From an optimization exercise on the open Yosys and OpenROAD flow, aimed at small area, a short achievable clock period and few clock cycles; shortcuts taken in it are not production practice.
Where RTL was checked, it was by simulation tests only, not by an equivalence proof against the original.
The series may have gaps, and a smaller design here may also do less where the tests do not look.
Function not checked in runs 2 to 12: the RTL went through the layout flow alone.

--- flow/design.v ---
`timescale 1 ns/1 ns
module Tresholding(Go, P_Addr, P_Data, B_Addr, I_RW, I_En, O_RW, O_En, Done, T_Out, Clk, Rst);
	input Go;
	input [7:0] P_Data;
	output reg [16:0] P_Addr, B_Addr;
	output [7:0] T_Out;
	output I_RW, O_RW;
	output reg I_En, O_En, Done;
	input Clk, Rst;
	localparam K  = 8;           
	localparam L  = K + 4;       
	localparam NS = 320 / K;     
	localparam RW = 4;             
	assign I_RW = 1'b0;
	assign O_RW = 1'b1;
	reg         busy;            
	reg         run;             
	reg [RW-1:0] r;              
	reg [7:0]   cc;              
	reg [5:0]   s;               
	wire start   = Go & (~busy | Done);
	wire r_last  = (r == L-1);
	wire s_last  = (s == NS-1);
	wire c_end   = s_last ? (cc == 8'd241) : (cc == 8'd239);
	wire f_last  = r_last & s_last & (cc == 8'd241);
	wire rd_ok   = run & (cc < 8'd240) & ~((s == 0) & (r < 2)) & ~(s_last & (r >= L-2));
	wire ov      = run & (r >= 4) & ((cc >= 8'd2) | (s != 0));
	wire o_rlast = r_last;
	wire o_c239  = (cc == 8'd1) | (cc == 8'd241);
	wire [2:0] mcode = (cc == 8'd0) ? 3'd1 : (cc == 8'd1) ? 3'd2 : (cc == 8'd2) ? 3'd3 :
	                   (cc == 8'd3) ? 3'd4 : 3'd0;
	always @(posedge Clk) begin
		if (Rst) begin
			busy <= 1'b0;
			run  <= 1'b0;
		end else begin
			if (start) begin
				busy <= 1'b1;
				run  <= 1'b1;
			end else begin
				if (Done) busy <= 1'b0;
				if (f_last) run <= 1'b0;
			end
		end
	end
	always @(posedge Clk) begin
		if (start) begin
			r  <= 0;
			cc <= 0;
			s  <= 0;
		end else if (run) begin
			if (r_last) begin
				r <= 0;
				if (c_end) begin
					cc <= 0;
					s  <= s + 1'b1;
				end else
					cc <= cc + 1'b1;
			end else
				r <= r + 1'b1;
		end
	end
	always @(posedge Clk) begin
		if (start)
			P_Addr <= 17'd479;
		else if (r != 0)
			P_Addr <= P_Addr + 17'd240;
		else if (cc != 0)
			P_Addr <= P_Addr - (17'd240*(L-1) - 17'd1);
		else
			P_Addr <= P_Addr - 17'd959;
	end
	reg       rv;
	reg [2:0] m1, m2, m3;
	reg [3:0] ov1, ov2, ov3, ov4;    
	reg       o_rl5, o_c5;
	always @(posedge Clk) begin
		if (Rst) begin
			I_En <= 1'b0;
			rv   <= 1'b0;
			ov1 <= 0; ov2 <= 0; ov3 <= 0; ov4 <= 0;
			O_En <= 1'b0;
			Done <= 1'b0;
		end else begin
			I_En <= rd_ok;
			rv   <= I_En;
			ov1  <= {f_last, o_c239, o_rlast, ov};
			ov2  <= ov1;
			ov3  <= ov2;
			ov4  <= ov3;
			O_En <= ov4[0];
			Done <= ov4[3];
		end
	end
	always @(posedge Clk) begin
		m1 <= mcode; m2 <= m1; m3 <= m2;
		o_rl5 <= ov4[1];
		o_c5  <= ov4[2];
	end
	always @(posedge Clk) begin
		if (start)
			B_Addr <= 17'd0;
		else if (O_En) begin
			if (~o_rl5)
				B_Addr <= B_Addr + 17'd240;
			else if (~o_c5)
				B_Addr <= B_Addr - (17'd240*(K-1) - 17'd1);
			else
				B_Addr <= B_Addr + 17'd1;
		end
	end
	localparam N = 4*L + 1;
	reg [7:0] sr [0:N-1];
	integer i;
	always @(posedge Clk) begin
		sr[0] <= rv ? P_Data : 8'd0;
		for (i = 1; i < N; i = i + 1)
			sr[i] <= sr[i-1];
	end
	wire mx4 = (m3 == 3'd1) | (m3 == 3'd2);
	wire mx3 = (m3 == 3'd2);
	wire mx1 = (m3 == 3'd3);
	wire mx0 = (m3 == 3'd3) | (m3 == 3'd4);
	wire [7:0] x4 = mx4 ? 8'd0 : sr[0];
	wire [7:0] x3 = mx3 ? 8'd0 : sr[L];
	wire [7:0] x2 = sr[2*L];
	wire [7:0] x1 = mx1 ? 8'd0 : sr[3*L];
	wire [7:0] x0 = mx0 ? 8'd0 : sr[4*L];
	wire [8:0] s04 = x0 + x4;
	wire [8:0] s13 = x1 + x3;
	reg [12:0] H0;
	reg [14:0] H1;
	reg [16:0] H2;
	always @(posedge Clk) begin
		H0 <= s04 + 4*s13 + 7*x2;
		H1 <= 4*s04 + 16*s13 + 26*x2;
		H2 <= 7*s04 + 26*s13 + 41*x2 + {~x2, 8'd0};
	end
	reg [12:0] Q1;
	reg [14:0] Q2;
	reg [16:0] Q3, Q4;
	wire [17:0] acc = Q4 + H0;
	reg  t;
	always @(posedge Clk) begin
		Q1 <= H0;
		Q2 <= Q1 + H1;
		Q3 <= Q2 + H2;
		Q4 <= Q3 + H1;
		t  <= acc[17] | acc[16];
	end
	assign T_Out = {8{t}};
endmodule
--- flow/run.sh ---
#!/bin/bash
# synth_recipe.tcl (not shown) runs the flow's synth.tcl, then flattens the netlist and writes it again
# the make line also repeats each setting of config.mk as NAME=value (left out here)
make -C /OpenROAD-flow-scripts/flow DESIGN_CONFIG=/design/flow/config.mk WORK_HOME=/design/flow/orfs CLKGATE_MAP_FILE= SYNTH_SCRIPT=/design/flow/synth_recipe.tcl finish
--- flow/config.mk ---
export PLATFORM = sky130hd
export DESIGN_NAME = Tresholding
export DESIGN_NICKNAME = Tresholding
export VERILOG_FILES = /design/flow/design.v
export SDC_FILE = /design/flow/constraint.sdc
export NUM_CORES = 4
export LEC_CHECK = 0
export CAP_MARGIN = 20
export CORE_MARGIN = 2
export CORE_UTILIZATION = 40
export SLEW_MARGIN = 20
--- flow/constraint.sdc ---
create_clock -name core_clock -period 8.0 [get_ports {Clk}]
set_input_delay 1.6000 -clock core_clock [delete_from_list [all_inputs] [get_ports {Clk}]]
set_output_delay 1.6000 -clock core_clock [all_outputs]
set_load 0.01 [all_outputs]
==> impl_results.md, run 1 <==
- Commonest cells after routing, fill and taps aside: sky130_fd_sc_hd__dfxtp_1, sky130_fd_sc_hd__inv_1, sky130_fd_sc_hd__ha_1
- # setup viols final: 0
- Cell depth of the worst flop-to-flop path: 29
- Buffers excl. clock: 65
- WS Path Type: flip-flop to flip-flop
- Flip-flop and latch count after synthesis: 582
- Minimum period implied by the final worst setup slack: 7.48 ns
- Share of synthesized area occupied by flip-flops and latches: 51.6%
- Final count of pins violating max slew: 0
- Unrepaired setup endpoints after global routing: false
- Largest area contributor in the synthesized netlist: sky130_fd_sc_hd__dfxtp_1
- Path type of the worst min-delay path: flip-flop to flip-flop
- Headroom to the max-slew limit: a little over two fifths
- Number of nets with antenna violations after routing: 0
- Met2 wire length: 19.5 mm
- Via Count: approximately 14,000
- Drt via density: approximately 4.7
- Detailed-routing iteration count for the pre-antenna-repair pass: 5
- Overall die width: roughly 240 um
- Status: no timing/DRC/antenna violations
- Count of clock-net buffers in the final layout: 74
- Count of cells resized by post-cts repair: 0
- Synthesized instance count: 2,019
- Final clock period utilization by the worst path: between 90 and 100%
- Die Y-Extent: around 240 um
- Synthesis-to-layout area growth: 15.2%
- Root buffer cell: sky130_fd_sc_hd__clkbuf_16
- Post-Place Setup Slack: 0.220 ns
- Clock transition at the register clock pins on the worst setup and hold paths after CTS: ~0.070 ns
- Top routing layer in use: met4
- Detailed route wirelength on metal3: between 1.5 and 2 mm
- Cell with the largest stage delay on the worst path: sky130_fd_sc_hd__fa_1
- Area of the multi-input gates: around 10000 sq um
- Final setup slack of the worst path: around 0.52 ns
- Post-layout instance count excluding filler cells: approximately 2,900
- Maximum number of pins on one net before global-route repair: 35
- Number of post-CTS setup repair buffers: 0
- Fin Clk Skew: ~0.036 ns
- Met3 layer usage reported by global route: 2.66%
- Clock tree from TritonCTS: done
- Worst setup slack for register-to-register paths: roughly 0.52 ns
- Post-Synthesis Net Count: around 2,300
- Xor and xnor fraction of the mapped netlist area: just over 5%
- Overall track demand over capacity in global routing: 14.5%
- Commonest cells post-synth: sky130_fd_sc_hd__dfxtp_1, sky130_fd_sc_hd__inv_1, sky130_fd_sc_hd__ha_1
- Top-area cell type share of the netlist area: between 50% and 60%
- Crit Path Max Fanout: 7
- Sequential cell count: ~580
- Total number of cells along the worst setup path: 29
- Worst hold stages: 0
- Busiest metal layer after global routing: met2
- Achievable clock frequency: 0.134 GHz
- Number of hold-slack violations in the final timing report: 0
- Tightest hold margin: between 0.3 and 0.4 ns
- Area of the core: around 56,000 sq um
- Worst hold start: sr[9][1]
- Non-clock buffer area fraction after layout: 2.40%
- Dominant combinational cell family by area after synthesis: adder cells
- Largest register FFs: slightly below 400
- Final standard cell utilization of the core: a little under half
- Worst stage delay on the critical path: 0.54 ns
- Number of enable flip-flop cells after synthesis: 0
- Synth Area in Compound Gates: around 9%
- Prevailing post-synth register cell: sky130_fd_sc_hd__dfxtp_1
- Quantity of hold-fixing buffers added after cts: 0
- Worst-case clock buffer depth: 3
- Antenna violations before repair: 3
- Capture point of the worst reg-to-reg path: H2[16]
- Arrival time at the worst endpoint: 7.98 ns
- Fraction of layout instances using a drive strength above 1: 6.39%
- Number of placed instances, taps included: 2,807
- Max H-tree Level: 2
- TritonCTS Buffers: 56
- Vias in the first global route: ~14,000
- Most common cell after layout, fill and taps aside: sky130_fd_sc_hd__dfxtp_1
- Number of antenna cells inserted: 0
- Kind of start point of the critical path: flip-flop
- Metal-1 WL: roughly 20 mm
- Post-route cell area: 26,000 sq um
- Warnings from Yosys: 2
- Number of sinks on the clock net: between 500 and 600
- Sequential share of cell area: approximately 45%
- Mux share of post-synthesis cell area: less than 1%
- Final TNS setup: 0 ns
- Measured slew at the worst slew-check pin: 0.853 ns
- Die outline area: a little under 60,000 sq um
- # Taps: 756
- Multi-input logic cell count: between 1,000 and 1,500
- RR Startpoint: m3[0]
- Post-DP HPWL: ~31 mm
- Largest contributor to cell area by class: sequential cells
- Type of element capturing the critical path: flip-flop
- Initial core utilization: 40.2%
- Critical Path Source: m3[0]
- DRC violation count after routing: 0
- Dominant cells by area after synthesis: sky130_fd_sc_hd__dfxtp_1, sky130_fd_sc_hd__ha_1, sky130_fd_sc_hd__fa_1, sky130_fd_sc_hd__inv_1, sky130_fd_sc_hd__xnor2_1
- Adder and majority cell fraction of the synthesized area: about a fifth
- Capture point of the critical path: H2[16]
- Most frequent cell after synthesis: sky130_fd_sc_hd__dfxtp_1
- Number of non-clock inverters in the layout: between 200 and 250
- GR Overflow Total: 0
- CP required: ~8.5 ns
- Fraction of synthesis flops using an asynchronous set or reset pin: 0%
- Row count: 87
- Wire length of the first global-routing pass: slightly below 70 mm
- End point of the most critical hold path: sr[10][1]
- Relative area of clock buffers and inverters in the final design: between 7 and 8%
- Net count reported at finish: 2,429
- CP delay by family, top: adder cells
- # fillers: between 5,000 and 6,000
- Register bank with the most flops: sr
- Number of different library cells in the post-synthesis netlist: 75
- Placement Cell Area: between 20,000 and 25,000 sq um
- Routability cong.: slightly below 0.9
- Number of violations of the max-capacitance limit: 0
- Simple-gate portion of the synthesized area: around a tenth
- Sequential Area: between 10,000 and 15,000 sq um
Testbench counts for the RTL of run 1, summed over its fixed seeds: cycles 345,687.
Fig. 1: run 1, clock network drawn from the DEF
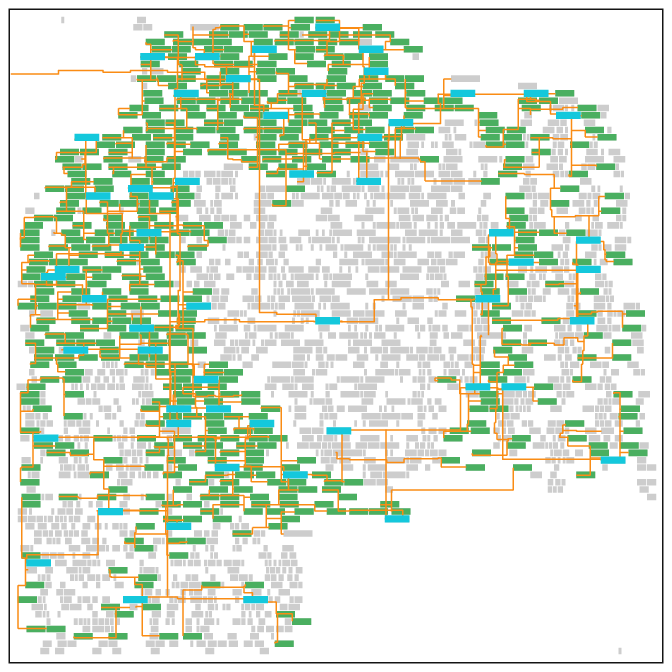
clock wires -> orange  # length 6,430 um
flip-flops -> green  # count 582
cells driving clock nets -> cyan  # count 56
routed clock nets = 57
flops lie = all over the die
insertion delay to the later sink of the worst-skew pair: 0.61 ns

Fig. 2: run 1, nets reached from selected ports
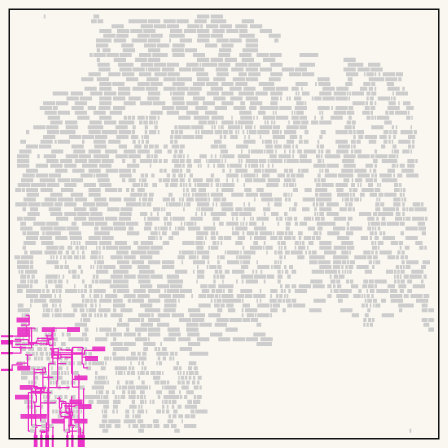
`P_Addr` -> magenta  # bits 17, direction output, edge 12 bottom, 5 left, end cells 17, buffers 17, wire 981 um
Port Buffer Count: 55
I/O Pins: 58

Fig. 3: run 1, routing congestion map
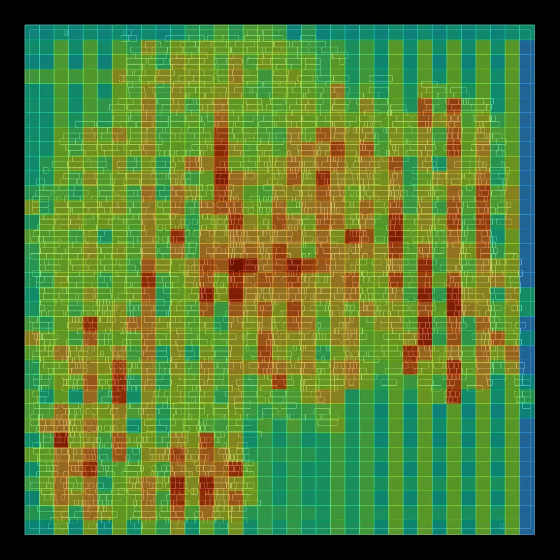
met2 demand-to-capacity share in global routing: 24.0%
average detailed-routed wire length per instance: 14.4 um
global routing usage on met1: 19.3%

Fig. 4: run 1, logic cells by family
Bar = 50 um.
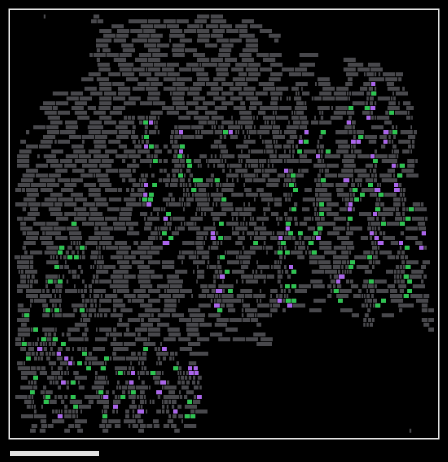
AND-OR and OR-AND gates -> purple  # cells 70, most used a21o_1
XOR/XNOR gates -> green  # cells 130, most used xnor2_1

Fig. 5: run 1, metal 4
Bar = 50 um. Supply wires on this layer in grey.
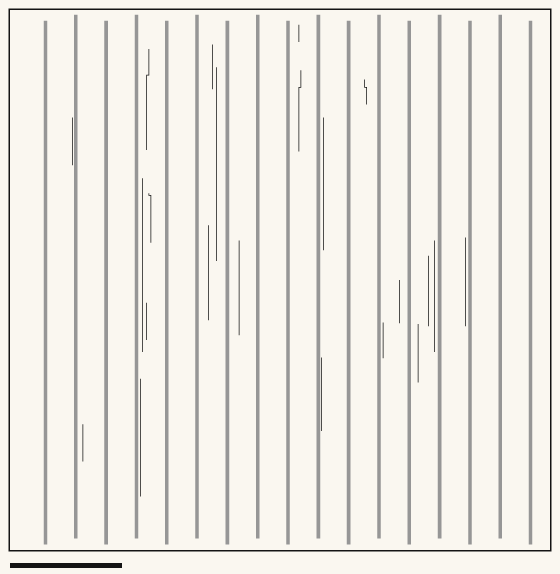

==> run 2: changes to the inputs <==
--- a/flow/design.v
+++ b/flow/design.v
@@ -7,7 +7,7 @@
 	output I_RW, O_RW;
 	output reg I_En, O_En, Done;
 	input Clk, Rst;
-	localparam K  = 8;           
+	localparam K  = 10;          
 	localparam L  = K + 4;       
 	localparam NS = 320 / K;     
 	localparam RW = 4;             
@@ -71,7 +71,7 @@
 			P_Addr <= P_Addr - 17'd959;
 	end
 	reg       rv;
-	reg [2:0] m1, m2, m3;
+	reg [3:0] m1, m2;                
 	reg [3:0] ov1, ov2, ov3, ov4;    
 	reg       o_rl5, o_c5;
 	always @(posedge Clk) begin
@@ -93,7 +93,8 @@
 		end
 	end
 	always @(posedge Clk) begin
-		m1 <= mcode; m2 <= m1; m3 <= m2;
+		m1 <= {(cc == 8'd0) | (cc == 8'd1), (cc == 8'd1), (cc == 8'd2), (cc == 8'd2) | (cc == 8'd3)};
+		m2 <= m1;
 		o_rl5 <= ov4[1];
 		o_c5  <= ov4[2];
 	end
@@ -109,43 +110,45 @@
 				B_Addr <= B_Addr + 17'd1;
 		end
 	end
-	localparam N = 4*L + 1;
+	localparam N = 4*L;
 	reg [7:0] sr [0:N-1];
+	wire [7:0] din = rv ? P_Data : 8'd0;
 	integer i;
 	always @(posedge Clk) begin
-		sr[0] <= rv ? P_Data : 8'd0;
+		sr[0] <= din;
 		for (i = 1; i < N; i = i + 1)
 			sr[i] <= sr[i-1];
 	end
-	wire mx4 = (m3 == 3'd1) | (m3 == 3'd2);
-	wire mx3 = (m3 == 3'd2);
-	wire mx1 = (m3 == 3'd3);
-	wire mx0 = (m3 == 3'd3) | (m3 == 3'd4);
-	wire [7:0] x4 = mx4 ? 8'd0 : sr[0];
-	wire [7:0] x3 = mx3 ? 8'd0 : sr[L];
-	wire [7:0] x2 = sr[2*L];
-	wire [7:0] x1 = mx1 ? 8'd0 : sr[3*L];
-	wire [7:0] x0 = mx0 ? 8'd0 : sr[4*L];
-	wire [8:0] s04 = x0 + x4;
-	wire [8:0] s13 = x1 + x3;
-	reg [12:0] H0;
-	reg [14:0] H1;
-	reg [16:0] H2;
+	wire [7:0] x4 = m2[3] ? 8'd0 : din;
+	wire [7:0] x3 = m2[2] ? 8'd0 : sr[L-1];
+	wire [7:0] x2 = sr[2*L-1];
+	wire [7:0] x1 = m2[1] ? 8'd0 : sr[3*L-1];
+	wire [7:0] x0 = m2[0] ? 8'd0 : sr[4*L-1];
+	reg [8:0] a04, a13;
+	reg [7:0] c2;
 	always @(posedge Clk) begin
-		H0 <= s04 + 4*s13 + 7*x2;
-		H1 <= 4*s04 + 16*s13 + 26*x2;
-		H2 <= 7*s04 + 26*s13 + 41*x2 + {~x2, 8'd0};
+		a04 <= x0 + x4;
+		a13 <= x1 + x3;
+		c2  <= x2;
+	end
+	reg [12:0] G;
+	reg [16:0] X3;
+	reg [7:0]  c2d;
+	always @(posedge Clk) begin
+		G   <= a04 + {a13, 2'b00} + {c2, 3'b000} - c2;
+		X3  <= {~c2, 8'd0} + {~c2, 3'd0} - {a13, 1'b0} - 17'd2040;
+		c2d <= c2;
 	end
 	reg [12:0] Q1;
 	reg [14:0] Q2;
 	reg [16:0] Q3, Q4;
-	wire [17:0] acc = Q4 + H0;
+	wire [17:0] acc = Q4 + G;
 	reg  t;
 	always @(posedge Clk) begin
-		Q1 <= H0;
-		Q2 <= Q1 + H1;
-		Q3 <= Q2 + H2;
-		Q4 <= Q3 + H1;
+		Q1 <= G;
+		Q2 <= Q1 + {G, 2'b00} - {c2d, 1'b0};
+		Q3 <= Q2 + {G, 3'b000} - G + X3;
+		Q4 <= Q3 + {G, 2'b00} - {c2d, 1'b0};
 		t  <= acc[17] | acc[16];
 	end
 	assign T_Out = {8{t}};
Fig. 6: run 2, metal 4
Bar = 50 um. Supply wires on this layer in grey.
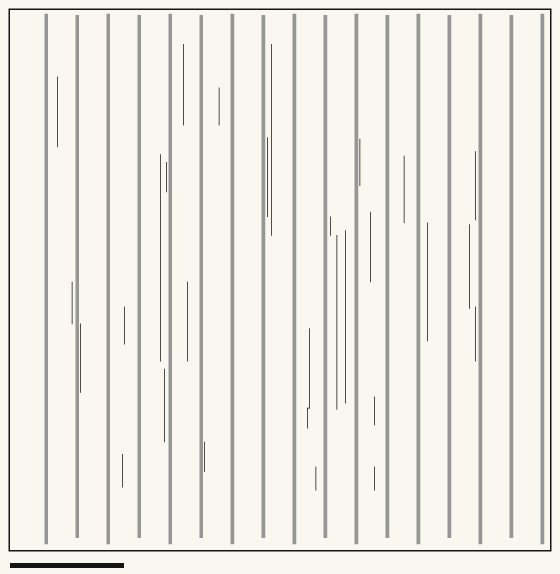
main direction = vertical
share of all routed wire = 2.5%

Fig. 7: run 2, logic cells by family
Bar = 50 um.
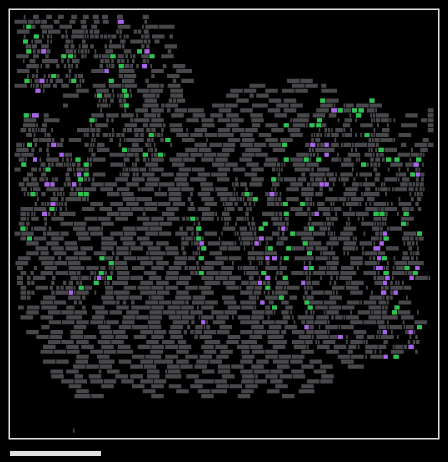
AND-OR and OR-AND gates -> purple  # cells 58, most used a21o_1
XOR/XNOR gates -> green  # cells 108, most used xnor2_1
most common cell after layout, fill and taps aside: sky130_fd_sc_hd__dfxtp_1
multi-input combinational area share: 30.7%

==> impl_results.md, run 2 <==
- Register bank with the most flops: sr
- Fraction of layout instances using a drive strength above 1: 6.29% (-0.098 points)
- Prevailing post-synth register cell: sky130_fd_sc_hd__dfxtp_1
- Largest area contributor in the synthesized netlist: sky130_fd_sc_hd__dfxtp_1
- Worst stage delay on the critical path: 0.74 ns (+0.20 ns)
- Dominant cells by area after synthesis: sky130_fd_sc_hd__dfxtp_1, sky130_fd_sc_hd__ha_1, sky130_fd_sc_hd__fa_1, sky130_fd_sc_hd__inv_1, sky130_fd_sc_hd__xnor2_1
- Capture point of the worst reg-to-reg path: Q3[15]
- Number of placed instances, taps included: 2,599 (-7.4%)
- Detailed route wirelength on metal3: 1.48 mm (-17%)
- Post-route cell area: 25,000 sq um (-3.9%)
- Status: no timing/DRC/antenna violations
- Unrepaired setup endpoints after global routing: false
- Cell with the largest stage delay on the worst path: sky130_fd_sc_hd__o41ai_1
- Via Count: 12,500 (-9.4%)
- Overall track demand over capacity in global routing: 13.7% (-0.80 points)
- Tightest hold margin: 0.322 ns (+0.0130 ns)
- Global routing usage on met1: 19.1% (-0.15 points)
- Cell depth of the worst flop-to-flop path: 10 (-66%)
- Number of non-clock inverters in the layout: 237 (+4.9%)
- Number of buffer and inverter instances along the worst setup path: 1
- Final TNS setup: 0 ns (unchanged)
- Commonest cells post-synth: sky130_fd_sc_hd__dfxtp_1, sky130_fd_sc_hd__inv_1, sky130_fd_sc_hd__ha_1
- Post-Synthesis Net Count: 2,101 (-10%)
- Met2 demand-to-capacity share in global routing: 21.3% (-2.7 points)
- Port Buffer Count: 55 (unchanged)
- Commonest cells after routing, fill and taps aside: sky130_fd_sc_hd__dfxtp_1, sky130_fd_sc_hd__inv_1, sky130_fd_sc_hd__ha_1
- Clock transition at the register clock pins on the worst setup and hold paths after CTS: 0.06 ns (about the same)
- Fraction of synthesis flops using an asynchronous set or reset pin: 0% (unchanged)
- Quantity of hold-fixing buffers added after cts: 0 (unchanged)
- Path type of the worst min-delay path: flip-flop to flip-flop
- I/O Pins: 58 (unchanged)
- Die Y-Extent: 236 um (-2.2%)
- Top-area cell type share of the netlist area: 59.5% (+8.0 points)
- TritonCTS Buffers: 61 (+8.9%)
- Relative area of clock buffers and inverters in the final design: 8.63% (+0.96 points)
- Capture point of the critical path: Q3[15]
- Root buffer cell: sky130_fd_sc_hd__clkbuf_16
- Number of different library cells in the post-synthesis netlist: 66 (-12%)
- CP delay by family, top: compound AO/OA/AOI/OAI gates
- Total number of cells along the worst setup path: 10 (-66%)
- Final clock period utilization by the worst path: 50.4% (-43 points)
- Number of enable flip-flop cells after synthesis: 0 (unchanged)
- Initial core utilization: 40.3% (+0.053 points)
- Largest register FFs: 448 (+14%)
- Count of clock-net buffers in the final layout: 79 (+6.8%)
- Xor and xnor fraction of the mapped netlist area: 4.38% (-0.66 points)
- Number of nets with antenna violations after routing: 0 (unchanged)
- GR Overflow Total: 0 (unchanged)
- Area of the core: 53,600 sq um (-4.6%)
- Most frequent cell after synthesis: sky130_fd_sc_hd__dfxtp_1
- Met3 layer usage reported by global route: 2.42% (-0.24 points)
- End point of the most critical hold path: sr[15][5]
- Worst setup slack for register-to-register paths: 3.97 ns (+3.45 ns)
- Headroom to the max-slew limit: 40.3% (-2.6 points)
- Warnings from Yosys: 2 (unchanged)
- Die outline area: 55,900 sq um (-4.4%)
- Top routing layer in use: met4
- Post-Place Setup Slack: 3.98 ns (+3.76 ns)
- Type of element capturing the critical path: flip-flop
- Final setup slack of the worst path: 3.97 ns (+3.45 ns)
- Count of cells resized by post-cts repair: 0 (unchanged)
- Busiest metal layer after global routing: met2
- # setup viols final: 0 (unchanged)
- Metal-1 WL: 18.8 mm (-6.2%)
- Max H-tree Level: 2 (unchanged)
- Largest contributor to cell area by class: sequential cells
- Worst-case clock buffer depth: 3 (unchanged)
- Synthesis-to-layout area growth: 15.8%
- Clock tree from TritonCTS: done
- # Taps: 696 (-7.9%)
- Synth Area in Compound Gates: 7.75% (-1.3 points)
- Wire length of the first global-routing pass: 62.5 mm (-9.2%)
- Buffers excl. clock: 57 (-12%)
- Mux share of post-synthesis cell area: 0.278% (+0.15 points)
- Non-clock buffer area fraction after layout: 2.26% (-0.14 points)
- Antenna violations before repair: 0 (-3)
- Arrival time at the worst endpoint: 4.51 ns (-3.47 ns)
- Routability cong.: 0.849 (-2.6%)
- WS Path Type: flip-flop to flip-flop
- RR Startpoint: G[3]
- Final count of pins violating max slew: 0 (unchanged)
- Worst hold stages: 0 (unchanged)
- Adder and majority cell fraction of the synthesized area: 13.8% (-6.2 points)
- Vias in the first global route: 12,500 (-9.4%)
- CP required: 8.48 ns (-0.02 ns)
- Critical Path Source: G[3]
- Multi-input logic cell count: 967 (-18%)
- Number of violations of the max-capacitance limit: 0 (unchanged)
- Post-layout instance count excluding filler cells: 2,714 (-6.9%)
- DRC violation count after routing: 0 (unchanged)
- Worst hold start: sr[14][5]
- Share of synthesized area occupied by flip-flops and latches: 59.5% (+8.0 points)
- Number of antenna cells inserted: 0 (unchanged)
- Overall die width: 236 um (-2.2%)
- Synthesized instance count: 1,886 (-6.6%)
- Sequential cell count: 642 (+10%)
- Minimum period implied by the final worst setup slack: 4.03 ns (-3.45 ns)
- Placement Cell Area: 22,800 sq um (-4.8%)
- Achievable clock frequency: 0.248 GHz (+86%)
- Sequential Area: 12,900 sq um (+10%)
- # fillers: 4,916 (-6.6%)
- Sequential share of cell area: 51.4% (+6.6 points)
- Dominant combinational cell family by area after synthesis: adder cells
- Final standard cell utilization of the core: 46.6% (+0.32 points)
Fig. 8: run 2, clock network drawn from the DEF
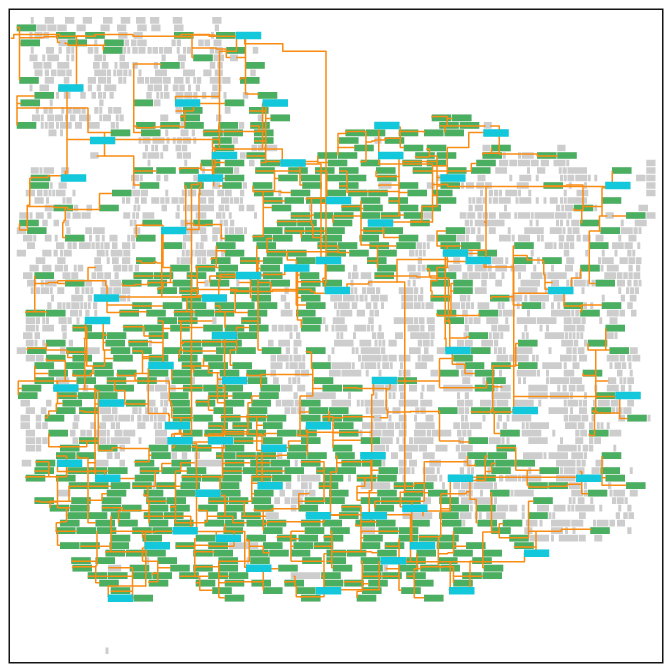
clock wires -> orange  # length 7,060 um
cells driving clock nets -> cyan  # count 61
flip-flops -> green  # count 642
routed clock nets = 62
Fin Clk Skew: 0.0228 ns
insertion delay to the later sink of the worst-skew pair: 0.63 ns

Fig. 9: run 2, routing congestion map
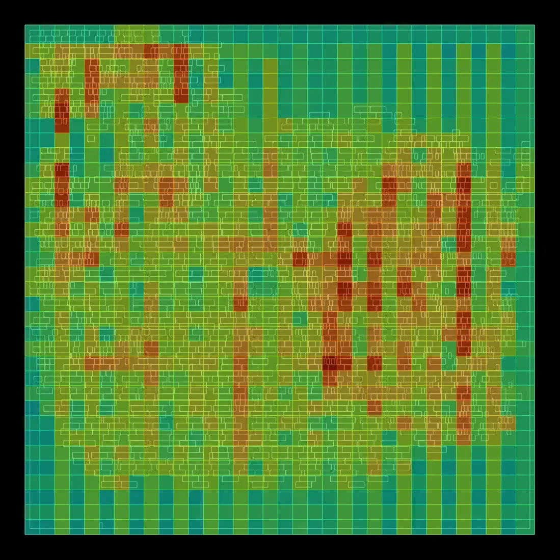

==> run 3: changes to the inputs <==
--- a/flow/design.v
+++ b/flow/design.v
@@ -7,7 +7,7 @@
 	output I_RW, O_RW;
 	output reg I_En, O_En, Done;
 	input Clk, Rst;
-	localparam K  = 10;          
+	localparam K  = 8;           
 	localparam L  = K + 4;       
 	localparam NS = 320 / K;     
 	localparam RW = 4;             
Fig. 10: run 3, routing congestion map
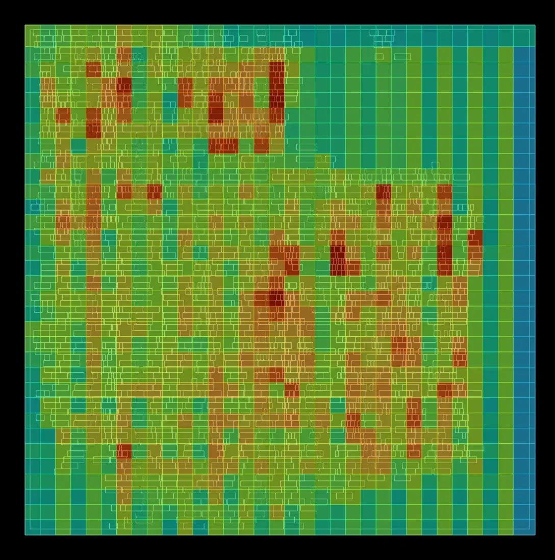
overall track demand over capacity in global routing: 13.8%
met2 demand-to-capacity share in global routing: 22.3%
average detailed-routed wire length per instance: 13.5 um
met3 layer usage reported by global route: 2.79%
global routing usage on met1: 18.3%

Fig. 11: run 3, clock network drawn from the DEF
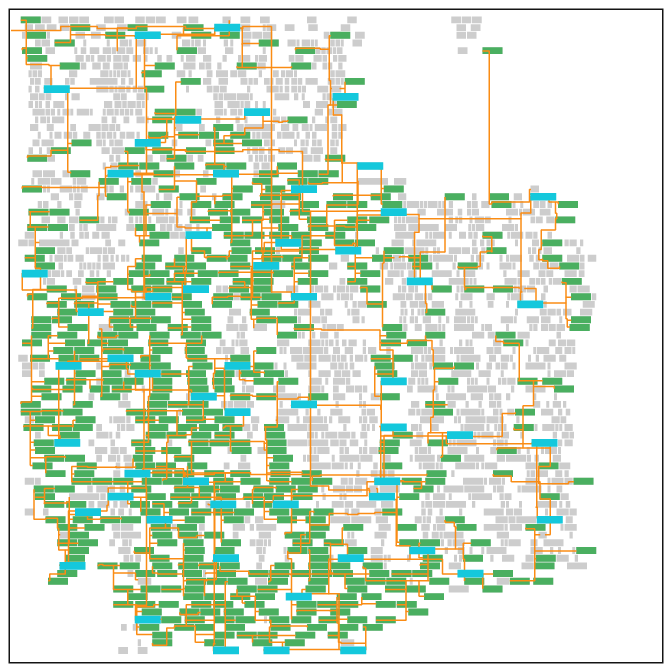
clock wires -> orange  # length 6,480 um
flip-flops -> green  # count 578
cells driving clock nets -> cyan  # count 56
routed clock nets = 57
insertion delay to the later sink of the worst-skew pair: 0.61 ns
Fin Clk Skew: 0.0319 ns

==> impl_results.md, run 3 <==
- Status: no timing/DRC/antenna violations
- Mux share of post-synthesis cell area: 0.298% (+0.020 points)
- Non-clock buffer area fraction after layout: 2.39% (+0.13 points)
- Synth Area in Compound Gates: 9.35% (+1.6 points)
- Worst-case clock buffer depth: 3 (unchanged)
- Final TNS setup: 0 ns (unchanged)
- Number of different library cells in the post-synthesis netlist: 76 (+15%)
- Synthesis-to-layout area growth: 15.3%
- Wire length of the first global-routing pass: 59.8 mm (-4.3%)
- Clock transition at the register clock pins on the worst setup and hold paths after CTS: 0.06 ns (about the same)
- Top routing layer in use: met4
- Tightest hold margin: 0.300 ns (-0.0218 ns)
- Final setup slack of the worst path: 4.48 ns (+0.513 ns)
- Max H-tree Level: 2 (unchanged)
- Critical Path Source: O_En
- Cell with the largest stage delay on the worst path: sky130_fd_sc_hd__dfxtp_1
- Die outline area: 53,200 sq um (-4.8%)
- Final clock period utilization by the worst path: 43.9% (-6.4 points)
- Largest register FFs: 384 (-14%)
- Top-area cell type share of the netlist area: 56.3% (-3.2 points)
- Largest area contributor in the synthesized netlist: sky130_fd_sc_hd__dfxtp_1
- Initial core utilization: 40.3% (about the same)
- CP delay by family, top: flip-flops
- End point of the most critical hold path: sr[21][7]
- Number of placed instances, taps included: 2,545 (-2.1%)
- Worst stage delay on the critical path: 0.66 ns (-0.08 ns)
- Cell depth of the worst flop-to-flop path: 12 (+2)
- Busiest metal layer after global routing: met2
- Final count of pins violating max slew: 0 (unchanged)
- Commonest cells post-synth: sky130_fd_sc_hd__dfxtp_1, sky130_fd_sc_hd__inv_1, sky130_fd_sc_hd__ha_1
- GR Overflow Total: 0 (unchanged)
- Achievable clock frequency: 0.284 GHz (+15%)
- CP required: 6.40 ns (-2.08 ns)
- Number of enable flip-flop cells after synthesis: 0 (unchanged)
- Dominant combinational cell family by area after synthesis: adder cells
- Share of synthesized area occupied by flip-flops and latches: 56.3% (-3.2 points)
- Sequential share of cell area: 48.9% (-2.5 points)
- Area of the core: 51,000 sq um (-4.9%)
- Register bank with the most flops: sr
- Xor and xnor fraction of the mapped netlist area: 4.56% (+0.18 points)
- Routability cong.: 0.835 (-1.7%)
- Sequential Area: 11,600 sq um (-10%)
- Overall die width: 231 um (-2.4%)
- Quantity of hold-fixing buffers added after cts: 0 (unchanged)
- Buffers excl. clock: 57 (unchanged)
- Largest contributor to cell area by class: sequential cells
- Dominant cells by area after synthesis: sky130_fd_sc_hd__dfxtp_1, sky130_fd_sc_hd__ha_1, sky130_fd_sc_hd__fa_1, sky130_fd_sc_hd__inv_1, sky130_fd_sc_hd__xnor2_1
- Fraction of synthesis flops using an asynchronous set or reset pin: 0% (unchanged)
- # fillers: 4,613 (-6.2%)
- RR Startpoint: G[6]
- I/O Pins: 58 (unchanged)
- Unrepaired setup endpoints after global routing: false
- Port Buffer Count: 55 (unchanged)
- Number of non-clock inverters in the layout: 239 (+0.84%)
- Synthesized instance count: 1,841 (-2.4%)
- Number of buffer and inverter instances along the worst setup path: 1 (unchanged)
- Fraction of layout instances using a drive strength above 1: 5.64% (-0.65 points)
- Count of clock-net buffers in the final layout: 70 (-11%)
- Path type of the worst min-delay path: flip-flop to flip-flop
- Post-Place Setup Slack: 4.13 ns (+0.153 ns)
- Worst hold start: sr[20][7]
- Adder and majority cell fraction of the synthesized area: 14.7% (+0.83 points)
Fig. 12: run 3, logic cells by family
Bar = 50 um.
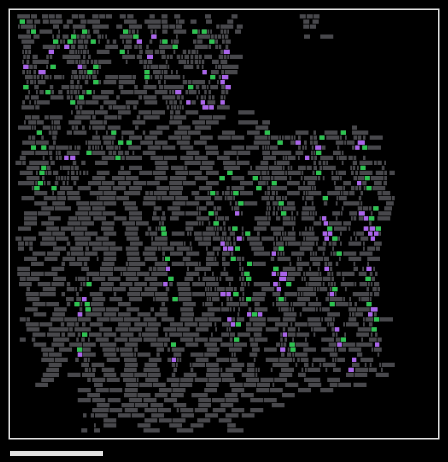
XOR/XNOR gates -> green  # cells 107, most used xnor2_1, where all over the die
AND-OR and OR-AND gates -> purple  # cells 74, most used a21o_1, where all over the die

Fig. 13: run 3, metal 4
Bar = 50 um. Supply wires on this layer in grey.
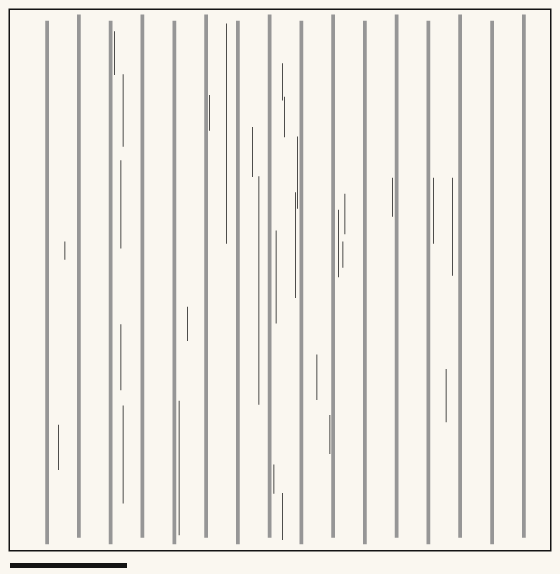

==> run 4: changes to the inputs <==
--- a/flow/config.mk
+++ b/flow/config.mk
@@ -8,4 +8,5 @@
 export CAP_MARGIN = 20
 export CORE_MARGIN = 2
 export CORE_UTILIZATION = 40
+export SETUP_SLACK_MARGIN = 5
 export SLEW_MARGIN = 20
Fig. 14: run 4, metal 4
Bar = 50 um. Supply wires on this layer in grey.
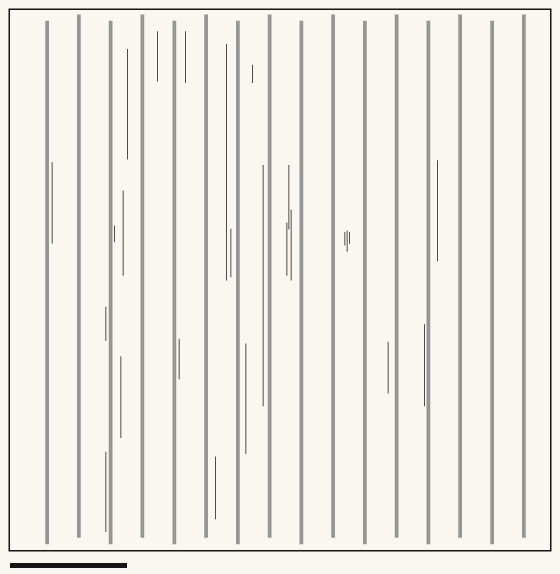
main direction = vertical
longest straight run = 103 um
nets with wire on the layer = 15
share of all routed wire = 2.1%
wire length on this layer = 770 um

Fig. 15: run 4, clock network drawn from the DEF
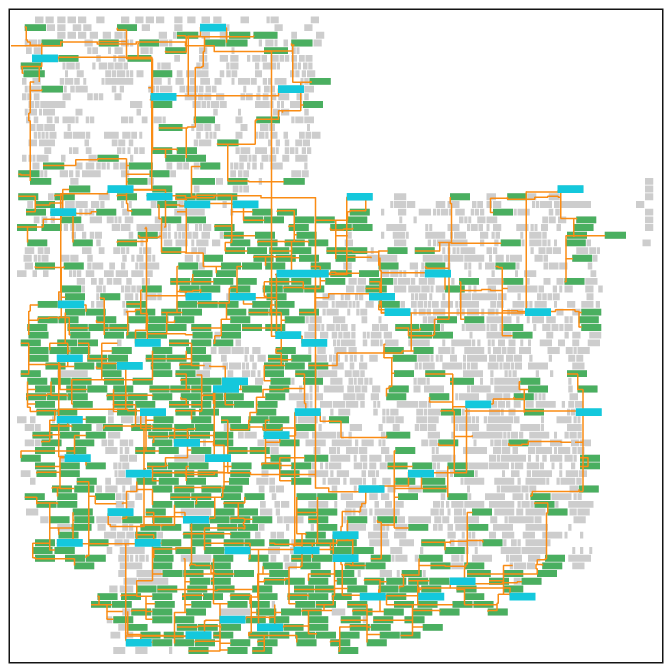
clock wires -> orange  # length 6,340 um
flip-flops -> green  # count 578
cells driving clock nets -> cyan  # count 55
routed clock nets = 56
Fin Clk Skew: 0.0363 ns

Fig. 16: run 4, routing congestion map
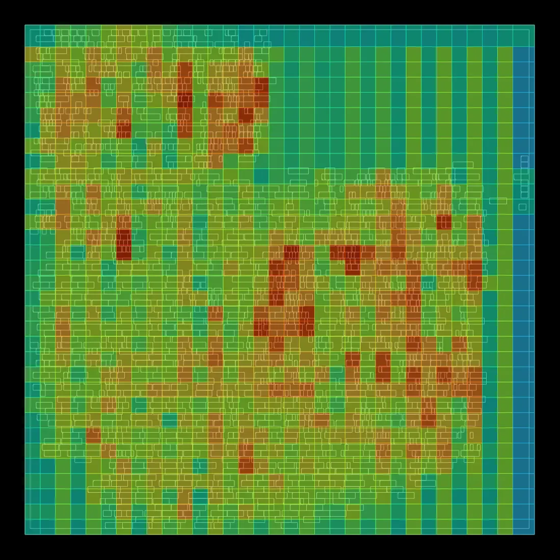
busiest metal layer after global routing: met2
met3 layer usage reported by global route: 2.71%
met2 demand-to-capacity share in global routing: 23.5%
overall track demand over capacity in global routing: 14.1%
average detailed-routed wire length per instance: 13.9 um

==> impl_results.md, run 4 <==
- Clock tree from TritonCTS: done
- Mux share of post-synthesis cell area: 0.298% (unchanged)
- Number of buffer and inverter instances along the worst setup path: 1 (unchanged)
- Root buffer cell: sky130_fd_sc_hd__clkbuf_16
- Non-clock buffer area fraction after layout: 2.88% (+0.49 points)
- Largest area contributor in the synthesized netlist: sky130_fd_sc_hd__dfxtp_1
- Worst hold stages: 0
- Die outline area: 53,200 sq um (unchanged)
- Final setup slack of the worst path: 4.98 ns (+0.492 ns)
- Post-Place Setup Slack: 4.26 ns (+0.124 ns)
- Wire length of the first global-routing pass: 61.4 mm (+2.6%)
- Insertion delay to the later sink of the worst-skew pair: 0.61 ns (about the same)
- Fraction of synthesis flops using an asynchronous set or reset pin: 0% (unchanged)
- Worst stage delay on the critical path: 0.55 ns (-0.11 ns)
- Placement Cell Area: around 22,000 sq um
- Detailed-routing iteration count for the pre-antenna-repair pass: 5
- Routability cong.: 0.833 (-0.20%)
- Count of clock-net buffers in the final layout: 70 (unchanged)
- Synth Area in Compound Gates: 9.35% (unchanged)
- Achievable clock frequency: 0.331 GHz (+16%)
- Clock transition at the register clock pins on the worst setup and hold paths after CTS: 0.07 ns (about the same)
- Synthesized instance count: 1,841 (unchanged)
- Initial core utilization: 40.3% (unchanged)
- End point of the most critical hold path: sr[24][4]
- Most frequent cell after synthesis: sky130_fd_sc_hd__dfxtp_1
- Via Count: roughly 12,000
- Number of antenna cells inserted: 0
- Minimum period implied by the final worst setup slack: about 3.0 ns
- # fillers: 4,526 (-1.9%)
- Xor and xnor fraction of the mapped netlist area: 4.56% (unchanged)
- Overall die width: 231 um (unchanged)
- Tightest hold margin: 0.294 ns (-0.00614 ns)
- Number of hold-slack violations in the final timing report: 0
- Worst hold start: sr[23][4]
- RR Startpoint: sr[24][3]
- Largest contributor to cell area by class: sequential cells
- Quantity of hold-fixing buffers added after cts: 0 (unchanged)
- Critical Path Source: sr[24][3]
- CP required: 8.47 ns (+2.07 ns)
- Number of non-clock inverters in the layout: 239 (unchanged)
- Row count: between 80 and 90
- Largest register FFs: 384 (unchanged)
- Buffers excl. clock: 83 (+46%)
- Port Buffer Count: 55 (unchanged)
- Top-area cell type share of the netlist area: 56.3% (unchanged)
- Warnings from Yosys: 2
- Simple-gate portion of the synthesized area: under 10%
- Final standard cell utilization of the core: approximately 48%
- CP delay by family, top: adder cells
- Post-DP HPWL: between 20 and 30 mm
- Commonest cells post-synth: sky130_fd_sc_hd__dfxtp_1, sky130_fd_sc_hd__inv_1, sky130_fd_sc_hd__ha_1
- Area of the core: 51,000 sq um (unchanged)
- Final TNS setup: 0 ns (unchanged)
- Worst-case clock buffer depth: 3 (unchanged)
- Adder and majority cell fraction of the synthesized area: 14.7% (unchanged)
- Top routing layer in use: met4
- Sequential share of cell area: 47.5% (-1.4 points)
- Dominant cells by area after synthesis: sky130_fd_sc_hd__dfxtp_1, sky130_fd_sc_hd__ha_1, sky130_fd_sc_hd__fa_1, sky130_fd_sc_hd__inv_1, sky130_fd_sc_hd__xnor2_1
- Worst setup slack for register-to-register paths: 4.98 ns
- Cell with the largest stage delay on the worst path: sky130_fd_sc_hd__fa_1
- I/O Pins: 58 (unchanged)
- Relative area of clock buffers and inverters in the final design: under 10%
- GR Overflow Total: 0 (unchanged)
- Final clock period utilization by the worst path: 37.8% (-6.1 points)
- Register bank with the most flops: sr
- Status: no timing/DRC/antenna violations
- Number of enable flip-flop cells after synthesis: 0 (unchanged)
- Unrepaired setup endpoints after global routing: true
- Path type of the worst min-delay path: flip-flop to flip-flop
- Post-Synthesis Net Count: a little over 2,000
- # setup viols final: 0
- Fraction of layout instances using a drive strength above 1: 13.8% (+8.1 points)
- Number of different library cells in the post-synthesis netlist: 76 (unchanged)
- Share of synthesized area occupied by flip-flops and latches: 56.3% (unchanged)
- Max H-tree Level: 2 (unchanged)
- Capture point of the worst reg-to-reg path: G[12]
- Sequential Area: 11,700 sq um (+0.94%)
- Count of cells resized by post-cts repair: 147
- Number of violations of the max-capacitance limit: 0
- Dominant combinational cell family by area after synthesis: adder cells
- Capture point of the critical path: G[12]
- Number of placed instances, taps included: 2,544 (-0.039%)
- Vias in the first global route: between 10,000 and 15,000
- Final count of pins violating max slew: 0 (unchanged)
- Global routing usage on met1: 18.6% (+0.31 points)
- Synthesis-to-layout area growth: 19.8%
- Cell depth of the worst flop-to-flop path: 10 (-2)
- Total number of cells along the worst setup path: 10
Fig. 17: run 4, nets reached from selected ports
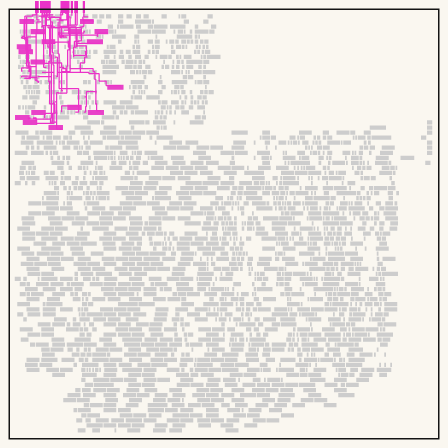

==> run 5: changes to the inputs <==
--- a/flow/config.mk
+++ b/flow/config.mk
@@ -8,5 +8,5 @@
 export CAP_MARGIN = 20
 export CORE_MARGIN = 2
 export CORE_UTILIZATION = 40
-export SETUP_SLACK_MARGIN = 5
+export SETUP_SLACK_MARGIN = 4.5
 export SLEW_MARGIN = 20
Fig. 18: run 5, nets reached from selected ports
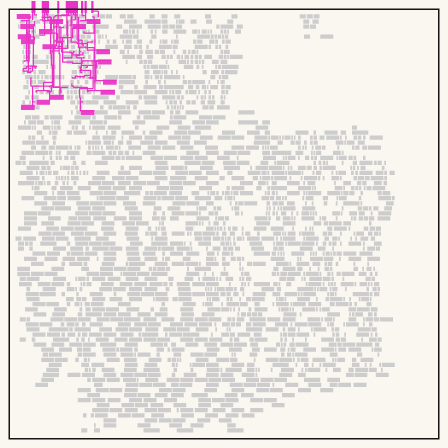
`P_Addr` -> magenta  # bits 17, direction output, edge top, end cells 17, buffers 17, wire 979 um

Fig. 19: run 5, metal 4
Bar = 50 um. Supply wires on this layer in grey.
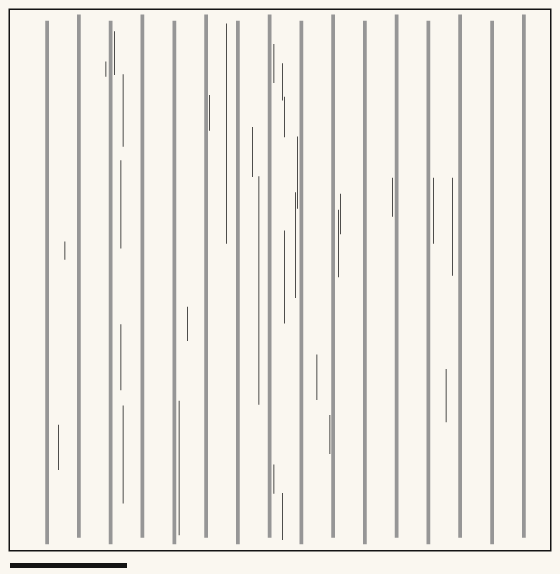
nets with wire on the layer = 14
main direction = vertical
wire length on this layer = 872 um

==> impl_results.md, run 5 <==
- Sequential share of cell area: 48.8% (+1.3 points)
- Port Buffer Count: 55 (unchanged)
- Number of sinks on the clock net: 578
- # Taps: 680
- Number of antenna cells inserted: 0 (unchanged)
- Fraction of synthesis flops using an asynchronous set or reset pin: 0% (unchanged)
- Non-clock buffer area fraction after layout: 2.42% (-0.46 points)
- Flip-flop and latch count after synthesis: slightly below 600
- Antenna violations before repair: 1
- Post-Synthesis Net Count: 2,058 (unchanged)
- Fin Clk Skew: 0.0331 ns (-0.00316 ns)
- Quantity of hold-fixing buffers added after cts: 0 (unchanged)
- Die outline area: 53,200 sq um (unchanged)
- CP required: 6.40 ns (-2.07 ns)
- Via Count: 12,300 (-1.7%)
- Synthesized instance count: 1,841 (unchanged)
- Synth Area in Compound Gates: 9.35% (unchanged)
- Fraction of layout instances using a drive strength above 1: 6.15% (-7.6 points)
- Final TNS setup: 0 ns (unchanged)
- Number of violations of the max-capacitance limit: 0 (unchanged)
- Tightest hold margin: 0.300 ns (+0.00584 ns)
- Critical Path Source: P_Addr[10]
- Area of the mapped netlist: between 20,000 and 25,000 sq um
- Number of nets with antenna violations after routing: 0
- Detailed-routing iteration count for the pre-antenna-repair pass: 5 (unchanged)
- Net count reported at finish: 2,141
- Average detailed-routed wire length per instance: 13.5 um (-3.0%)
- Number of hold-slack violations in the final timing report: 0 (unchanged)
- Share of synthesized area occupied by flip-flops and latches: 56.3% (unchanged)
- Synthesis-to-layout area growth: 15.5%
- Register bank with the most flops: sr
- Adder and majority cell fraction of the synthesized area: 14.7% (unchanged)
- Achievable clock frequency: 0.293 GHz (-11%)
- Max H-tree Level: 2 (unchanged)
- Minimum period implied by the final worst setup slack: 3.41 ns (+0.384 ns)
- Cell Chain, Critical Path: clkdlybuf4s50_1
- Buffers excl. clock: 58 (-30%)
- Number of enable flip-flop cells after synthesis: 0 (unchanged)
- Row count: 83 (unchanged)
- Type of element capturing the critical path: output pin
- # fillers: 4,607 (+1.8%)
- Maximum number of pins on one net before global-route repair: 33
- Die Y-Extent: about 230 um
- Detailed router's first-iteration violation count: between 500 and 600
- Average size of a mapped cell: between 10 and 15 sq um
- Met2 demand-to-capacity share in global routing: 22.3% (-1.1 points)
- Most common cell after layout, fill and taps aside: sky130_fd_sc_hd__dfxtp_1
- Warnings from Yosys: 2 (unchanged)
- Metal-1 WL: roughly 17 mm
- Clock transition at the register clock pins on the worst setup and hold paths after CTS: 0.06 ns (about the same)
- Number of different library cells in the post-synthesis netlist: 76 (unchanged)
- Overall routed net length: 35.6 mm
- Global routing usage on met1: 18.3% (-0.32 points)
- Xor and xnor fraction of the mapped netlist area: 4.56% (unchanged)
- Headroom to the max-slew limit: 36.5%
- Overall die width: 231 um (unchanged)
- Vias in the first global route: 12,200 (-1.4%)
- Arrival time at the worst endpoint: between 1.5 and 2 ns
- Dominant combinational cell family by area after synthesis: adder cells
- I/O Pins: 58 (unchanged)
- GR Overflow Total: 0 (unchanged)
- Number of buffer and inverter instances along the worst setup path: 1 (unchanged)
- DRC violation count after routing: 0
- Commonest cells post-synth: sky130_fd_sc_hd__dfxtp_1, sky130_fd_sc_hd__inv_1, sky130_fd_sc_hd__ha_1
- Routability cong.: 0.835 (+0.20%)
- Final standard cell utilization of the core: 46.5% (-1.7 points)
- Crit Path Max Fanout: 10
- Total number of cells along the worst setup path: 1 (-9)
- Worst-case clock buffer depth: 3 (unchanged)
- Number of non-clock inverters in the layout: 239 (unchanged)
- Met2 wire length: roughly 16 mm
- Number of post-CTS setup repair buffers: 0
- Worst hold stages: 0 (unchanged)
- Initial core utilization: 40.3% (unchanged)
- Root buffer cell: sky130_fd_sc_hd__clkbuf_16
- Final setup slack of the worst path: 4.59 ns (-0.384 ns)
- Worst hold start: sr[20][7]
- Post-Place Setup Slack: 4.13 ns (-0.124 ns)
- Detailed route wirelength on metal3: between 1 and 1.5 mm
- Simple-gate portion of the synthesized area: 9.59% (unchanged)
- Status: no timing/DRC/antenna violations
- Largest contributor to cell area by class: sequential cells
- Drt via density: roughly 4.6
- Mux share of post-synthesis cell area: 0.298% (unchanged)
- Area of the core: 51,000 sq um (unchanged)
- Worst stage delay on the critical path: 0.62 ns (+0.07 ns)
- Kind of start point of the critical path: flip-flop
- Dominant cells by area after synthesis: sky130_fd_sc_hd__dfxtp_1, sky130_fd_sc_hd__ha_1, sky130_fd_sc_hd__fa_1, sky130_fd_sc_hd__inv_1, sky130_fd_sc_hd__xnor2_1
- Insertion delay to the later sink of the worst-skew pair: 0.61 ns (about the same)
- Multi-input logic cell count: 991
- TritonCTS Buffers: 56
- Busiest metal layer after global routing: met2
- Sequential cell count: about 580
- Most frequent cell after synthesis: sky130_fd_sc_hd__dfxtp_1
- Top-area cell type share of the netlist area: 56.3% (unchanged)
- Relative area of clock buffers and inverters in the final design: 7.97% (-0.25 points)
- Count of cells resized by post-cts repair: 2 (-99%)
- End point of the most critical hold path: sr[21][7]
- Overall track demand over capacity in global routing: 13.8% (-0.33 points)
- Largest area contributor in the synthesized netlist: sky130_fd_sc_hd__dfxtp_1
- CP delay by family, top: buffers and inverters
- Path type of the worst min-delay path: flip-flop to flip-flop
- Capture point of the critical path: P_Addr[10]
- Unrepaired setup endpoints after global routing: true
- Prevailing post-synth register cell: sky130_fd_sc_hd__dfxtp_1
- Capture point of the worst reg-to-reg path: Q3[14]
- Area of the multi-input gates: 7940 sq um
- Number of placed instances, taps included: 2,545 (+0.039%)
- Largest register FFs: 384 (unchanged)
- Met3 layer usage reported by global route: 2.79% (+0.086 points)
- Cell depth of the worst flop-to-flop path: 11 (+1)
- Final clock period utilization by the worst path: 42.6% (+4.8 points)
- Top routing layer in use: met4
- Final count of pins violating max slew: 0 (unchanged)
- Post-DP HPWL: 25.3 mm (-1.2%)
- Sequential Area: 11,600 sq um (-0.90%)
- RR Startpoint: G[7]
- Placement Cell Area: 21,800 sq um (-0.19%)
- WS Path Type: flip-flop to output pin
- Wire length of the first global-routing pass: 59.8 mm (-2.5%)
- Commonest cells after routing, fill and taps aside: sky130_fd_sc_hd__dfxtp_1, sky130_fd_sc_hd__inv_1, sky130_fd_sc_hd__ha_1
- Cell with the largest stage delay on the worst path: sky130_fd_sc_hd__clkdlybuf4s50_1
- Count of clock-net buffers in the final layout: 70 (unchanged)
- Measured slew at the worst slew-check pin: between 0.9 and 1 ns
- Post-route cell area: 23,700 sq um
- Worst setup slack for register-to-register paths: 4.62 ns (-0.36 ns)
- Clock tree from TritonCTS: done
- # setup viols final: 0 (unchanged)
Fig. 20: run 5, logic cells by family
Bar = 50 um.
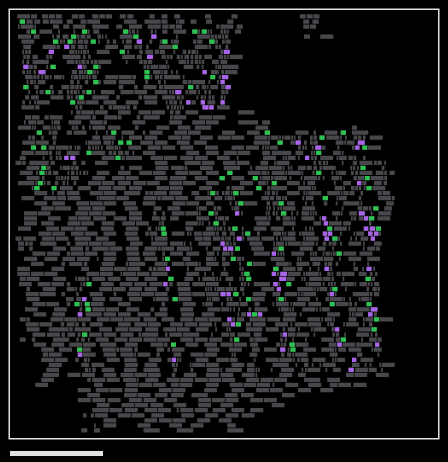
XOR/XNOR gates -> green  # cells 107, most used xnor2_1, where all over the die
AND-OR and OR-AND gates -> purple  # cells 74, most used a21o_1, where all over the die
multi-input combinational area share: 33.5%
post-layout instance count excluding filler cells: 2,649

Fig. 21: run 5, clock network drawn from the DEF
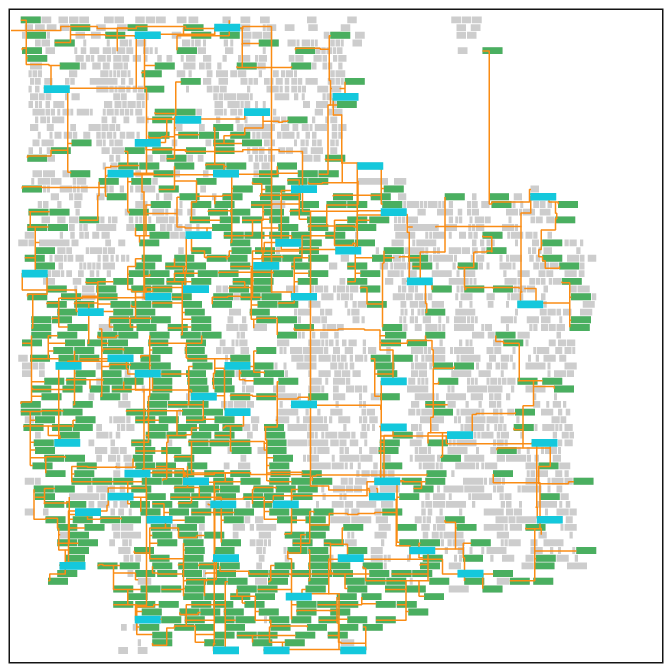

==> run 6: changes to the inputs <==
--- a/flow/design.v
+++ b/flow/design.v
@@ -7,7 +7,7 @@
 	output I_RW, O_RW;
 	output reg I_En, O_En, Done;
 	input Clk, Rst;
-	localparam K  = 8;           
+	localparam K  = 10;          
 	localparam L  = K + 4;       
 	localparam NS = 320 / K;     
 	localparam RW = 4;             
--- a/flow/config.mk
+++ b/flow/config.mk
@@ -8,5 +8,5 @@
 export CAP_MARGIN = 20
 export CORE_MARGIN = 2
 export CORE_UTILIZATION = 40
-export SETUP_SLACK_MARGIN = 4.5
+export SETUP_SLACK_MARGIN = 5
 export SLEW_MARGIN = 20
Fig. 22: run 6, clock network drawn from the DEF
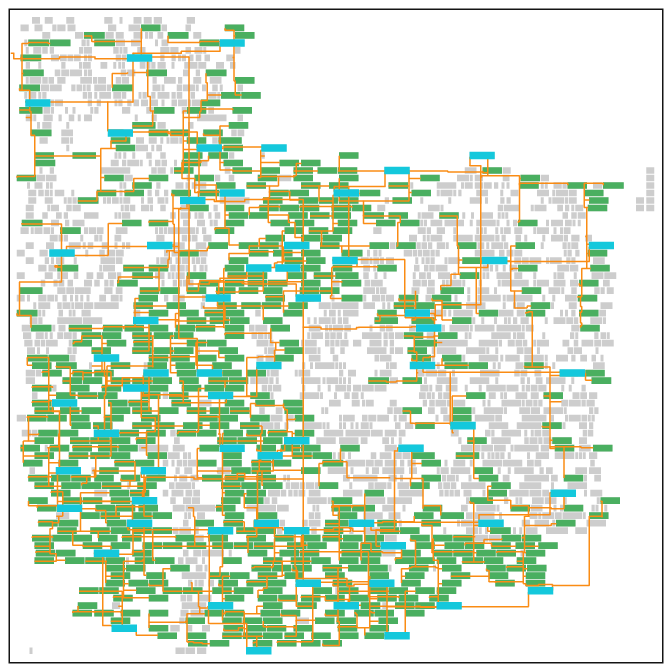
cells driving clock nets -> cyan  # count 61
clock wires -> orange  # length 7,150 um
flip-flops -> green  # count 642
routed clock nets = 62
insertion delay to the later sink of the worst-skew pair: 0.63 ns
Fin Clk Skew: 0.0269 ns

Fig. 23: run 6, nets reached from selected ports
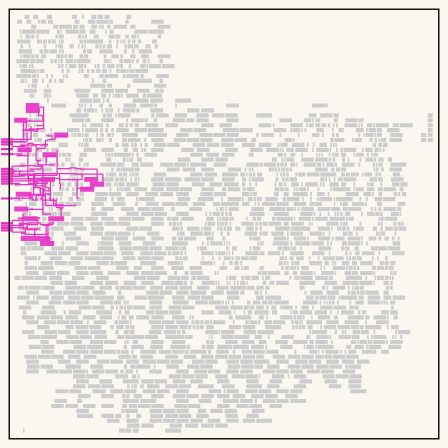
`P_Addr` -> magenta  # bits 17, direction output, edge left, end cells 17, buffers 17, wire 958 um

Fig. 24: run 6, metal 4
Bar = 50 um. Supply wires on this layer in grey.
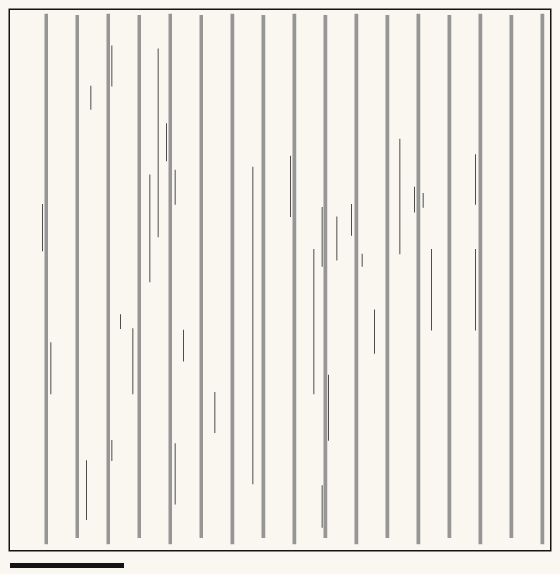
longest straight run = 139 um
main direction = vertical
share of all routed wire = 2.3%
wire length on this layer = 877 um
overall routed net length: 37.6 mm
Via Count: 12,700

==> impl_results.md, run 6 <==
- Initial core utilization: 40.3% (about the same)
- Count of cells resized by post-cts repair: 124 (+122)
- Root buffer cell: sky130_fd_sc_hd__clkbuf_16
- Largest contributor to cell area by class: sequential cells
- Met3 layer usage reported by global route: 2.73% (-0.065 points)
- Vias in the first global route: 12,900 (+6.3%)
- Measured slew at the worst slew-check pin: 0.858 ns (-0.0928 ns)
- Flip-flop and latch count after synthesis: 642 (+11%)
- Relative area of clock buffers and inverters in the final design: 8.23% (+0.26 points)
- Detailed-routing iteration count for the pre-antenna-repair pass: 7 (+2)
- Antenna violations before repair: 2 (+1)
- # fillers: 4,862 (+5.5%)
- Post-Place Setup Slack: 4.28 ns (+0.142 ns)
- Tightest hold margin: 0.304 ns (+0.00393 ns)
- Placement Cell Area: 23,000 sq um (+5.6%)
- Worst setup slack for register-to-register paths: 4.75 ns (+0.13 ns)
- Buffers excl. clock: 81 (+40%)
- Top-area cell type share of the netlist area: 59.5% (+3.2 points)
- Crit Path Max Fanout: 2 (-8)
- GR Overflow Total: 0 (unchanged)
- Number of post-CTS setup repair buffers: 12 (+12)
- Cell with the largest stage delay on the worst path: sky130_fd_sc_hd__fa_1
- Wire length of the first global-routing pass: 63.1 mm (+5.5%)
- Non-clock buffer area fraction after layout: 2.70% (+0.29 points)
- Maximum number of pins on one net before global-route repair: 34 (+3.0%)
- Final clock period utilization by the worst path: 40.6% (-2.0 points)
- Average size of a mapped cell: 11.4 sq um (+2.6%)
- Minimum period implied by the final worst setup slack: 3.25 ns (-0.159 ns)
- Status: no timing/DRC/antenna violations
- Prevailing post-synth register cell: sky130_fd_sc_hd__dfxtp_1
- Number of nets with antenna violations after routing: 0 (unchanged)
- Overall die width: 236 um (+2.5%)
- Average detailed-routed wire length per instance: 13.7 um (+2.1%)
- Overall track demand over capacity in global routing: 13.7% (about the same)
- # Taps: 696 (+2.4%)
- Routability cong.: 0.839 (+0.58%)
- Mux share of post-synthesis cell area: 0.278% (-0.020 points)
- Dominant cells by area after synthesis: sky130_fd_sc_hd__dfxtp_1, sky130_fd_sc_hd__ha_1, sky130_fd_sc_hd__fa_1, sky130_fd_sc_hd__inv_1, sky130_fd_sc_hd__xnor2_1
- Post-route cell area: 25,700 sq um (+8.2%)
- Global routing usage on met1: 18.2% (-0.14 points)
- Type of element capturing the critical path: flip-flop
- # setup viols final: 0 (unchanged)
- Post-layout instance count excluding filler cells: 2,740 (+3.4%)
- Cell depth of the worst flop-to-flop path: 9 (-2)
- Number of buffer and inverter instances along the worst setup path: 0 (-1)
- Fraction of synthesis flops using an asynchronous set or reset pin: 0% (unchanged)
- Detailed router's first-iteration violation count: 589 (+4.6%)
- Number of violations of the max-capacitance limit: 0 (unchanged)
- Area of the mapped netlist: 21,600 sq um (+5.1%)
- Synth Area in Compound Gates: 7.75% (-1.6 points)
- I/O Pins: 58 (unchanged)
- Worst-case clock buffer depth: 3 (unchanged)
- Net count reported at finish: 2,205 (+3.0%)
- Commonest cells post-synth: sky130_fd_sc_hd__dfxtp_1, sky130_fd_sc_hd__inv_1, sky130_fd_sc_hd__ha_1
- Xor and xnor fraction of the mapped netlist area: 4.38% (-0.18 points)
- Post-Synthesis Net Count: 2,101 (+2.1%)
- Final standard cell utilization of the core: 47.9% (+1.4 points)
- Synthesis-to-layout area growth: 18.9%
- Largest register FFs: 448 (+17%)
- Area of the core: 53,600 sq um (+5.1%)
- Most frequent cell after synthesis: sky130_fd_sc_hd__dfxtp_1
- Detailed route wirelength on metal3: 1.51 mm (+17%)
- Clock transition at the register clock pins on the worst setup and hold paths after CTS: 0.06 ns (about the same)
- Worst hold start: sr[30][6]
- Commonest cells after routing, fill and taps aside: sky130_fd_sc_hd__dfxtp_1, sky130_fd_sc_hd__inv_1, sky130_fd_sc_hd__ha_1
- Capture point of the critical path: G[12]
- Number of non-clock inverters in the layout: 237 (-0.84%)
- Arrival time at the worst endpoint: 3.78 ns (+1.97 ns)
Fig. 25: run 6, logic cells by family
Bar = 50 um.
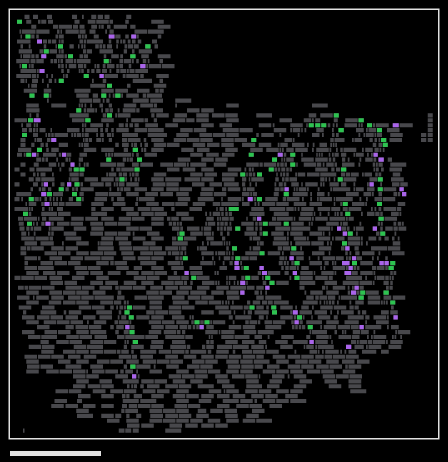

==> run 7: changes to the inputs <==
--- a/flow/design.v
+++ b/flow/design.v
@@ -7,7 +7,7 @@
 	output I_RW, O_RW;
 	output reg I_En, O_En, Done;
 	input Clk, Rst;
-	localparam K  = 10;          
+	localparam K  = 8;           
 	localparam L  = K + 4;       
 	localparam NS = 320 / K;     
 	localparam RW = 4;             
--- a/flow/config.mk
+++ b/flow/config.mk
@@ -8,5 +8,6 @@
 export CAP_MARGIN = 20
 export CORE_MARGIN = 2
 export CORE_UTILIZATION = 40
+export CTS_BUF_LIST = sky130_fd_sc_hd__clkbuf_8
 export SETUP_SLACK_MARGIN = 5
 export SLEW_MARGIN = 20
Fig. 26: run 7, logic cells by family
Bar = 50 um.
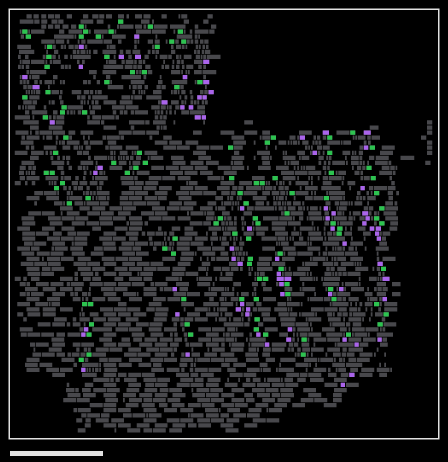
XOR/XNOR gates -> green  # cells 107, most used xnor2_1, where all over the die
AND-OR and OR-AND gates -> purple  # cells 74, most used a21o_1, where all over the die
post-layout instance count excluding filler cells: 2,726
multi-input combinational area share: 34.2%

Fig. 27: run 7, nets reached from selected ports
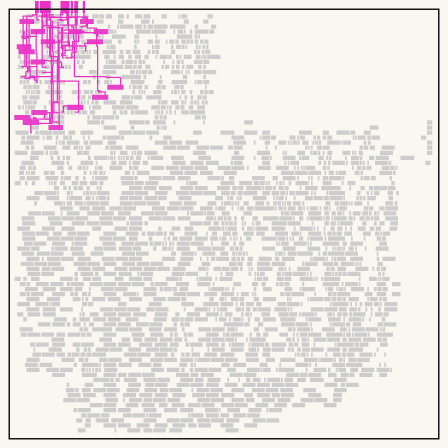
`P_Addr` -> magenta  # bits 17, direction output, edge top, end cells 17, buffers 17, wire 1,080 um

Fig. 28: run 7, routing congestion map
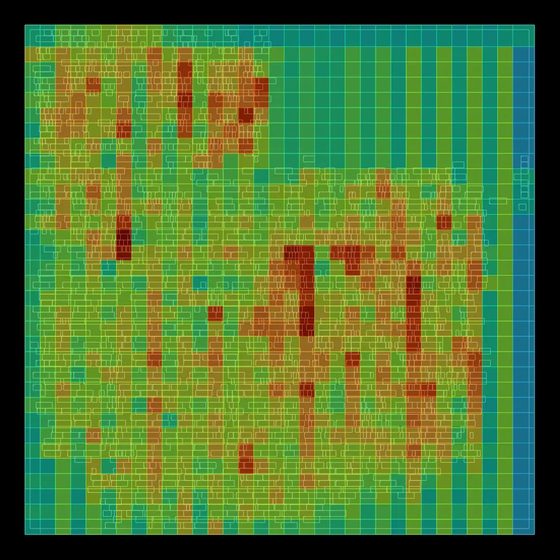
global routing usage on met1: 18.6%
met2 demand-to-capacity share in global routing: 23.5%
overall track demand over capacity in global routing: 14.4%
final standard cell utilization of the core: 47.9%

==> impl_results.md, run 7 <==
- Status: no timing/DRC/antenna violations
- Final clock period utilization by the worst path: 37.5% (-3.1 points)
- Detailed-routing iteration count for the pre-antenna-repair pass: 5 (-2)
- Antenna violations before repair: 1 (-1)
- Capture point of the critical path: G[12]
- Post-route cell area: 24,400 sq um (-4.9%)
- # setup viols final: 0 (unchanged)
- Quantity of hold-fixing buffers added after cts: 0
- Measured slew at the worst slew-check pin: 0.941 ns (+0.0830 ns)
- CP required: 8.55 ns
- Overall die width: 231 um (-2.4%)
- Average size of a mapped cell: 11.2 sq um (-2.5%)
- Capture point of the worst reg-to-reg path: G[12]
- Via Count: 12,600 (-0.81%)
- Number of enable flip-flop cells after synthesis: 0
- Achievable clock frequency: approximately 0.33 GHz
- RR Startpoint: sr[24][4]
- Largest contributor to cell area by class: sequential cells
- Synthesis-to-layout area growth: 18.9% (about the same)
- Sequential Area: 11,700 sq um
- Tightest hold margin: 0.296 ns (-0.00813 ns)
- Number of placed instances, taps included: around 2,500
- Net count reported at finish: 2,198 (-0.32%)
- Post-Place Setup Slack: 4.26 ns (-0.0184 ns)
- Detailed route wirelength on metal3: 1.48 mm (-2.2%)
- Minimum period implied by the final worst setup slack: 3.00 ns (-0.250 ns)
- Worst-case clock buffer depth: 3 (unchanged)
- Overall routed net length: 37.2 mm (-1.2%)
- Flip-flop and latch count after synthesis: 578 (-10%)
- Busiest metal layer after global routing: met2
- Root buffer cell: sky130_fd_sc_hd__clkbuf_8
- Cell depth of the worst flop-to-flop path: 12 (+3)
- Cell Chain, Critical Path: clkinv_4 -> fa_1 -> inv_2 -> fa_1 -> inv_2 -> ha_4 -> a21o_1 -> a21oi_2 -> o21ai_2 -> or4_4 -> a21o_1 -> o311ai_1
- Number of buffer and inverter instances along the worst setup path: 3 (+3)
- Count of clock-net buffers in the final layout: between 100 and 150
- Synth Area in Compound Gates: 9.35% (+1.6 points)
- Vias in the first global route: 12,800 (-1.2%)
- Multi-input logic cell count: just under 1,000
- Number of hold-slack violations in the final timing report: 0
- Worst hold start: sr[44][6]
- Number of non-clock inverters in the layout: 239 (+0.84%)
- GR Overflow Total: 0 (unchanged)
- Max H-tree Level: 3
- Critical Path Source: sr[24][4]
- Post-Synthesis Net Count: 2,058 (-2.0%)
- End point of the most critical hold path: sr[45][6]
- Largest register FFs: 384 (-14%)
- Commonest cells after routing, fill and taps aside: sky130_fd_sc_hd__dfxtp_1, sky130_fd_sc_hd__inv_1, sky130_fd_sc_hd__ha_1
- Cell with the largest stage delay on the worst path: sky130_fd_sc_hd__fa_1
- Metal-1 WL: between 15 and 20 mm
- Prevailing post-synth register cell: sky130_fd_sc_hd__dfxtp_1
- Detailed router's first-iteration violation count: 561 (-4.8%)
- # Taps: 680 (-2.3%)
- Simple-gate portion of the synthesized area: under 10%
- Sequential share of cell area: ~48%
- Crit Path Max Fanout: 4 (+2)
- # fillers: 4,566 (-6.1%)
- Area of the mapped netlist: 20,500 sq um (-4.9%)
- Worst setup slack for register-to-register paths: 5.00 ns (+0.25 ns)
- Initial core utilization: 40.3% (about the same)
- TritonCTS Buffers: 89
- Placement Cell Area: 21,800 sq um (-5.1%)
- Dominant combinational cell family by area after synthesis: adder cells
- Xor and xnor fraction of the mapped netlist area: 4.56% (+0.18 points)
- Non-clock buffer area fraction after layout: 2.90% (+0.20 points)
- Fraction of synthesis flops using an asynchronous set or reset pin: 0% (unchanged)
- Drt via density: between 4 and 5
- Type of element capturing the critical path: flip-flop
- Sequential cell count: 578
- Number of violations of the max-capacitance limit: 0 (unchanged)
- Mux share of post-synthesis cell area: 0.298% (+0.020 points)
- CP delay by family, top: adder cells
- Total number of cells along the worst setup path: 12
- Adder and majority cell fraction of the synthesized area: 14.7%
- Row count: 83
- Maximum number of pins on one net before global-route repair: 38 (+12%)
- Warnings from Yosys: 2
- Clock tree from TritonCTS: done
- Commonest cells post-synth: sky130_fd_sc_hd__dfxtp_1, sky130_fd_sc_hd__inv_1, sky130_fd_sc_hd__ha_1
- Top-area cell type share of the netlist area: 56.3% (-3.2 points)
- Met3 layer usage reported by global route: 3.01% (+0.29 points)
- Kind of start point of the critical path: flip-flop
- Area of the core: 51,000 sq um (-4.9%)
- I/O Pins: 58 (unchanged)
- Number of nets with antenna violations after routing: 0 (unchanged)
- Wire length of the first global-routing pass: 62.4 mm (-1.2%)
- Count of cells resized by post-cts repair: 185 (+49%)
- Fraction of layout instances using a drive strength above 1: 15.6%
- Relative area of clock buffers and inverters in the final design: 7.73% (-0.50 points)
- Insertion delay to the later sink of the worst-skew pair: 0.67 ns (+0.04 ns)
- Buffers excl. clock: 82 (+1.2%)
- Average detailed-routed wire length per instance: 13.6 um (-0.69%)
- Clock transition at the register clock pins on the worst setup and hold paths after CTS: 0.06 ns (about the same)
- Most frequent cell after synthesis: sky130_fd_sc_hd__dfxtp_1
- Routability cong.: 0.833 (-0.77%)
- Number of antenna cells inserted: 0
- Number of post-CTS setup repair buffers: 8 (-4)
- Dominant cells by area after synthesis: sky130_fd_sc_hd__dfxtp_1, sky130_fd_sc_hd__ha_1, sky130_fd_sc_hd__fa_1, sky130_fd_sc_hd__inv_1, sky130_fd_sc_hd__xnor2_1
- Fin Clk Skew: 0.0401 ns (+0.0132 ns)
- Arrival time at the worst endpoint: 3.55 ns (-0.23 ns)
Fig. 29: run 7, clock network drawn from the DEF
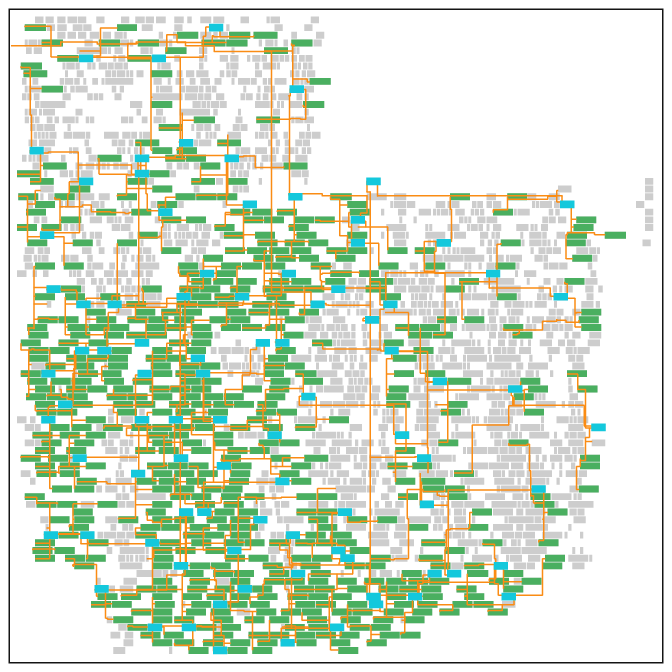

## Run 8: files that changed since run 7, shown whole
==> flow/design.v <==
`timescale 1 ns/1 ns
module Tresholding(Go, P_Addr, P_Data, B_Addr, I_RW, I_En, O_RW, O_En, Done, T_Out, Clk, Rst);
	input Go;
	input [7:0] P_Data;
	output reg [16:0] P_Addr, B_Addr;
	output [7:0] T_Out;
	output I_RW, O_RW;
	output reg I_En, O_En, Done;
	input Clk, Rst;
	localparam K  = 8;           
	localparam L  = K + 4;       
	localparam NS = 320 / K;     
	localparam RW = 4;             
	assign I_RW = 1'b0;
	assign O_RW = 1'b1;
	reg         busy;            
	reg         run;             
	reg [RW-1:0] r;              
	reg [7:0]   cc;              
	reg [5:0]   s;               
	wire start   = Go & (~busy | Done);
	wire r_last  = (r == L-1);
	wire s_last  = (s == NS-1);
	wire c_end   = s_last ? (cc == 8'd241) : (cc == 8'd239);
	wire f_last  = r_last & s_last & (cc == 8'd241);
	wire rd_ok   = run & (cc < 8'd240) & ~((s == 0) & (r < 2)) & ~(s_last & (r >= L-2));
	wire ov      = run & (r >= 4) & ((cc >= 8'd2) | (s != 0));
	wire [1:0] otype = ~ov ? 2'd0 : ~r_last ? 2'd1 :
	                   ((cc == 8'd1) | (cc == 8'd241)) ? 2'd3 : 2'd2;
	always @(posedge Clk) begin
		if (Rst) begin
			busy <= 1'b0;
			run  <= 1'b0;
		end else begin
			if (start) begin
				busy <= 1'b1;
				run  <= 1'b1;
			end else begin
				if (Done) busy <= 1'b0;
				if (f_last) run <= 1'b0;
			end
		end
	end
	always @(posedge Clk) begin
		if (start) begin
			r  <= 0;
			cc <= 0;
			s  <= 0;
		end else if (run) begin
			if (r_last) begin
				r <= 0;
				if (c_end) begin
					cc <= 0;
					s  <= s + 1'b1;
				end else
					cc <= cc + 1'b1;
			end else
				r <= r + 1'b1;
		end
	end
	reg p_r0, p_c0;                  
	always @(posedge Clk) begin
		if (start) begin
			p_r0 <= 1'b1;
			p_c0 <= 1'b1;
		end else if (run) begin
			p_r0 <= r_last;
			p_c0 <= r_last & c_end;
		end
	end
	always @(posedge Clk) begin
		if (start)
			P_Addr <= 17'd479;
		else if (~p_r0)
			P_Addr <= P_Addr + 17'd240;
		else if (~p_c0)
			P_Addr <= P_Addr - (17'd240*(L-1) - 17'd1);
		else
			P_Addr <= P_Addr - 17'd959;
	end
	reg       rv;
	reg [3:0] m1, m2;                
	reg [1:0] ot1, ot2, ot3, ot4, ot5, ot6;
	always @(posedge Clk) begin
		if (Rst) begin
			I_En <= 1'b0;
			rv   <= 1'b0;
			ot1 <= 0; ot2 <= 0; ot3 <= 0; ot4 <= 0; ot5 <= 0;
			O_En <= 1'b0;
			Done <= 1'b0;
		end else begin
			I_En <= rd_ok;
			rv   <= I_En;
			ot1  <= otype;
			ot2  <= ot1;
			ot3  <= ot2;
			ot4  <= ot3;
			ot5  <= ot4;
			O_En <= (ot5 != 2'd0);
			Done <= (ot5 == 2'd3) & ~run;
		end
	end
	always @(posedge Clk) begin
		m1 <= {(cc == 8'd0) | (cc == 8'd1), (cc == 8'd1), (cc == 8'd2), (cc == 8'd2) | (cc == 8'd3)};
		m2 <= m1;
		ot6 <= ot5;
	end
	always @(posedge Clk) begin
		if (start)
			B_Addr <= 17'd0;
		else if (O_En) begin
			if (ot6 == 2'd1)
				B_Addr <= B_Addr + 17'd240;
			else if (ot6 == 2'd2)
				B_Addr <= B_Addr - (17'd240*(K-1) - 17'd1);
			else
				B_Addr <= B_Addr + 17'd1;
		end
	end
	localparam N = 4*L;
	reg [7:0] sr [0:N-1];
	wire [7:0] din = rv ? P_Data : 8'd0;
	integer i;
	always @(posedge Clk) begin
		sr[0] <= din;
		for (i = 1; i < N; i = i + 1)
			sr[i] <= sr[i-1];
	end
	wire [7:0] x4 = m2[3] ? 8'd0 : din;
	wire [7:0] x3 = m2[2] ? 8'd0 : sr[L-1];
	wire [7:0] x2 = sr[2*L-1];
	wire [7:0] x1 = m2[1] ? 8'd0 : sr[3*L-1];
	wire [7:0] x0 = m2[0] ? 8'd0 : sr[4*L-1];
	reg [8:0]  a04, a13;
	reg [10:0] c7;
	always @(posedge Clk) begin
		a04 <= x0 + x4;
		a13 <= x1 + x3;
		c7  <= {x2, 3'b000} - x2;
	end
	wire [7:0] c2 = sr[2*L];         
	reg [12:0] G;
	reg [16:0] X3;
	always @(posedge Clk) begin
		G   <= a04 + {a13, 2'b00} + c7;
		X3  <= {~c2, 8'd0} + {~c2, 3'd0} - {a13, 1'b0} - 17'd2040;
	end
	wire [7:0] c3 = sr[2*L+1];       
	reg [12:0] H0;
	reg [14:0] H1;
	reg [16:0] H3;
	always @(posedge Clk) begin
		H0 <= G;
		H1 <= {G, 2'b00} - {c3, 1'b0};
		H3 <= {G, 3'b000} - G + X3;
	end
	reg [12:0] Q1;
	reg [14:0] Q2;
	reg [16:0] Q3, Q4;
	wire [17:0] acc = Q4 + H0;
	reg  t;
	always @(posedge Clk) begin
		Q1 <= H0;
		Q2 <= Q1 + H1;
		Q3 <= Q2 + H3;
		Q4 <= Q3 + H1;
		t  <= acc[17] | acc[16];
	end
	assign T_Out = {8{t}};
endmodule
Fig. 30: run 8, clock network drawn from the DEF
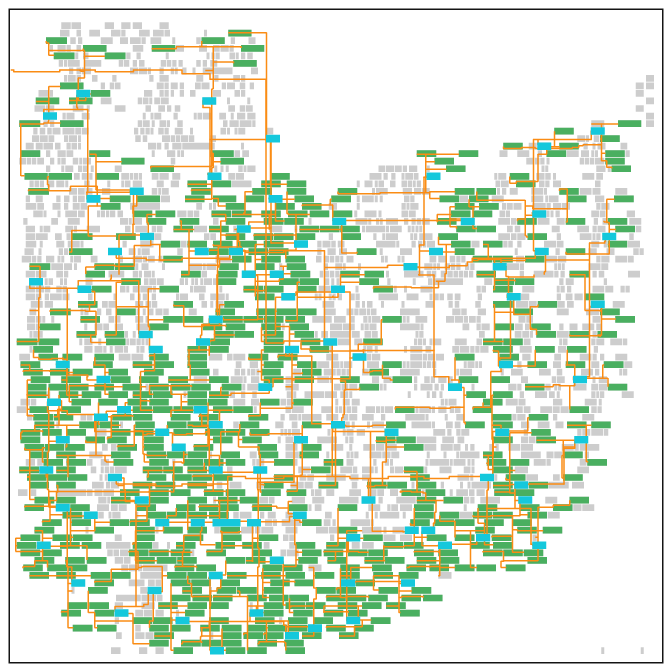
flip-flops -> green  # count 626
cells driving clock nets -> cyan  # count 96
clock wires -> orange  # length 7,310 um
routed clock nets = 97
flops lie = all over the die
insertion delay to the later sink of the worst-skew pair: 0.70 ns
Fin Clk Skew: 0.0524 ns

Fig. 31: run 8, metal 4
Bar = 50 um. Supply wires on this layer in grey.
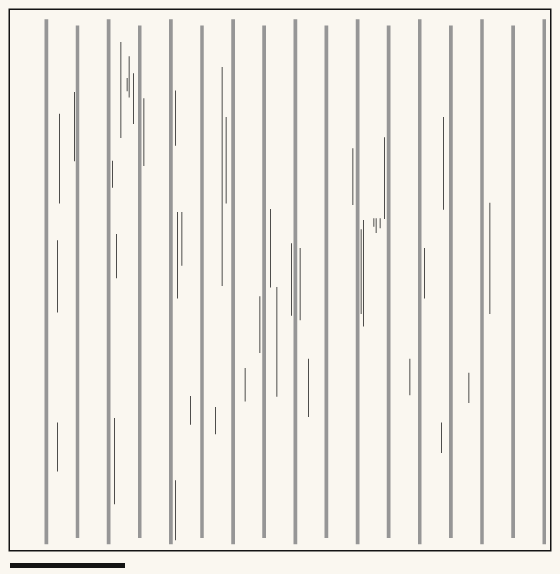
wire length on this layer = 1,090 um
share of all routed wire = 2.7%
main direction = vertical
longest straight run = 95.2 um
nets with wire on the layer = 23
Via Count: 13,600
overall routed net length: 40.1 mm

==> impl_results.md, run 8 <==
- Number of violations of the max-capacitance limit: 0 (unchanged)
- CP delay by family, top: compound AO/OA/AOI/OAI gates
- Count of clock-net buffers in the final layout: 114 (+12%)
- Post-Place Setup Slack: 4.21 ns (-0.0430 ns)
- Number of placed instances, taps included: 2,608 (+2.5%)
- Wire length of the first global-routing pass: 66.5 mm (+6.6%)
- Detailed-routing iteration count for the pre-antenna-repair pass: 5 (unchanged)
- Root buffer cell: sky130_fd_sc_hd__clkbuf_8
- Antenna violations before repair: 0 (-1)
- Busiest metal layer after global routing: met2
- Flip-flop and latch count after synthesis: 626 (+8.3%)
- Placement Cell Area: 22,600 sq um (+3.7%)
- Number of post-CTS setup repair buffers: 9 (+1)
- Sequential Area: 12,600 sq um (+7.9%)
- Dominant combinational cell family by area after synthesis: adder cells
- Fraction of layout instances using a drive strength above 1: 11.7% (-4.0 points)
- Worst-case clock buffer depth: 3 (unchanged)
- Detailed route wirelength on metal3: 1.47 mm (-0.81%)
- Largest register FFs: 384 (unchanged)
- Count of cells resized by post-cts repair: 151 (-18%)
- Sequential cell count: 626 (+8.3%)
- # Taps: 688 (+1.2%)
- Cell with the largest stage delay on the worst path: sky130_fd_sc_hd__clkdlybuf4s50_1
- Sequential share of cell area: 50.7% (+2.8 points)
- Measured slew at the worst slew-check pin: 0.862 ns (-0.0791 ns)
- Relative area of clock buffers and inverters in the final design: 8.04% (+0.32 points)
- Max H-tree Level: 3 (unchanged)
- Quantity of hold-fixing buffers added after cts: 0 (unchanged)
- Type of element capturing the critical path: flip-flop
- Number of hold-slack violations in the final timing report: 0 (unchanged)
- Non-clock buffer area fraction after layout: 2.68% (-0.22 points)
- Number of enable flip-flop cells after synthesis: 0 (unchanged)
- Buffers excl. clock: 68 (-17%)
- Achievable clock frequency: 0.336 GHz (+0.87%)
- Multi-input logic cell count: 1,112 (+12%)
- GR Overflow Total: 0 (unchanged)
- CP required: 8.58 ns (+0.03 ns)
- Worst hold start: sr[27][6]
- Adder and majority cell fraction of the synthesized area: 11.1% (-3.6 points)
- Initial core utilization: 40.6% (+0.34 points)
- Number of antenna cells inserted: 0 (unchanged)
- Simple-gate portion of the synthesized area: 10.9% (+1.3 points)
- TritonCTS Buffers: 96 (+7.9%)
- Post-layout instance count excluding filler cells: 2,789 (+2.3%)
- Xor and xnor fraction of the mapped netlist area: 5.23% (+0.67 points)
- Metal-1 WL: 18.8 mm (+6.7%)
- Commonest cells post-synth: sky130_fd_sc_hd__dfxtp_1, sky130_fd_sc_hd__ha_1, sky130_fd_sc_hd__inv_1
- Largest contributor to cell area by class: sequential cells
- Prevailing post-synth register cell: sky130_fd_sc_hd__dfxtp_1
- Critical Path Source: P_Data[2]
- Minimum period implied by the final worst setup slack: 2.97 ns (-0.0258 ns)
- Met3 layer usage reported by global route: 3.30% (+0.28 points)
- # setup viols final: 0 (unchanged)
- Tightest hold margin: 0.302 ns (+0.00630 ns)
- Total number of cells along the worst setup path: 9 (-3)
- Status: no timing/DRC/antenna violations
- Arrival time at the worst endpoint: 3.55 ns (about the same)
- Crit Path Max Fanout: 2 (-2)
- I/O Pins: 58 (unchanged)
- Synthesis-to-layout area growth: 16.2%
- # fillers: 4,836 (+5.9%)
- Net count reported at finish: 2,214 (+0.73%)
- Synth Area in Compound Gates: 10.6% (+1.2 points)
- RR Startpoint: ot6[1]
- Fraction of synthesis flops using an asynchronous set or reset pin: 0% (unchanged)
- Warnings from Yosys: 2 (unchanged)
- Number of non-clock inverters in the layout: 125 (-48%)
- Maximum number of pins on one net before global-route repair: 21 (-45%)
- Cell depth of the worst flop-to-flop path: 6 (-6)
- Detailed router's first-iteration violation count: 637 (+14%)
- Most frequent cell after synthesis: sky130_fd_sc_hd__dfxtp_1
- Average size of a mapped cell: 11.2 sq um (+0.69%)
- Vias in the first global route: 13,700 (+7.5%)
- Top-area cell type share of the netlist area: 58.5% (+2.1 points)
- Drt via density: 4.86 (+5.2%)
- Final clock period utilization by the worst path: 37.1% (-0.32 points)
- Worst setup slack for register-to-register paths: 5.17 ns (+0.17 ns)
Fig. 32: run 8, routing congestion map
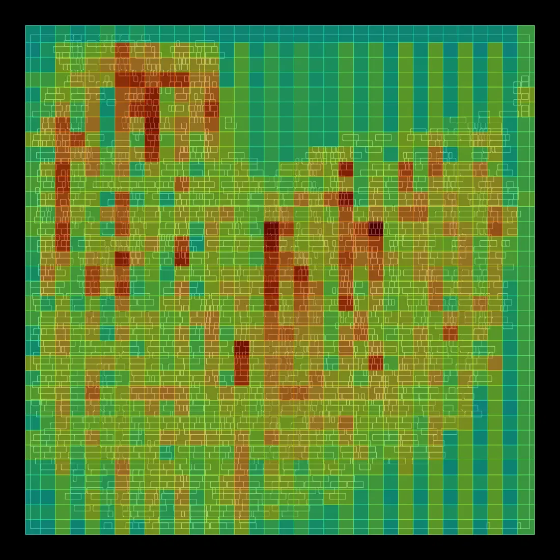
average detailed-routed wire length per instance: 14.4 um
overall track demand over capacity in global routing: 14.6%
final standard cell utilization of the core: 47.2%
global routing usage on met1: 18.4%
met2 demand-to-capacity share in global routing: 24.6%

Fig. 33: run 8, nets reached from selected ports
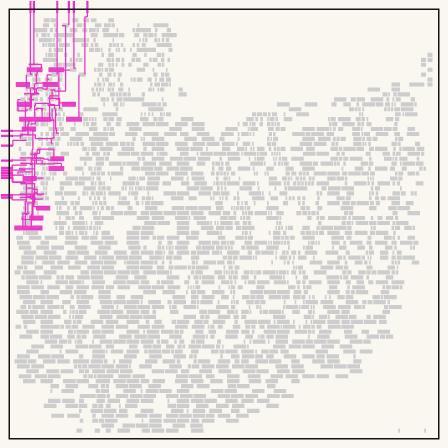

==> run 9: changes to the inputs <==
==> flow/flow/run.sh (new file) <==
#!/bin/bash
# The standard layout, with ORFS's timing repair aiming at a larger setup margin.
bash standard.sh SETUP_SLACK_MARGIN=5.4 finish > standard.log 2>&1
==> flow/standard.sh (new file) <==
#!/bin/bash
# synth_recipe.tcl (not shown) runs the flow's synth.tcl, then flattens the netlist and writes it again
# the make line also repeats each setting of config.mk as NAME=value (left out here)
make -C /OpenROAD-flow-scripts/flow DESIGN_CONFIG=/design/flow/config.mk WORK_HOME=/design/flow/orfs CLKGATE_MAP_FILE= SYNTH_SCRIPT=/design/flow/synth_recipe.tcl "${@:-finish}"
removed: flow/run.sh
Fig. 34: run 9, nets reached from selected ports
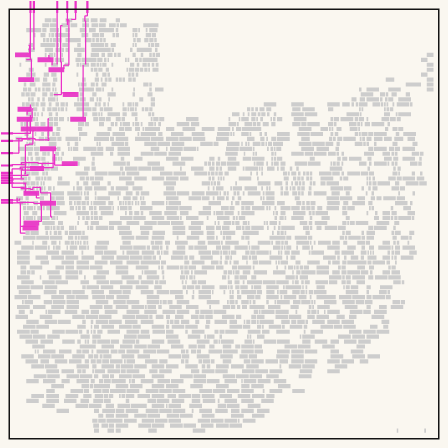
`P_Addr` -> magenta  # bits 17, direction output, edge 11 left, 6 top, end cells 17, buffers 17, wire 648 um

Fig. 35: run 9, logic cells by family
Bar = 50 um.
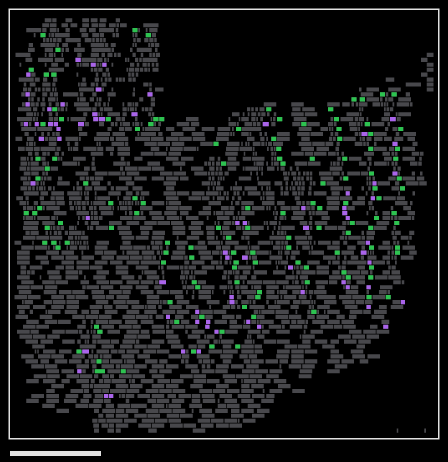
AND-OR and OR-AND gates -> purple  # cells 70, most used a21o_1
XOR/XNOR gates -> green  # cells 128, most used xnor2_1
multi-input combinational area share: 33.4%
post-layout instance count excluding filler cells: 2,840

Fig. 36: run 9, clock network drawn from the DEF
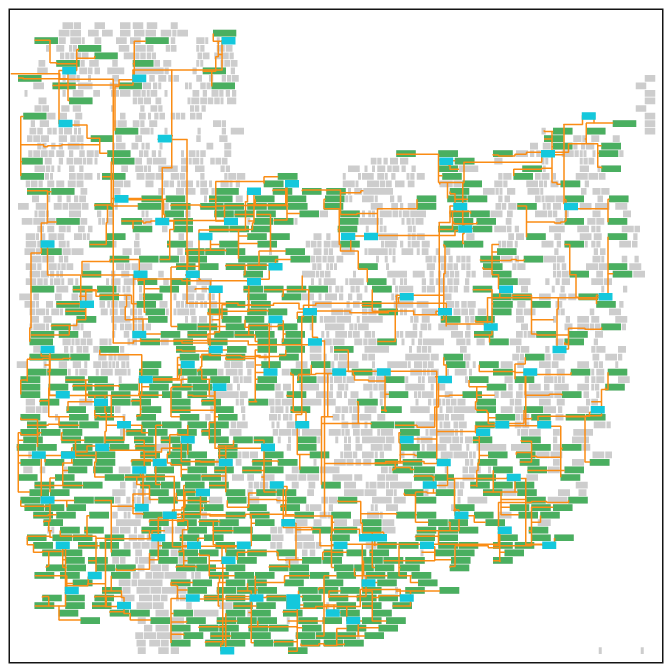
flip-flops -> green  # count 626
clock wires -> orange  # length 7,360 um
cells driving clock nets -> cyan  # count 96
routed clock nets = 97

==> impl_results.md, run 9 <==
- Worst setup slack for register-to-register paths: 5.47 ns (+0.30 ns)
- Initial core utilization: 40.6% (unchanged)
- Post-Place Setup Slack: 4.26 ns (+0.0407 ns)
- Prevailing post-synth register cell: sky130_fd_sc_hd__dfxtp_1
- Synthesis-to-layout area growth: 19.9%
- Via Count: 13,800 (+1.7%)
- Cell with the largest stage delay on the worst path: sky130_fd_sc_hd__dfxtp_1
- CP delay by family, top: flip-flops
- Detailed route wirelength on metal3: 1.93 mm (+31%)
- Drt via density: 4.86 (about the same)
- Sequential share of cell area: 49.3% (-1.4 points)
- Worst hold start: sr[9][4]
- Synth Area in Compound Gates: 10.6% (unchanged)
- Relative area of clock buffers and inverters in the final design: 7.91% (-0.14 points)
- Met2 demand-to-capacity share in global routing: 25.1% (+0.48 points)
- Worst-case clock buffer depth: 3 (unchanged)
- Crit Path Max Fanout: 2 (unchanged)
- Buffers excl. clock: 116 (+71%)
- Final setup slack of the worst path: 5.18 ns
- Detailed-routing iteration count for the pre-antenna-repair pass: 6 (+1)
- Placement Cell Area: 22,600 sq um (about the same)
- Flip-flop and latch count after synthesis: 626 (unchanged)
- Arrival time at the worst endpoint: 1.22 ns (-2.33 ns)
- Vias in the first global route: 14,000 (+1.7%)
- Met3 layer usage reported by global route: 3.86% (+0.56 points)
- Most frequent cell after synthesis: sky130_fd_sc_hd__dfxtp_1
- Register bank with the most flops: sr
- Headroom to the max-slew limit: 46.5%
- Commonest cells post-synth: sky130_fd_sc_hd__dfxtp_1, sky130_fd_sc_hd__ha_1, sky130_fd_sc_hd__inv_1
- Number of placed instances, taps included: 2,608 (unchanged)
- GR Overflow Total: 0 (unchanged)
- Number of violations of the max-capacitance limit: 0 (unchanged)
- Count of cells resized by post-cts repair: 350 (+130%)
- Multi-input logic cell count: 1,112 (unchanged)
- Count of clock-net buffers in the final layout: 114 (unchanged)
- Detailed router's first-iteration violation count: 701 (+10%)
- # Taps: 688 (unchanged)
- Measured slew at the worst slew-check pin: 0.801 ns (-0.0611 ns)
- Type of element capturing the critical path: output pin
- Simple-gate portion of the synthesized area: 10.9% (unchanged)
- # fillers: 4,739 (-2.0%)
- Busiest metal layer after global routing: met2
- TritonCTS Buffers: 96 (unchanged)
- Dominant combinational cell family by area after synthesis: adder cells
- Sequential Area: 12,700 sq um (+0.42%)
- Net count reported at finish: 2,262 (+2.2%)
- Status: no timing/DRC/antenna violations
- Tightest hold margin: 0.313 ns (+0.0107 ns)
- Fraction of layout instances using a drive strength above 1: 17.6% (+6.0 points)
- Achievable clock frequency: 0.354 GHz (+5.3%)
- Unrepaired setup endpoints after global routing: true
- Kind of start point of the critical path: flip-flop
- Global routing usage on met1: 18.3% (-0.087 points)
- # setup viols final: 0 (unchanged)
- CP required: 6.40 ns (-2.18 ns)
- Number of hold-slack violations in the final timing report: 0 (unchanged)
- Fraction of synthesis flops using an asynchronous set or reset pin: 0% (unchanged)
- Top-area cell type share of the netlist area: 58.5% (unchanged)
- I/O Pins: 58 (unchanged)
- Maximum number of pins on one net before global-route repair: 21 (unchanged)
- Largest contributor to cell area by class: sequential cells
- Row count: 84
- Sequential cell count: 626 (unchanged)
- Final clock period utilization by the worst path: 35.3% (-1.9 points)
- Largest register FFs: 384 (unchanged)
- Non-clock buffer area fraction after layout: 4.26% (+1.6 points)
- Minimum period implied by the final worst setup slack: 2.82 ns (-0.150 ns)
- Area of the mapped netlist: ~21,000 sq um
- Antenna violations before repair: 0 (unchanged)
- Xor and xnor fraction of the mapped netlist area: 5.23% (unchanged)
- Insertion delay to the later sink of the worst-skew pair: 0.70 ns (about the same)
- Total number of cells along the worst setup path: 2 (-7)
- Quantity of hold-fixing buffers added after cts: 0 (unchanged)
- Root buffer cell: sky130_fd_sc_hd__clkbuf_8
- Max H-tree Level: 3 (unchanged)
- Fin Clk Skew: 0.0459 ns (-0.00654 ns)
- Wire length of the first global-routing pass: 67.8 mm (+1.9%)
- Die outline area: 55,500 sq um
- Final standard cell utilization of the core: 48.7% (+1.5 points)
- Most common cell after layout, fill and taps aside: sky130_fd_sc_hd__dfxtp_1
- Critical Path Source: B_Addr[5]
- Number of post-CTS setup repair buffers: 49 (+40)
- Number of antenna cells inserted: 0 (unchanged)
- Warnings from Yosys: 2 (unchanged)
- Post-Synthesis Net Count: between 2,000 and 2,500
- Number of enable flip-flop cells after synthesis: 0 (unchanged)
- Cell depth of the worst flop-to-flop path: 9 (+3)
Fig. 37: run 9, routing congestion map
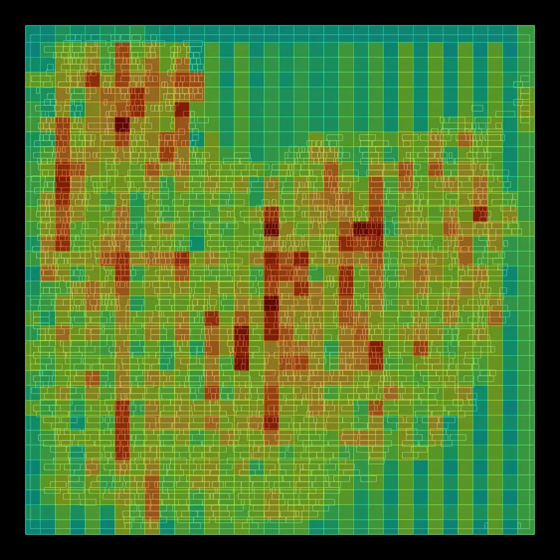

==> run 10: changes to the inputs <==
==> flow/flow/run.sh (replaced) <==
#!/bin/bash
# The standard layout, with ORFS's timing repair aiming at a larger setup margin.
bash standard.sh SETUP_SLACK_MARGIN=5.6 finish > standard.log 2>&1
--- a/flow/config.mk
+++ b/flow/config.mk
@@ -8,6 +8,6 @@
 export CAP_MARGIN = 20
 export CORE_MARGIN = 2
 export CORE_UTILIZATION = 40
-export CTS_BUF_LIST = sky130_fd_sc_hd__clkbuf_8
+export CTS_BUF_LIST = sky130_fd_sc_hd__clkbuf_16
 export SETUP_SLACK_MARGIN = 5
 export SLEW_MARGIN = 20
Fig. 38: run 10, routing congestion map
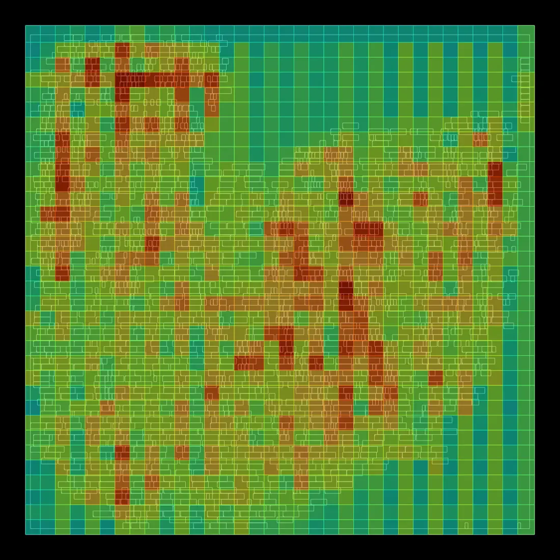
average detailed-routed wire length per instance: 15.1 um
final standard cell utilization of the core: 50.1%
global routing usage on met1: 18.9%
met2 demand-to-capacity share in global routing: 25.6%
overall track demand over capacity in global routing: 15.1%

Fig. 39: run 10, clock network drawn from the DEF
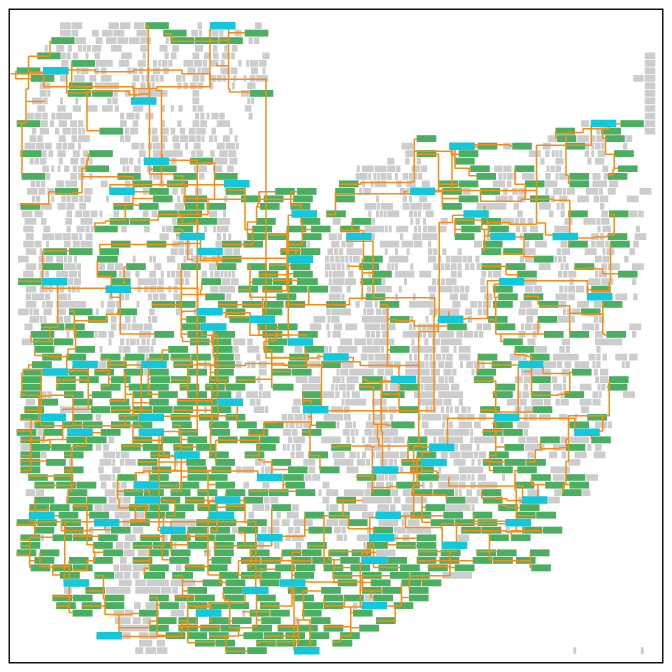
cells driving clock nets -> cyan  # count 66
flip-flops -> green  # count 626
clock wires -> orange  # length 7,160 um
routed clock nets = 67
Fin Clk Skew: 0.0273 ns
insertion delay to the later sink of the worst-skew pair: 0.60 ns

==> impl_results.md, run 10 <==
- Wire length of the first global-routing pass: 68.3 mm (+0.75%)
- Kind of start point of the critical path: input pin
- Multi-input logic cell count: 1,114 (+0.18%)
- Fraction of synthesis flops using an asynchronous set or reset pin: 0% (unchanged)
- Via Count: 13,800 (-0.12%)
- Routability cong.: 0.822
- Vias in the first global route: 13,700 (-1.9%)
- Worst hold start: sr[36][7]
- Synthesis-to-layout area growth: 23.4%
- Post-Place Setup Slack: 4.23 ns (-0.0218 ns)
- Post-layout instance count excluding filler cells: 2,809 (-1.1%)
- Simple-gate portion of the synthesized area: 10.9% (unchanged)
- Row count: 84 (unchanged)
- Maximum number of pins on one net before global-route repair: 36 (+71%)
- Final setup slack of the worst path: 5.17 ns (-0.00910 ns)
- Multi-input combinational area share: 33.7% (+0.33 points)
- RR Startpoint: a13[0]
- Crit Path Max Fanout: 2 (unchanged)
- Max H-tree Level: 3 (unchanged)
- Type of element capturing the critical path: flip-flop
- Top-area cell type share of the netlist area: 58.5% (unchanged)
- Cell with the largest stage delay on the worst path: sky130_fd_sc_hd__o41a_1
- Number of post-CTS setup repair buffers: 57 (+16%)
- Count of cells resized by post-cts repair: 418 (+19%)
- Largest register FFs: 384 (unchanged)
- Number of violations of the max-capacitance limit: 0 (unchanged)
- CP delay by family, top: compound AO/OA/AOI/OAI gates
- Largest contributor to cell area by class: sequential cells
- TritonCTS Buffers: 66 (-31%)
- Root buffer cell: sky130_fd_sc_hd__clkbuf_16
- Number of antenna cells inserted: 1 (+1)
- Flip-flop and latch count after synthesis: 626 (unchanged)
- Busiest metal layer after global routing: met2
- Die outline area: 55,500 sq um (unchanged)
- # fillers: 4,651 (-1.9%)
- Headroom to the max-slew limit: 43.3% (-3.2 points)
- Placement Cell Area: 22,600 sq um (about the same)
- Count of clock-net buffers in the final layout: 67 (-41%)
- Commonest cells post-synth: sky130_fd_sc_hd__dfxtp_1, sky130_fd_sc_hd__ha_1, sky130_fd_sc_hd__inv_1
- Measured slew at the worst slew-check pin: 0.848 ns (+0.0475 ns)
- I/O Pins: 58 (unchanged)
- # setup viols final: 0 (unchanged)
- Number of placed instances, taps included: 2,606 (-0.077%)
- # Taps: 688 (unchanged)
- Critical Path Source: P_Data[1]
- Relative area of clock buffers and inverters in the final design: 8.44% (+0.53 points)
- Drt via density: 4.90 (+0.99%)
- Synth Area in Compound Gates: 10.6% (unchanged)
- GR Overflow Total: 0 (unchanged)
- Sequential share of cell area: 48.1% (-1.2 points)
- Sequential Area: 12,700 sq um (+0.32%)
- Quantity of hold-fixing buffers added after cts: 0 (unchanged)
- Worst-case clock buffer depth: 3 (unchanged)
- Port Buffer Count: between 50 and 60
- Register bank with the most flops: sr
- Warnings from Yosys: 2 (unchanged)
- Synthesized instance count: roughly 1,900
- Non-clock buffer area fraction after layout: 4.76% (+0.50 points)
- Final clock period utilization by the worst path: 35.4% (+0.11 points)
- Dominant combinational cell family by area after synthesis: adder cells
- Fraction of layout instances using a drive strength above 1: 19.6% (+2.0 points)
- Post-Synthesis Net Count: 2,093 (unchanged)
- Net count reported at finish: 2,253 (-0.40%)
- Status: no timing/DRC/antenna violations
- Number of hold-slack violations in the final timing report: 0 (unchanged)
- Most frequent cell after synthesis: sky130_fd_sc_hd__dfxtp_1
- Xor and xnor fraction of the mapped netlist area: 5.23% (unchanged)
- Worst stage delay on the critical path: approximately 0.35 ns
- Achievable clock frequency: 0.353 GHz (-0.32%)
- Unrepaired setup endpoints after global routing: true
- Antenna violations before repair: 0 (unchanged)
- Tightest hold margin: 0.320 ns (+0.00769 ns)
- Area of the mapped netlist: 21,400 sq um (unchanged)
- Initial core utilization: 40.6% (unchanged)
- Total number of cells along the worst setup path: 10 (+8)
- CP required: 8.49 ns (+2.09 ns)
- Buffers excl. clock: 135 (+16%)
- Cell depth of the worst flop-to-flop path: 10 (+1)
- Arrival time at the worst endpoint: 3.32 ns (+2.10 ns)
- Detailed route wirelength on metal3: 1.84 mm (-4.4%)
- Sequential cell count: 626 (unchanged)
- Detailed router's first-iteration violation count: 644 (-8.1%)
- Worst setup slack for register-to-register paths: 5.49 ns (+0.02 ns)
- Prevailing post-synth register cell: sky130_fd_sc_hd__dfxtp_1
- Number of enable flip-flop cells after synthesis: 0 (unchanged)
- Met3 layer usage reported by global route: 3.13% (-0.73 points)
Fig. 40: run 10, nets reached from selected ports
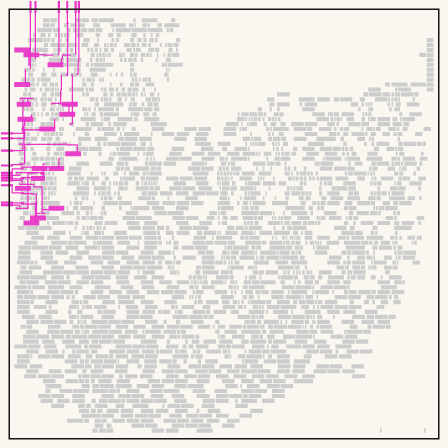
`P_Addr` -> magenta  # bits 17, direction output, edge 11 left, 6 top, end cells 17, buffers 17, wire 682 um

Fig. 41: run 10, metal 4
Bar = 50 um. Supply wires on this layer in grey.
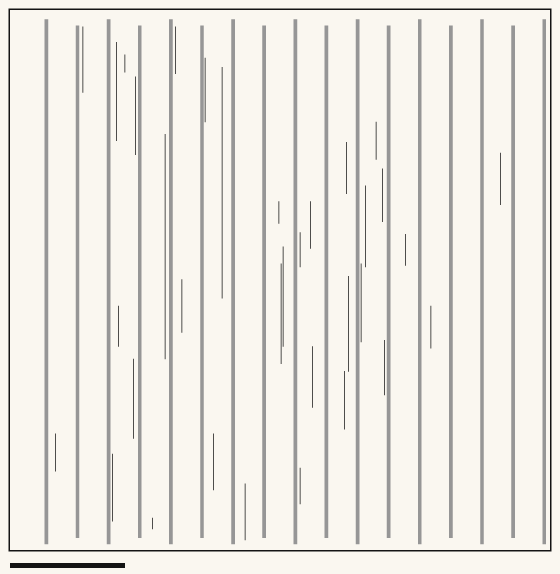

==> run 11: changes to the inputs <==
--- a/flow/config.mk
+++ b/flow/config.mk
@@ -9,5 +9,7 @@
 export CORE_MARGIN = 2
 export CORE_UTILIZATION = 40
 export CTS_BUF_LIST = sky130_fd_sc_hd__clkbuf_16
+export CTS_CLUSTER_DIAMETER = 100
+export CTS_CLUSTER_SIZE = 30
 export SETUP_SLACK_MARGIN = 5
 export SLEW_MARGIN = 20
Fig. 42: run 11, metal 4
Bar = 50 um. Supply wires on this layer in grey.
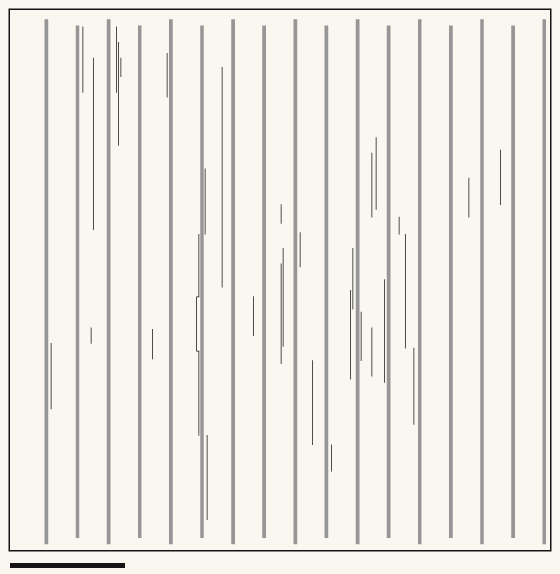
wire length on this layer = 1,020 um
longest straight run = 95.9 um
nets with wire on the layer = 19
main direction = vertical

Fig. 43: run 11, clock network drawn from the DEF
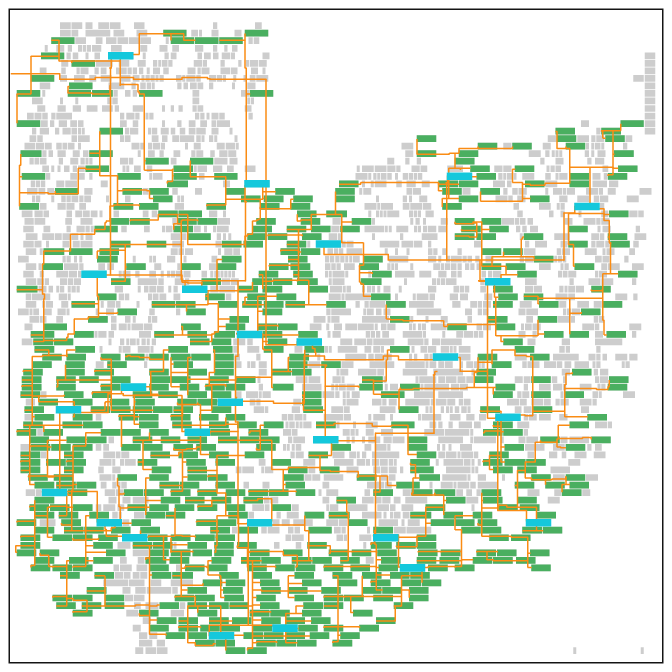
cells driving clock nets -> cyan  # count 26
flip-flops -> green  # count 626
clock wires -> orange  # length 5,990 um
routed clock nets = 27
flops lie = all over the die
Fin Clk Skew: 0.0230 ns

==> impl_results.md, run 11 <==
- Global routing usage on met1: 18.7% (-0.16 points)
- Overall routed net length: approximately 41 mm
- Minimum period implied by the final worst setup slack: just under 3 ns
- Total number of cells along the worst setup path: 10 (unchanged)
- Non-clock buffer area fraction after layout: 5.09% (+0.33 points)
- Measured slew at the worst slew-check pin: 0.855 ns (+0.00675 ns)
- Synthesized instance count: 1,908 (unchanged)
- Post-layout instance count excluding filler cells: 2,724 (-3.0%)
- Root buffer cell: sky130_fd_sc_hd__clkbuf_16
- Commonest cells post-synth: sky130_fd_sc_hd__dfxtp_1, sky130_fd_sc_hd__ha_1, sky130_fd_sc_hd__inv_1
- Die Y-Extent: between 200 and 250 um
- Cell Chain, Critical Path: buf_6 -> and2_4 -> nor2b_4 -> ha_1 -> a21o_1 -> a21oi_4 -> nor2b_4 -> o21a_1 -> o41a_1 -> xor2_1
- Synthesis-to-layout area growth: 16.4%
- Fraction of synthesis flops using an asynchronous set or reset pin: 0% (unchanged)
- Capture point of the worst reg-to-reg path: G[11]
- Post-Synthesis Net Count: 2,093 (unchanged)
- Final clock period utilization by the worst path: 36.0% (+0.66 points)
- Path type of the worst min-delay path: flip-flop to flip-flop
- Multi-input logic cell count: 1,113 (-0.090%)
- Number of post-CTS setup repair buffers: 64 (+12%)
- Worst-case clock buffer depth: 3 (unchanged)
- Post-Place Setup Slack: 4.23 ns (unchanged)
- Cell with the largest stage delay on the worst path: sky130_fd_sc_hd__o41a_1
- Xor and xnor fraction of the mapped netlist area: 5.23% (unchanged)
- Antenna violations before repair: 0 (unchanged)
- Final TNS setup: 0 ns
- Placement Cell Area: 22,600 sq um (unchanged)
- Max H-tree Level: 1 (-2)
- Critical Path Source: P_Data[1]
- Row count: 84 (unchanged)
- Most prevalent standard cell on the critical path: sky130_fd_sc_hd__nor2b_4
- Synth Area in Compound Gates: 10.6% (unchanged)
- Register bank with the most flops: sr
- I/O Pins: 58 (unchanged)
- Met2 demand-to-capacity share in global routing: 25.0% (-0.65 points)
- Wire length of the first global-routing pass: 65.7 mm (-3.8%)
- TritonCTS Buffers: 26 (-61%)
- Commonest cells after routing, fill and taps aside: sky130_fd_sc_hd__dfxtp_1, sky130_fd_sc_hd__ha_1, sky130_fd_sc_hd__inv_1
- Routability cong.: 0.822 (unchanged)
- Number of hold-slack violations in the final timing report: 0 (unchanged)
- Number of non-clock inverters in the layout: about 130
- Fraction of layout instances using a drive strength above 1: 16.9% (-2.7 points)
- Overall die width: 236 um
- Clock transition at the register clock pins on the worst setup and hold paths after CTS: 0.11 ns
- RR Startpoint: a13[0]
- DRC violation count after routing: 0
- Sequential cell count: 626 (unchanged)
- Multi-input combinational area share: 35.6% (+1.9 points)
- Capture point of the critical path: a04[7]
- Prevailing post-synth register cell: sky130_fd_sc_hd__dfxtp_1
- Clock tree from TritonCTS: done
- # Taps: 688 (unchanged)
- Via Count: 13,400 (-2.4%)
- Dominant combinational cell family by area after synthesis: adder cells
- Largest register FFs: 384 (unchanged)
- Headroom to the max-slew limit: 42.9% (-0.45 points)
- Quantity of hold-fixing buffers added after cts: 0 (unchanged)
- Dominant cells by area after synthesis: sky130_fd_sc_hd__dfxtp_1, sky130_fd_sc_hd__ha_1, sky130_fd_sc_hd__xnor2_1, sky130_fd_sc_hd__fa_1, sky130_fd_sc_hd__a21oi_1
- Number of sinks on the clock net: around 630
- Worst hold start: sr[38][3]
- # setup viols final: 0 (unchanged)
- Maximum number of pins on one net before global-route repair: 36 (unchanged)
- Area of the mapped netlist: 21,400 sq um (unchanged)
- Mux share of post-synthesis cell area: less than 1%
- Achievable clock frequency: 0.347 GHz (-1.8%)
- Largest contributor to cell area by class: sequential cells
- Warnings from Yosys: 2 (unchanged)
- GR Overflow Total: 0 (unchanged)
- Cell depth of the worst flop-to-flop path: 10 (unchanged)
- Net count reported at finish: 2,215 (-1.7%)
- Top-area cell type share of the netlist area: 58.5% (unchanged)
- Count of cells resized by post-cts repair: 414 (-0.96%)
- Drt via density: 4.94 (+0.66%)
- Detailed route wirelength on metal3: 1.28 mm (-30%)
- Status: no timing/DRC/antenna violations
- Flip-flop and latch count after synthesis: 626 (unchanged)
- Number of violations of the max-capacitance limit: 0 (unchanged)
- Worst hold stages: 0
- # fillers: 4,816 (+3.5%)
- Crit Path Max Fanout: 2 (unchanged)
- Metal-1 WL: ~19 mm
- Busiest metal layer after global routing: met2
- Tightest hold margin: 0.312 ns (-0.00873 ns)
- Post-route cell area: between 20,000 and 25,000 sq um
- Sequential Area: 12,700 sq um (about the same)
- CP delay by family, top: compound AO/OA/AOI/OAI gates
- Top routing layer in use: met4
- Adder and majority cell fraction of the synthesized area: between 10 and 15%
- Initial core utilization: 40.6% (unchanged)
- Number of buffer and inverter instances along the worst setup path: 1
- Count of clock-net buffers in the final layout: 26 (-61%)
- Detailed router's first-iteration violation count: 619 (-3.9%)
- Vias in the first global route: 13,100 (-4.2%)
- CP required: 8.50 ns (about the same)
- Simple-gate portion of the synthesized area: 10.9% (unchanged)
- Arrival time at the worst endpoint: 3.39 ns (+0.07 ns)
- Number of antenna cells inserted: 0 (-1)
- Insertion delay to the later sink of the worst-skew pair: 0.60 ns (about the same)
- Buffers excl. clock: 138 (+2.2%)
- Port Buffer Count: 55 (unchanged)
- Die outline area: 55,500 sq um (unchanged)
- Sequential share of cell area: 51.0% (+2.9 points)
- Unrepaired setup endpoints after global routing: true
- Worst setup slack for register-to-register paths: 5.49 ns (about the same)
- Number of enable flip-flop cells after synthesis: 0 (unchanged)
- Final setup slack of the worst path: 5.12 ns (-0.0526 ns)
- Type of element capturing the critical path: flip-flop
- Area of the multi-input gates: ~9000 sq um
- Relative area of clock buffers and inverters in the final design: 3.03% (-5.4 points)
- Most frequent cell after synthesis: sky130_fd_sc_hd__dfxtp_1
- Number of placed instances, taps included: 2,606 (unchanged)
- Worst stage delay on the critical path: 0.34 ns (about the same)
- WS Path Type: input pin to flip-flop
- Average size of a mapped cell: roughly 11 sq um
- Kind of start point of the critical path: input pin
Fig. 44: run 11, routing congestion map
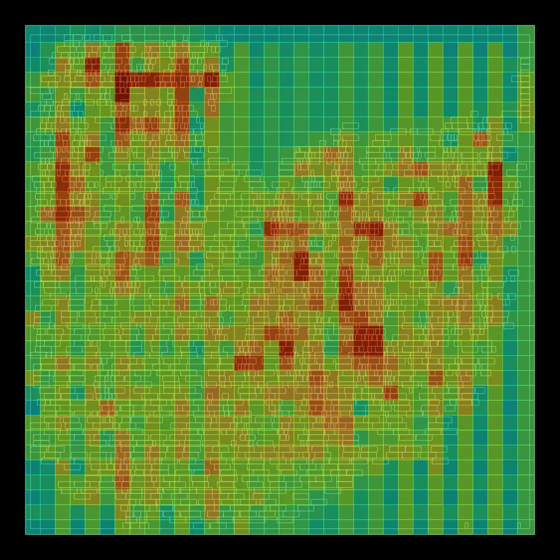
met3 layer usage reported by global route: 1.71%
average detailed-routed wire length per instance: 14.9 um
overall track demand over capacity in global routing: 14.3%
final standard cell utilization of the core: 47.3%

Fig. 45: run 11, logic cells by family
Bar = 50 um.
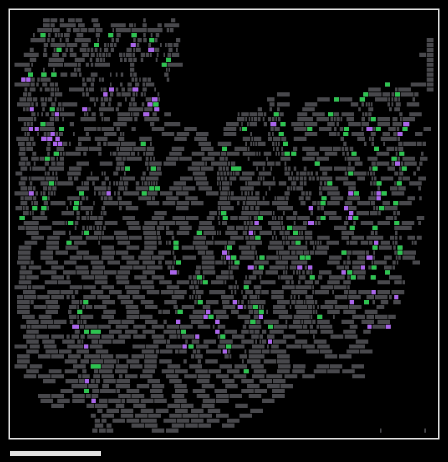

==> run 12: changes to the inputs <==
==> flow/flow/run.sh (replaced) <==
#!/bin/bash
# The standard layout, with ORFS's timing repair aiming at a larger setup
# margin and a clock tree without dummy loads.
bash standard.sh SETUP_SLACK_MARGIN=5.4 "CTS_ARGS=-sink_clustering_enable -repair_clock_nets -dont_use_dummy_load -buf_list sky130_fd_sc_hd__clkbuf_8" finish > standard.log 2>&1
--- a/flow/config.mk
+++ b/flow/config.mk
@@ -8,8 +8,6 @@
 export CAP_MARGIN = 20
 export CORE_MARGIN = 2
 export CORE_UTILIZATION = 40
-export CTS_BUF_LIST = sky130_fd_sc_hd__clkbuf_16
-export CTS_CLUSTER_DIAMETER = 100
-export CTS_CLUSTER_SIZE = 30
+export CTS_BUF_LIST = sky130_fd_sc_hd__clkbuf_8
 export SETUP_SLACK_MARGIN = 5
 export SLEW_MARGIN = 20
Fig. 46: run 12, logic cells by family
Bar = 50 um.
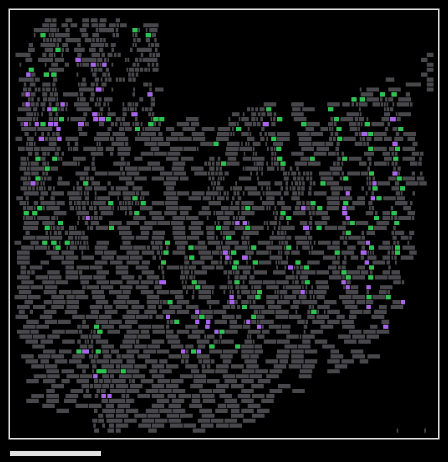
AND-OR and OR-AND gates -> purple  # cells 70, most used a21o_1
XOR/XNOR gates -> green  # cells 128, most used xnor2_1

Fig. 47: run 12, nets reached from selected ports
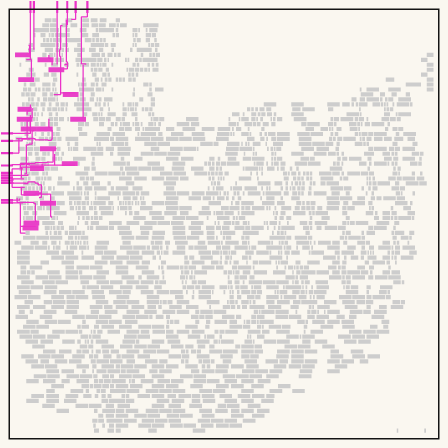
`P_Addr` -> magenta  # bits 17, direction output, edge 11 left, 6 top, end cells 17, buffers 17, wire 651 um

==> impl_results.md, run 12 <==
- Clock tree from TritonCTS: done
- Fraction of synthesis flops using an asynchronous set or reset pin: 0% (unchanged)
- TritonCTS Buffers: 96 (+270%)
- Xor and xnor fraction of the mapped netlist area: 5.23% (unchanged)
- DRC violation count after routing: 0 (unchanged)
- Measured slew at the worst slew-check pin: 0.798 ns (-0.0569 ns)
- Average detailed-routed wire length per instance: 14.8 um (-0.56%)
- Antenna violations before repair: 0 (unchanged)
- Global routing usage on met1: 18.2% (-0.52 points)
- Sequential share of cell area: 50.8% (-0.17 points)
- WS Path Type: input pin to flip-flop
- Worst-case clock buffer depth: 3 (unchanged)
- Worst hold stages: 0 (unchanged)
- Number of buffer and inverter instances along the worst setup path: 1 (unchanged)
- Multi-input combinational area share: 34.3% (-1.2 points)
- Post-Place Setup Slack: 4.26 ns (+0.0218 ns)
- Cell depth of the worst flop-to-flop path: 9 (-1)
- # Taps: 688 (unchanged)
- Capture point of the critical path: a04[7]
- Non-clock buffer area fraction after layout: 4.26% (-0.83 points)
- Commonest cells post-synth: sky130_fd_sc_hd__dfxtp_1, sky130_fd_sc_hd__ha_1, sky130_fd_sc_hd__inv_1
- Capture point of the worst reg-to-reg path: B_Addr[12]
- Synth Area in Compound Gates: 10.6% (unchanged)
- Top routing layer in use: met4
- Prevailing post-synth register cell: sky130_fd_sc_hd__dfxtp_1
- Overall routed net length: 40.9 mm (+0.79%)
- Metal-1 WL: 18.6 mm (-1.8%)
- RR Startpoint: B_Addr[0]
- Top-area cell type share of the netlist area: 58.5% (unchanged)
- GR Overflow Total: 0 (unchanged)
- Final standard cell utilization of the core: 47.3% (about the same)
- Worst stage delay on the critical path: 0.40 ns (+0.06 ns)
- Met2 demand-to-capacity share in global routing: 25.0% (about the same)
- Post-layout instance count excluding filler cells: 2,761 (+1.4%)
- Number of violations of the max-capacitance limit: 0 (unchanged)
- Vias in the first global route: 13,900 (+5.6%)
- Multi-input logic cell count: 1,112 (-0.090%)
- Row count: 84 (unchanged)
- Flip-flop and latch count after synthesis: 626 (unchanged)
- Root buffer cell: sky130_fd_sc_hd__clkbuf_8
- Path type of the worst min-delay path: flip-flop to flip-flop
- Synthesis-to-layout area growth: 16.4% (about the same)
- Kind of start point of the critical path: input pin
- # fillers: 4,818 (+0.042%)
- Final TNS setup: 0 ns (unchanged)
- Critical Path Source: P_Data[4]
- Routability cong.: 0.822 (about the same)
- Met3 layer usage reported by global route: 3.39% (+1.7 points)
- Wire length of the first global-routing pass: 67.2 mm (+2.4%)
- Number of enable flip-flop cells after synthesis: 0 (unchanged)
- Detailed router's first-iteration violation count: 676 (+9.2%)
- Crit Path Max Fanout: 3 (+1)
- Number of placed instances, taps included: 2,608 (+0.077%)
- Number of post-CTS setup repair buffers: 50 (-22%)
- Headroom to the max-slew limit: 46.7% (+3.8 points)
- Buffers excl. clock: 114 (-17%)
- Clock transition at the register clock pins on the worst setup and hold paths after CTS: 0.06 ns (-0.05 ns)
- Dominant cells by area after synthesis: sky130_fd_sc_hd__dfxtp_1, sky130_fd_sc_hd__ha_1, sky130_fd_sc_hd__xnor2_1, sky130_fd_sc_hd__fa_1, sky130_fd_sc_hd__a21oi_1
- Largest register FFs: 384 (unchanged)
- Sequential Area: 12,700 sq um (-0.29%)
- Unrepaired setup endpoints after global routing: true
- Number of antenna cells inserted: 0 (unchanged)
- Register bank with the most flops: sr
- Status: no timing/DRC/antenna violations
- CP required: 8.56 ns (+0.06 ns)
- Tightest hold margin: 0.276 ns (-0.0358 ns)
- Minimum period implied by the final worst setup slack: 2.77 ns (-0.118 ns)
- Number of sinks on the clock net: 626 (unchanged)
- Relative area of clock buffers and inverters in the final design: 5.29% (+2.3 points)
- # setup viols final: 0 (unchanged)
Fig. 48: run 12, metal 4
Bar = 50 um. Supply wires on this layer in grey.
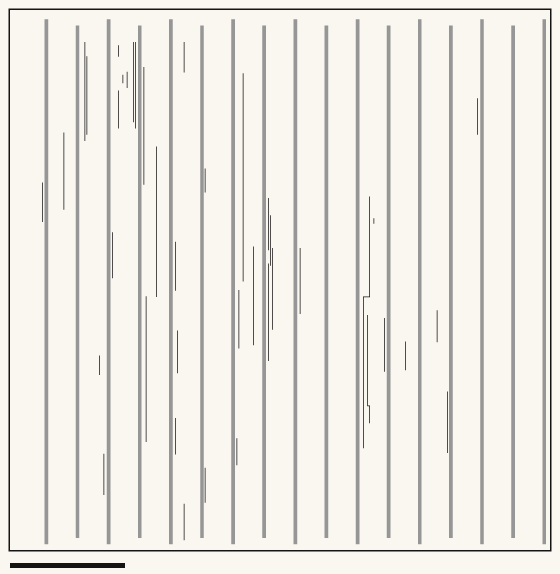
main direction = vertical
wire length on this layer = 1,140 um
nets with wire on the layer = 28
longest straight run = 90.4 um
share of all routed wire = 2.8%

==> afterwards: timing with drivers on the ports <==
Ports are ideal in the flow. The routed layouts listed here were re-timed in OpenROAD. Step 1 assumes that a clkbuf_16 drives the clock port and a buf_2 every other input. Step 2 moves the port delays by t, midway between the first and last clock arrival at a register: inputs arrive t later, outputs are due t later. That takes back most of the time a late clock gives input paths. Slacks: ideal ports / drivers / drivers and shift; pairs: ideal ports / drivers.
| run | t (ns) | setup WS [ns] | worst register clock-pin slew, ns | worst data-port slew with drivers (ns) | pins driven straight from the clock port |
|---|---|---|---|---|---|
| run 1 | 0.657 | 0.518 / 0.518 / 0.518 | 0.07 / 0.07 | 0.03 | 1 |
| run 2 | 0.673 | 3.971 / 3.971 / 3.971 | 0.07 / 0.07 | 0.03 | 1 |
| run 3 | 0.647 | 4.485 / 4.431 / 4.157 | 0.07 / 0.07 | 0.03 | 1 |
| run 4 | 0.643 | 4.977 / 4.977 / 4.484 | 0.07 / 0.07 | 0.03 | 1 |
| run 5 | 0.646 | 4.593 / 4.539 / 4.159 | 0.07 / 0.07 | 0.03 | 1 |
| run 6 | 0.669 | 4.752 / 4.752 / 4.406 | 0.07 / 0.07 | 0.03 | 1 |
| run 7 | 0.706 | 5.002 / 5.002 / 4.411 | 0.07 / 0.07 | 0.03 | 1 |
| run 8 | 0.728 | 5.028 / 5.014 / 4.325 | 0.07 / 0.07 | 0.03 | 1 |
| run 9 | 0.731 | 5.178 / 5.124 / 4.619 | 0.07 / 0.07 | 0.04 | 1 |
| run 10 | 0.647 | 5.169 / 5.157 / 4.549 | 0.06 / 0.06 | 0.04 | 1 |
| run 11 | 0.655 | 5.116 / 5.109 / 4.485 | 0.12 / 0.12 | 0.04 | 1 |
| run 12 | 0.680 | 5.234 / 5.200 / 4.582 | 0.06 / 0.06 | 0.04 | 1 |
After both steps setup and hold are still met in every run listed. The setup slack of run 8, which loses most, moves by -0.014 ns with the drivers and by -0.703 ns with both steps.
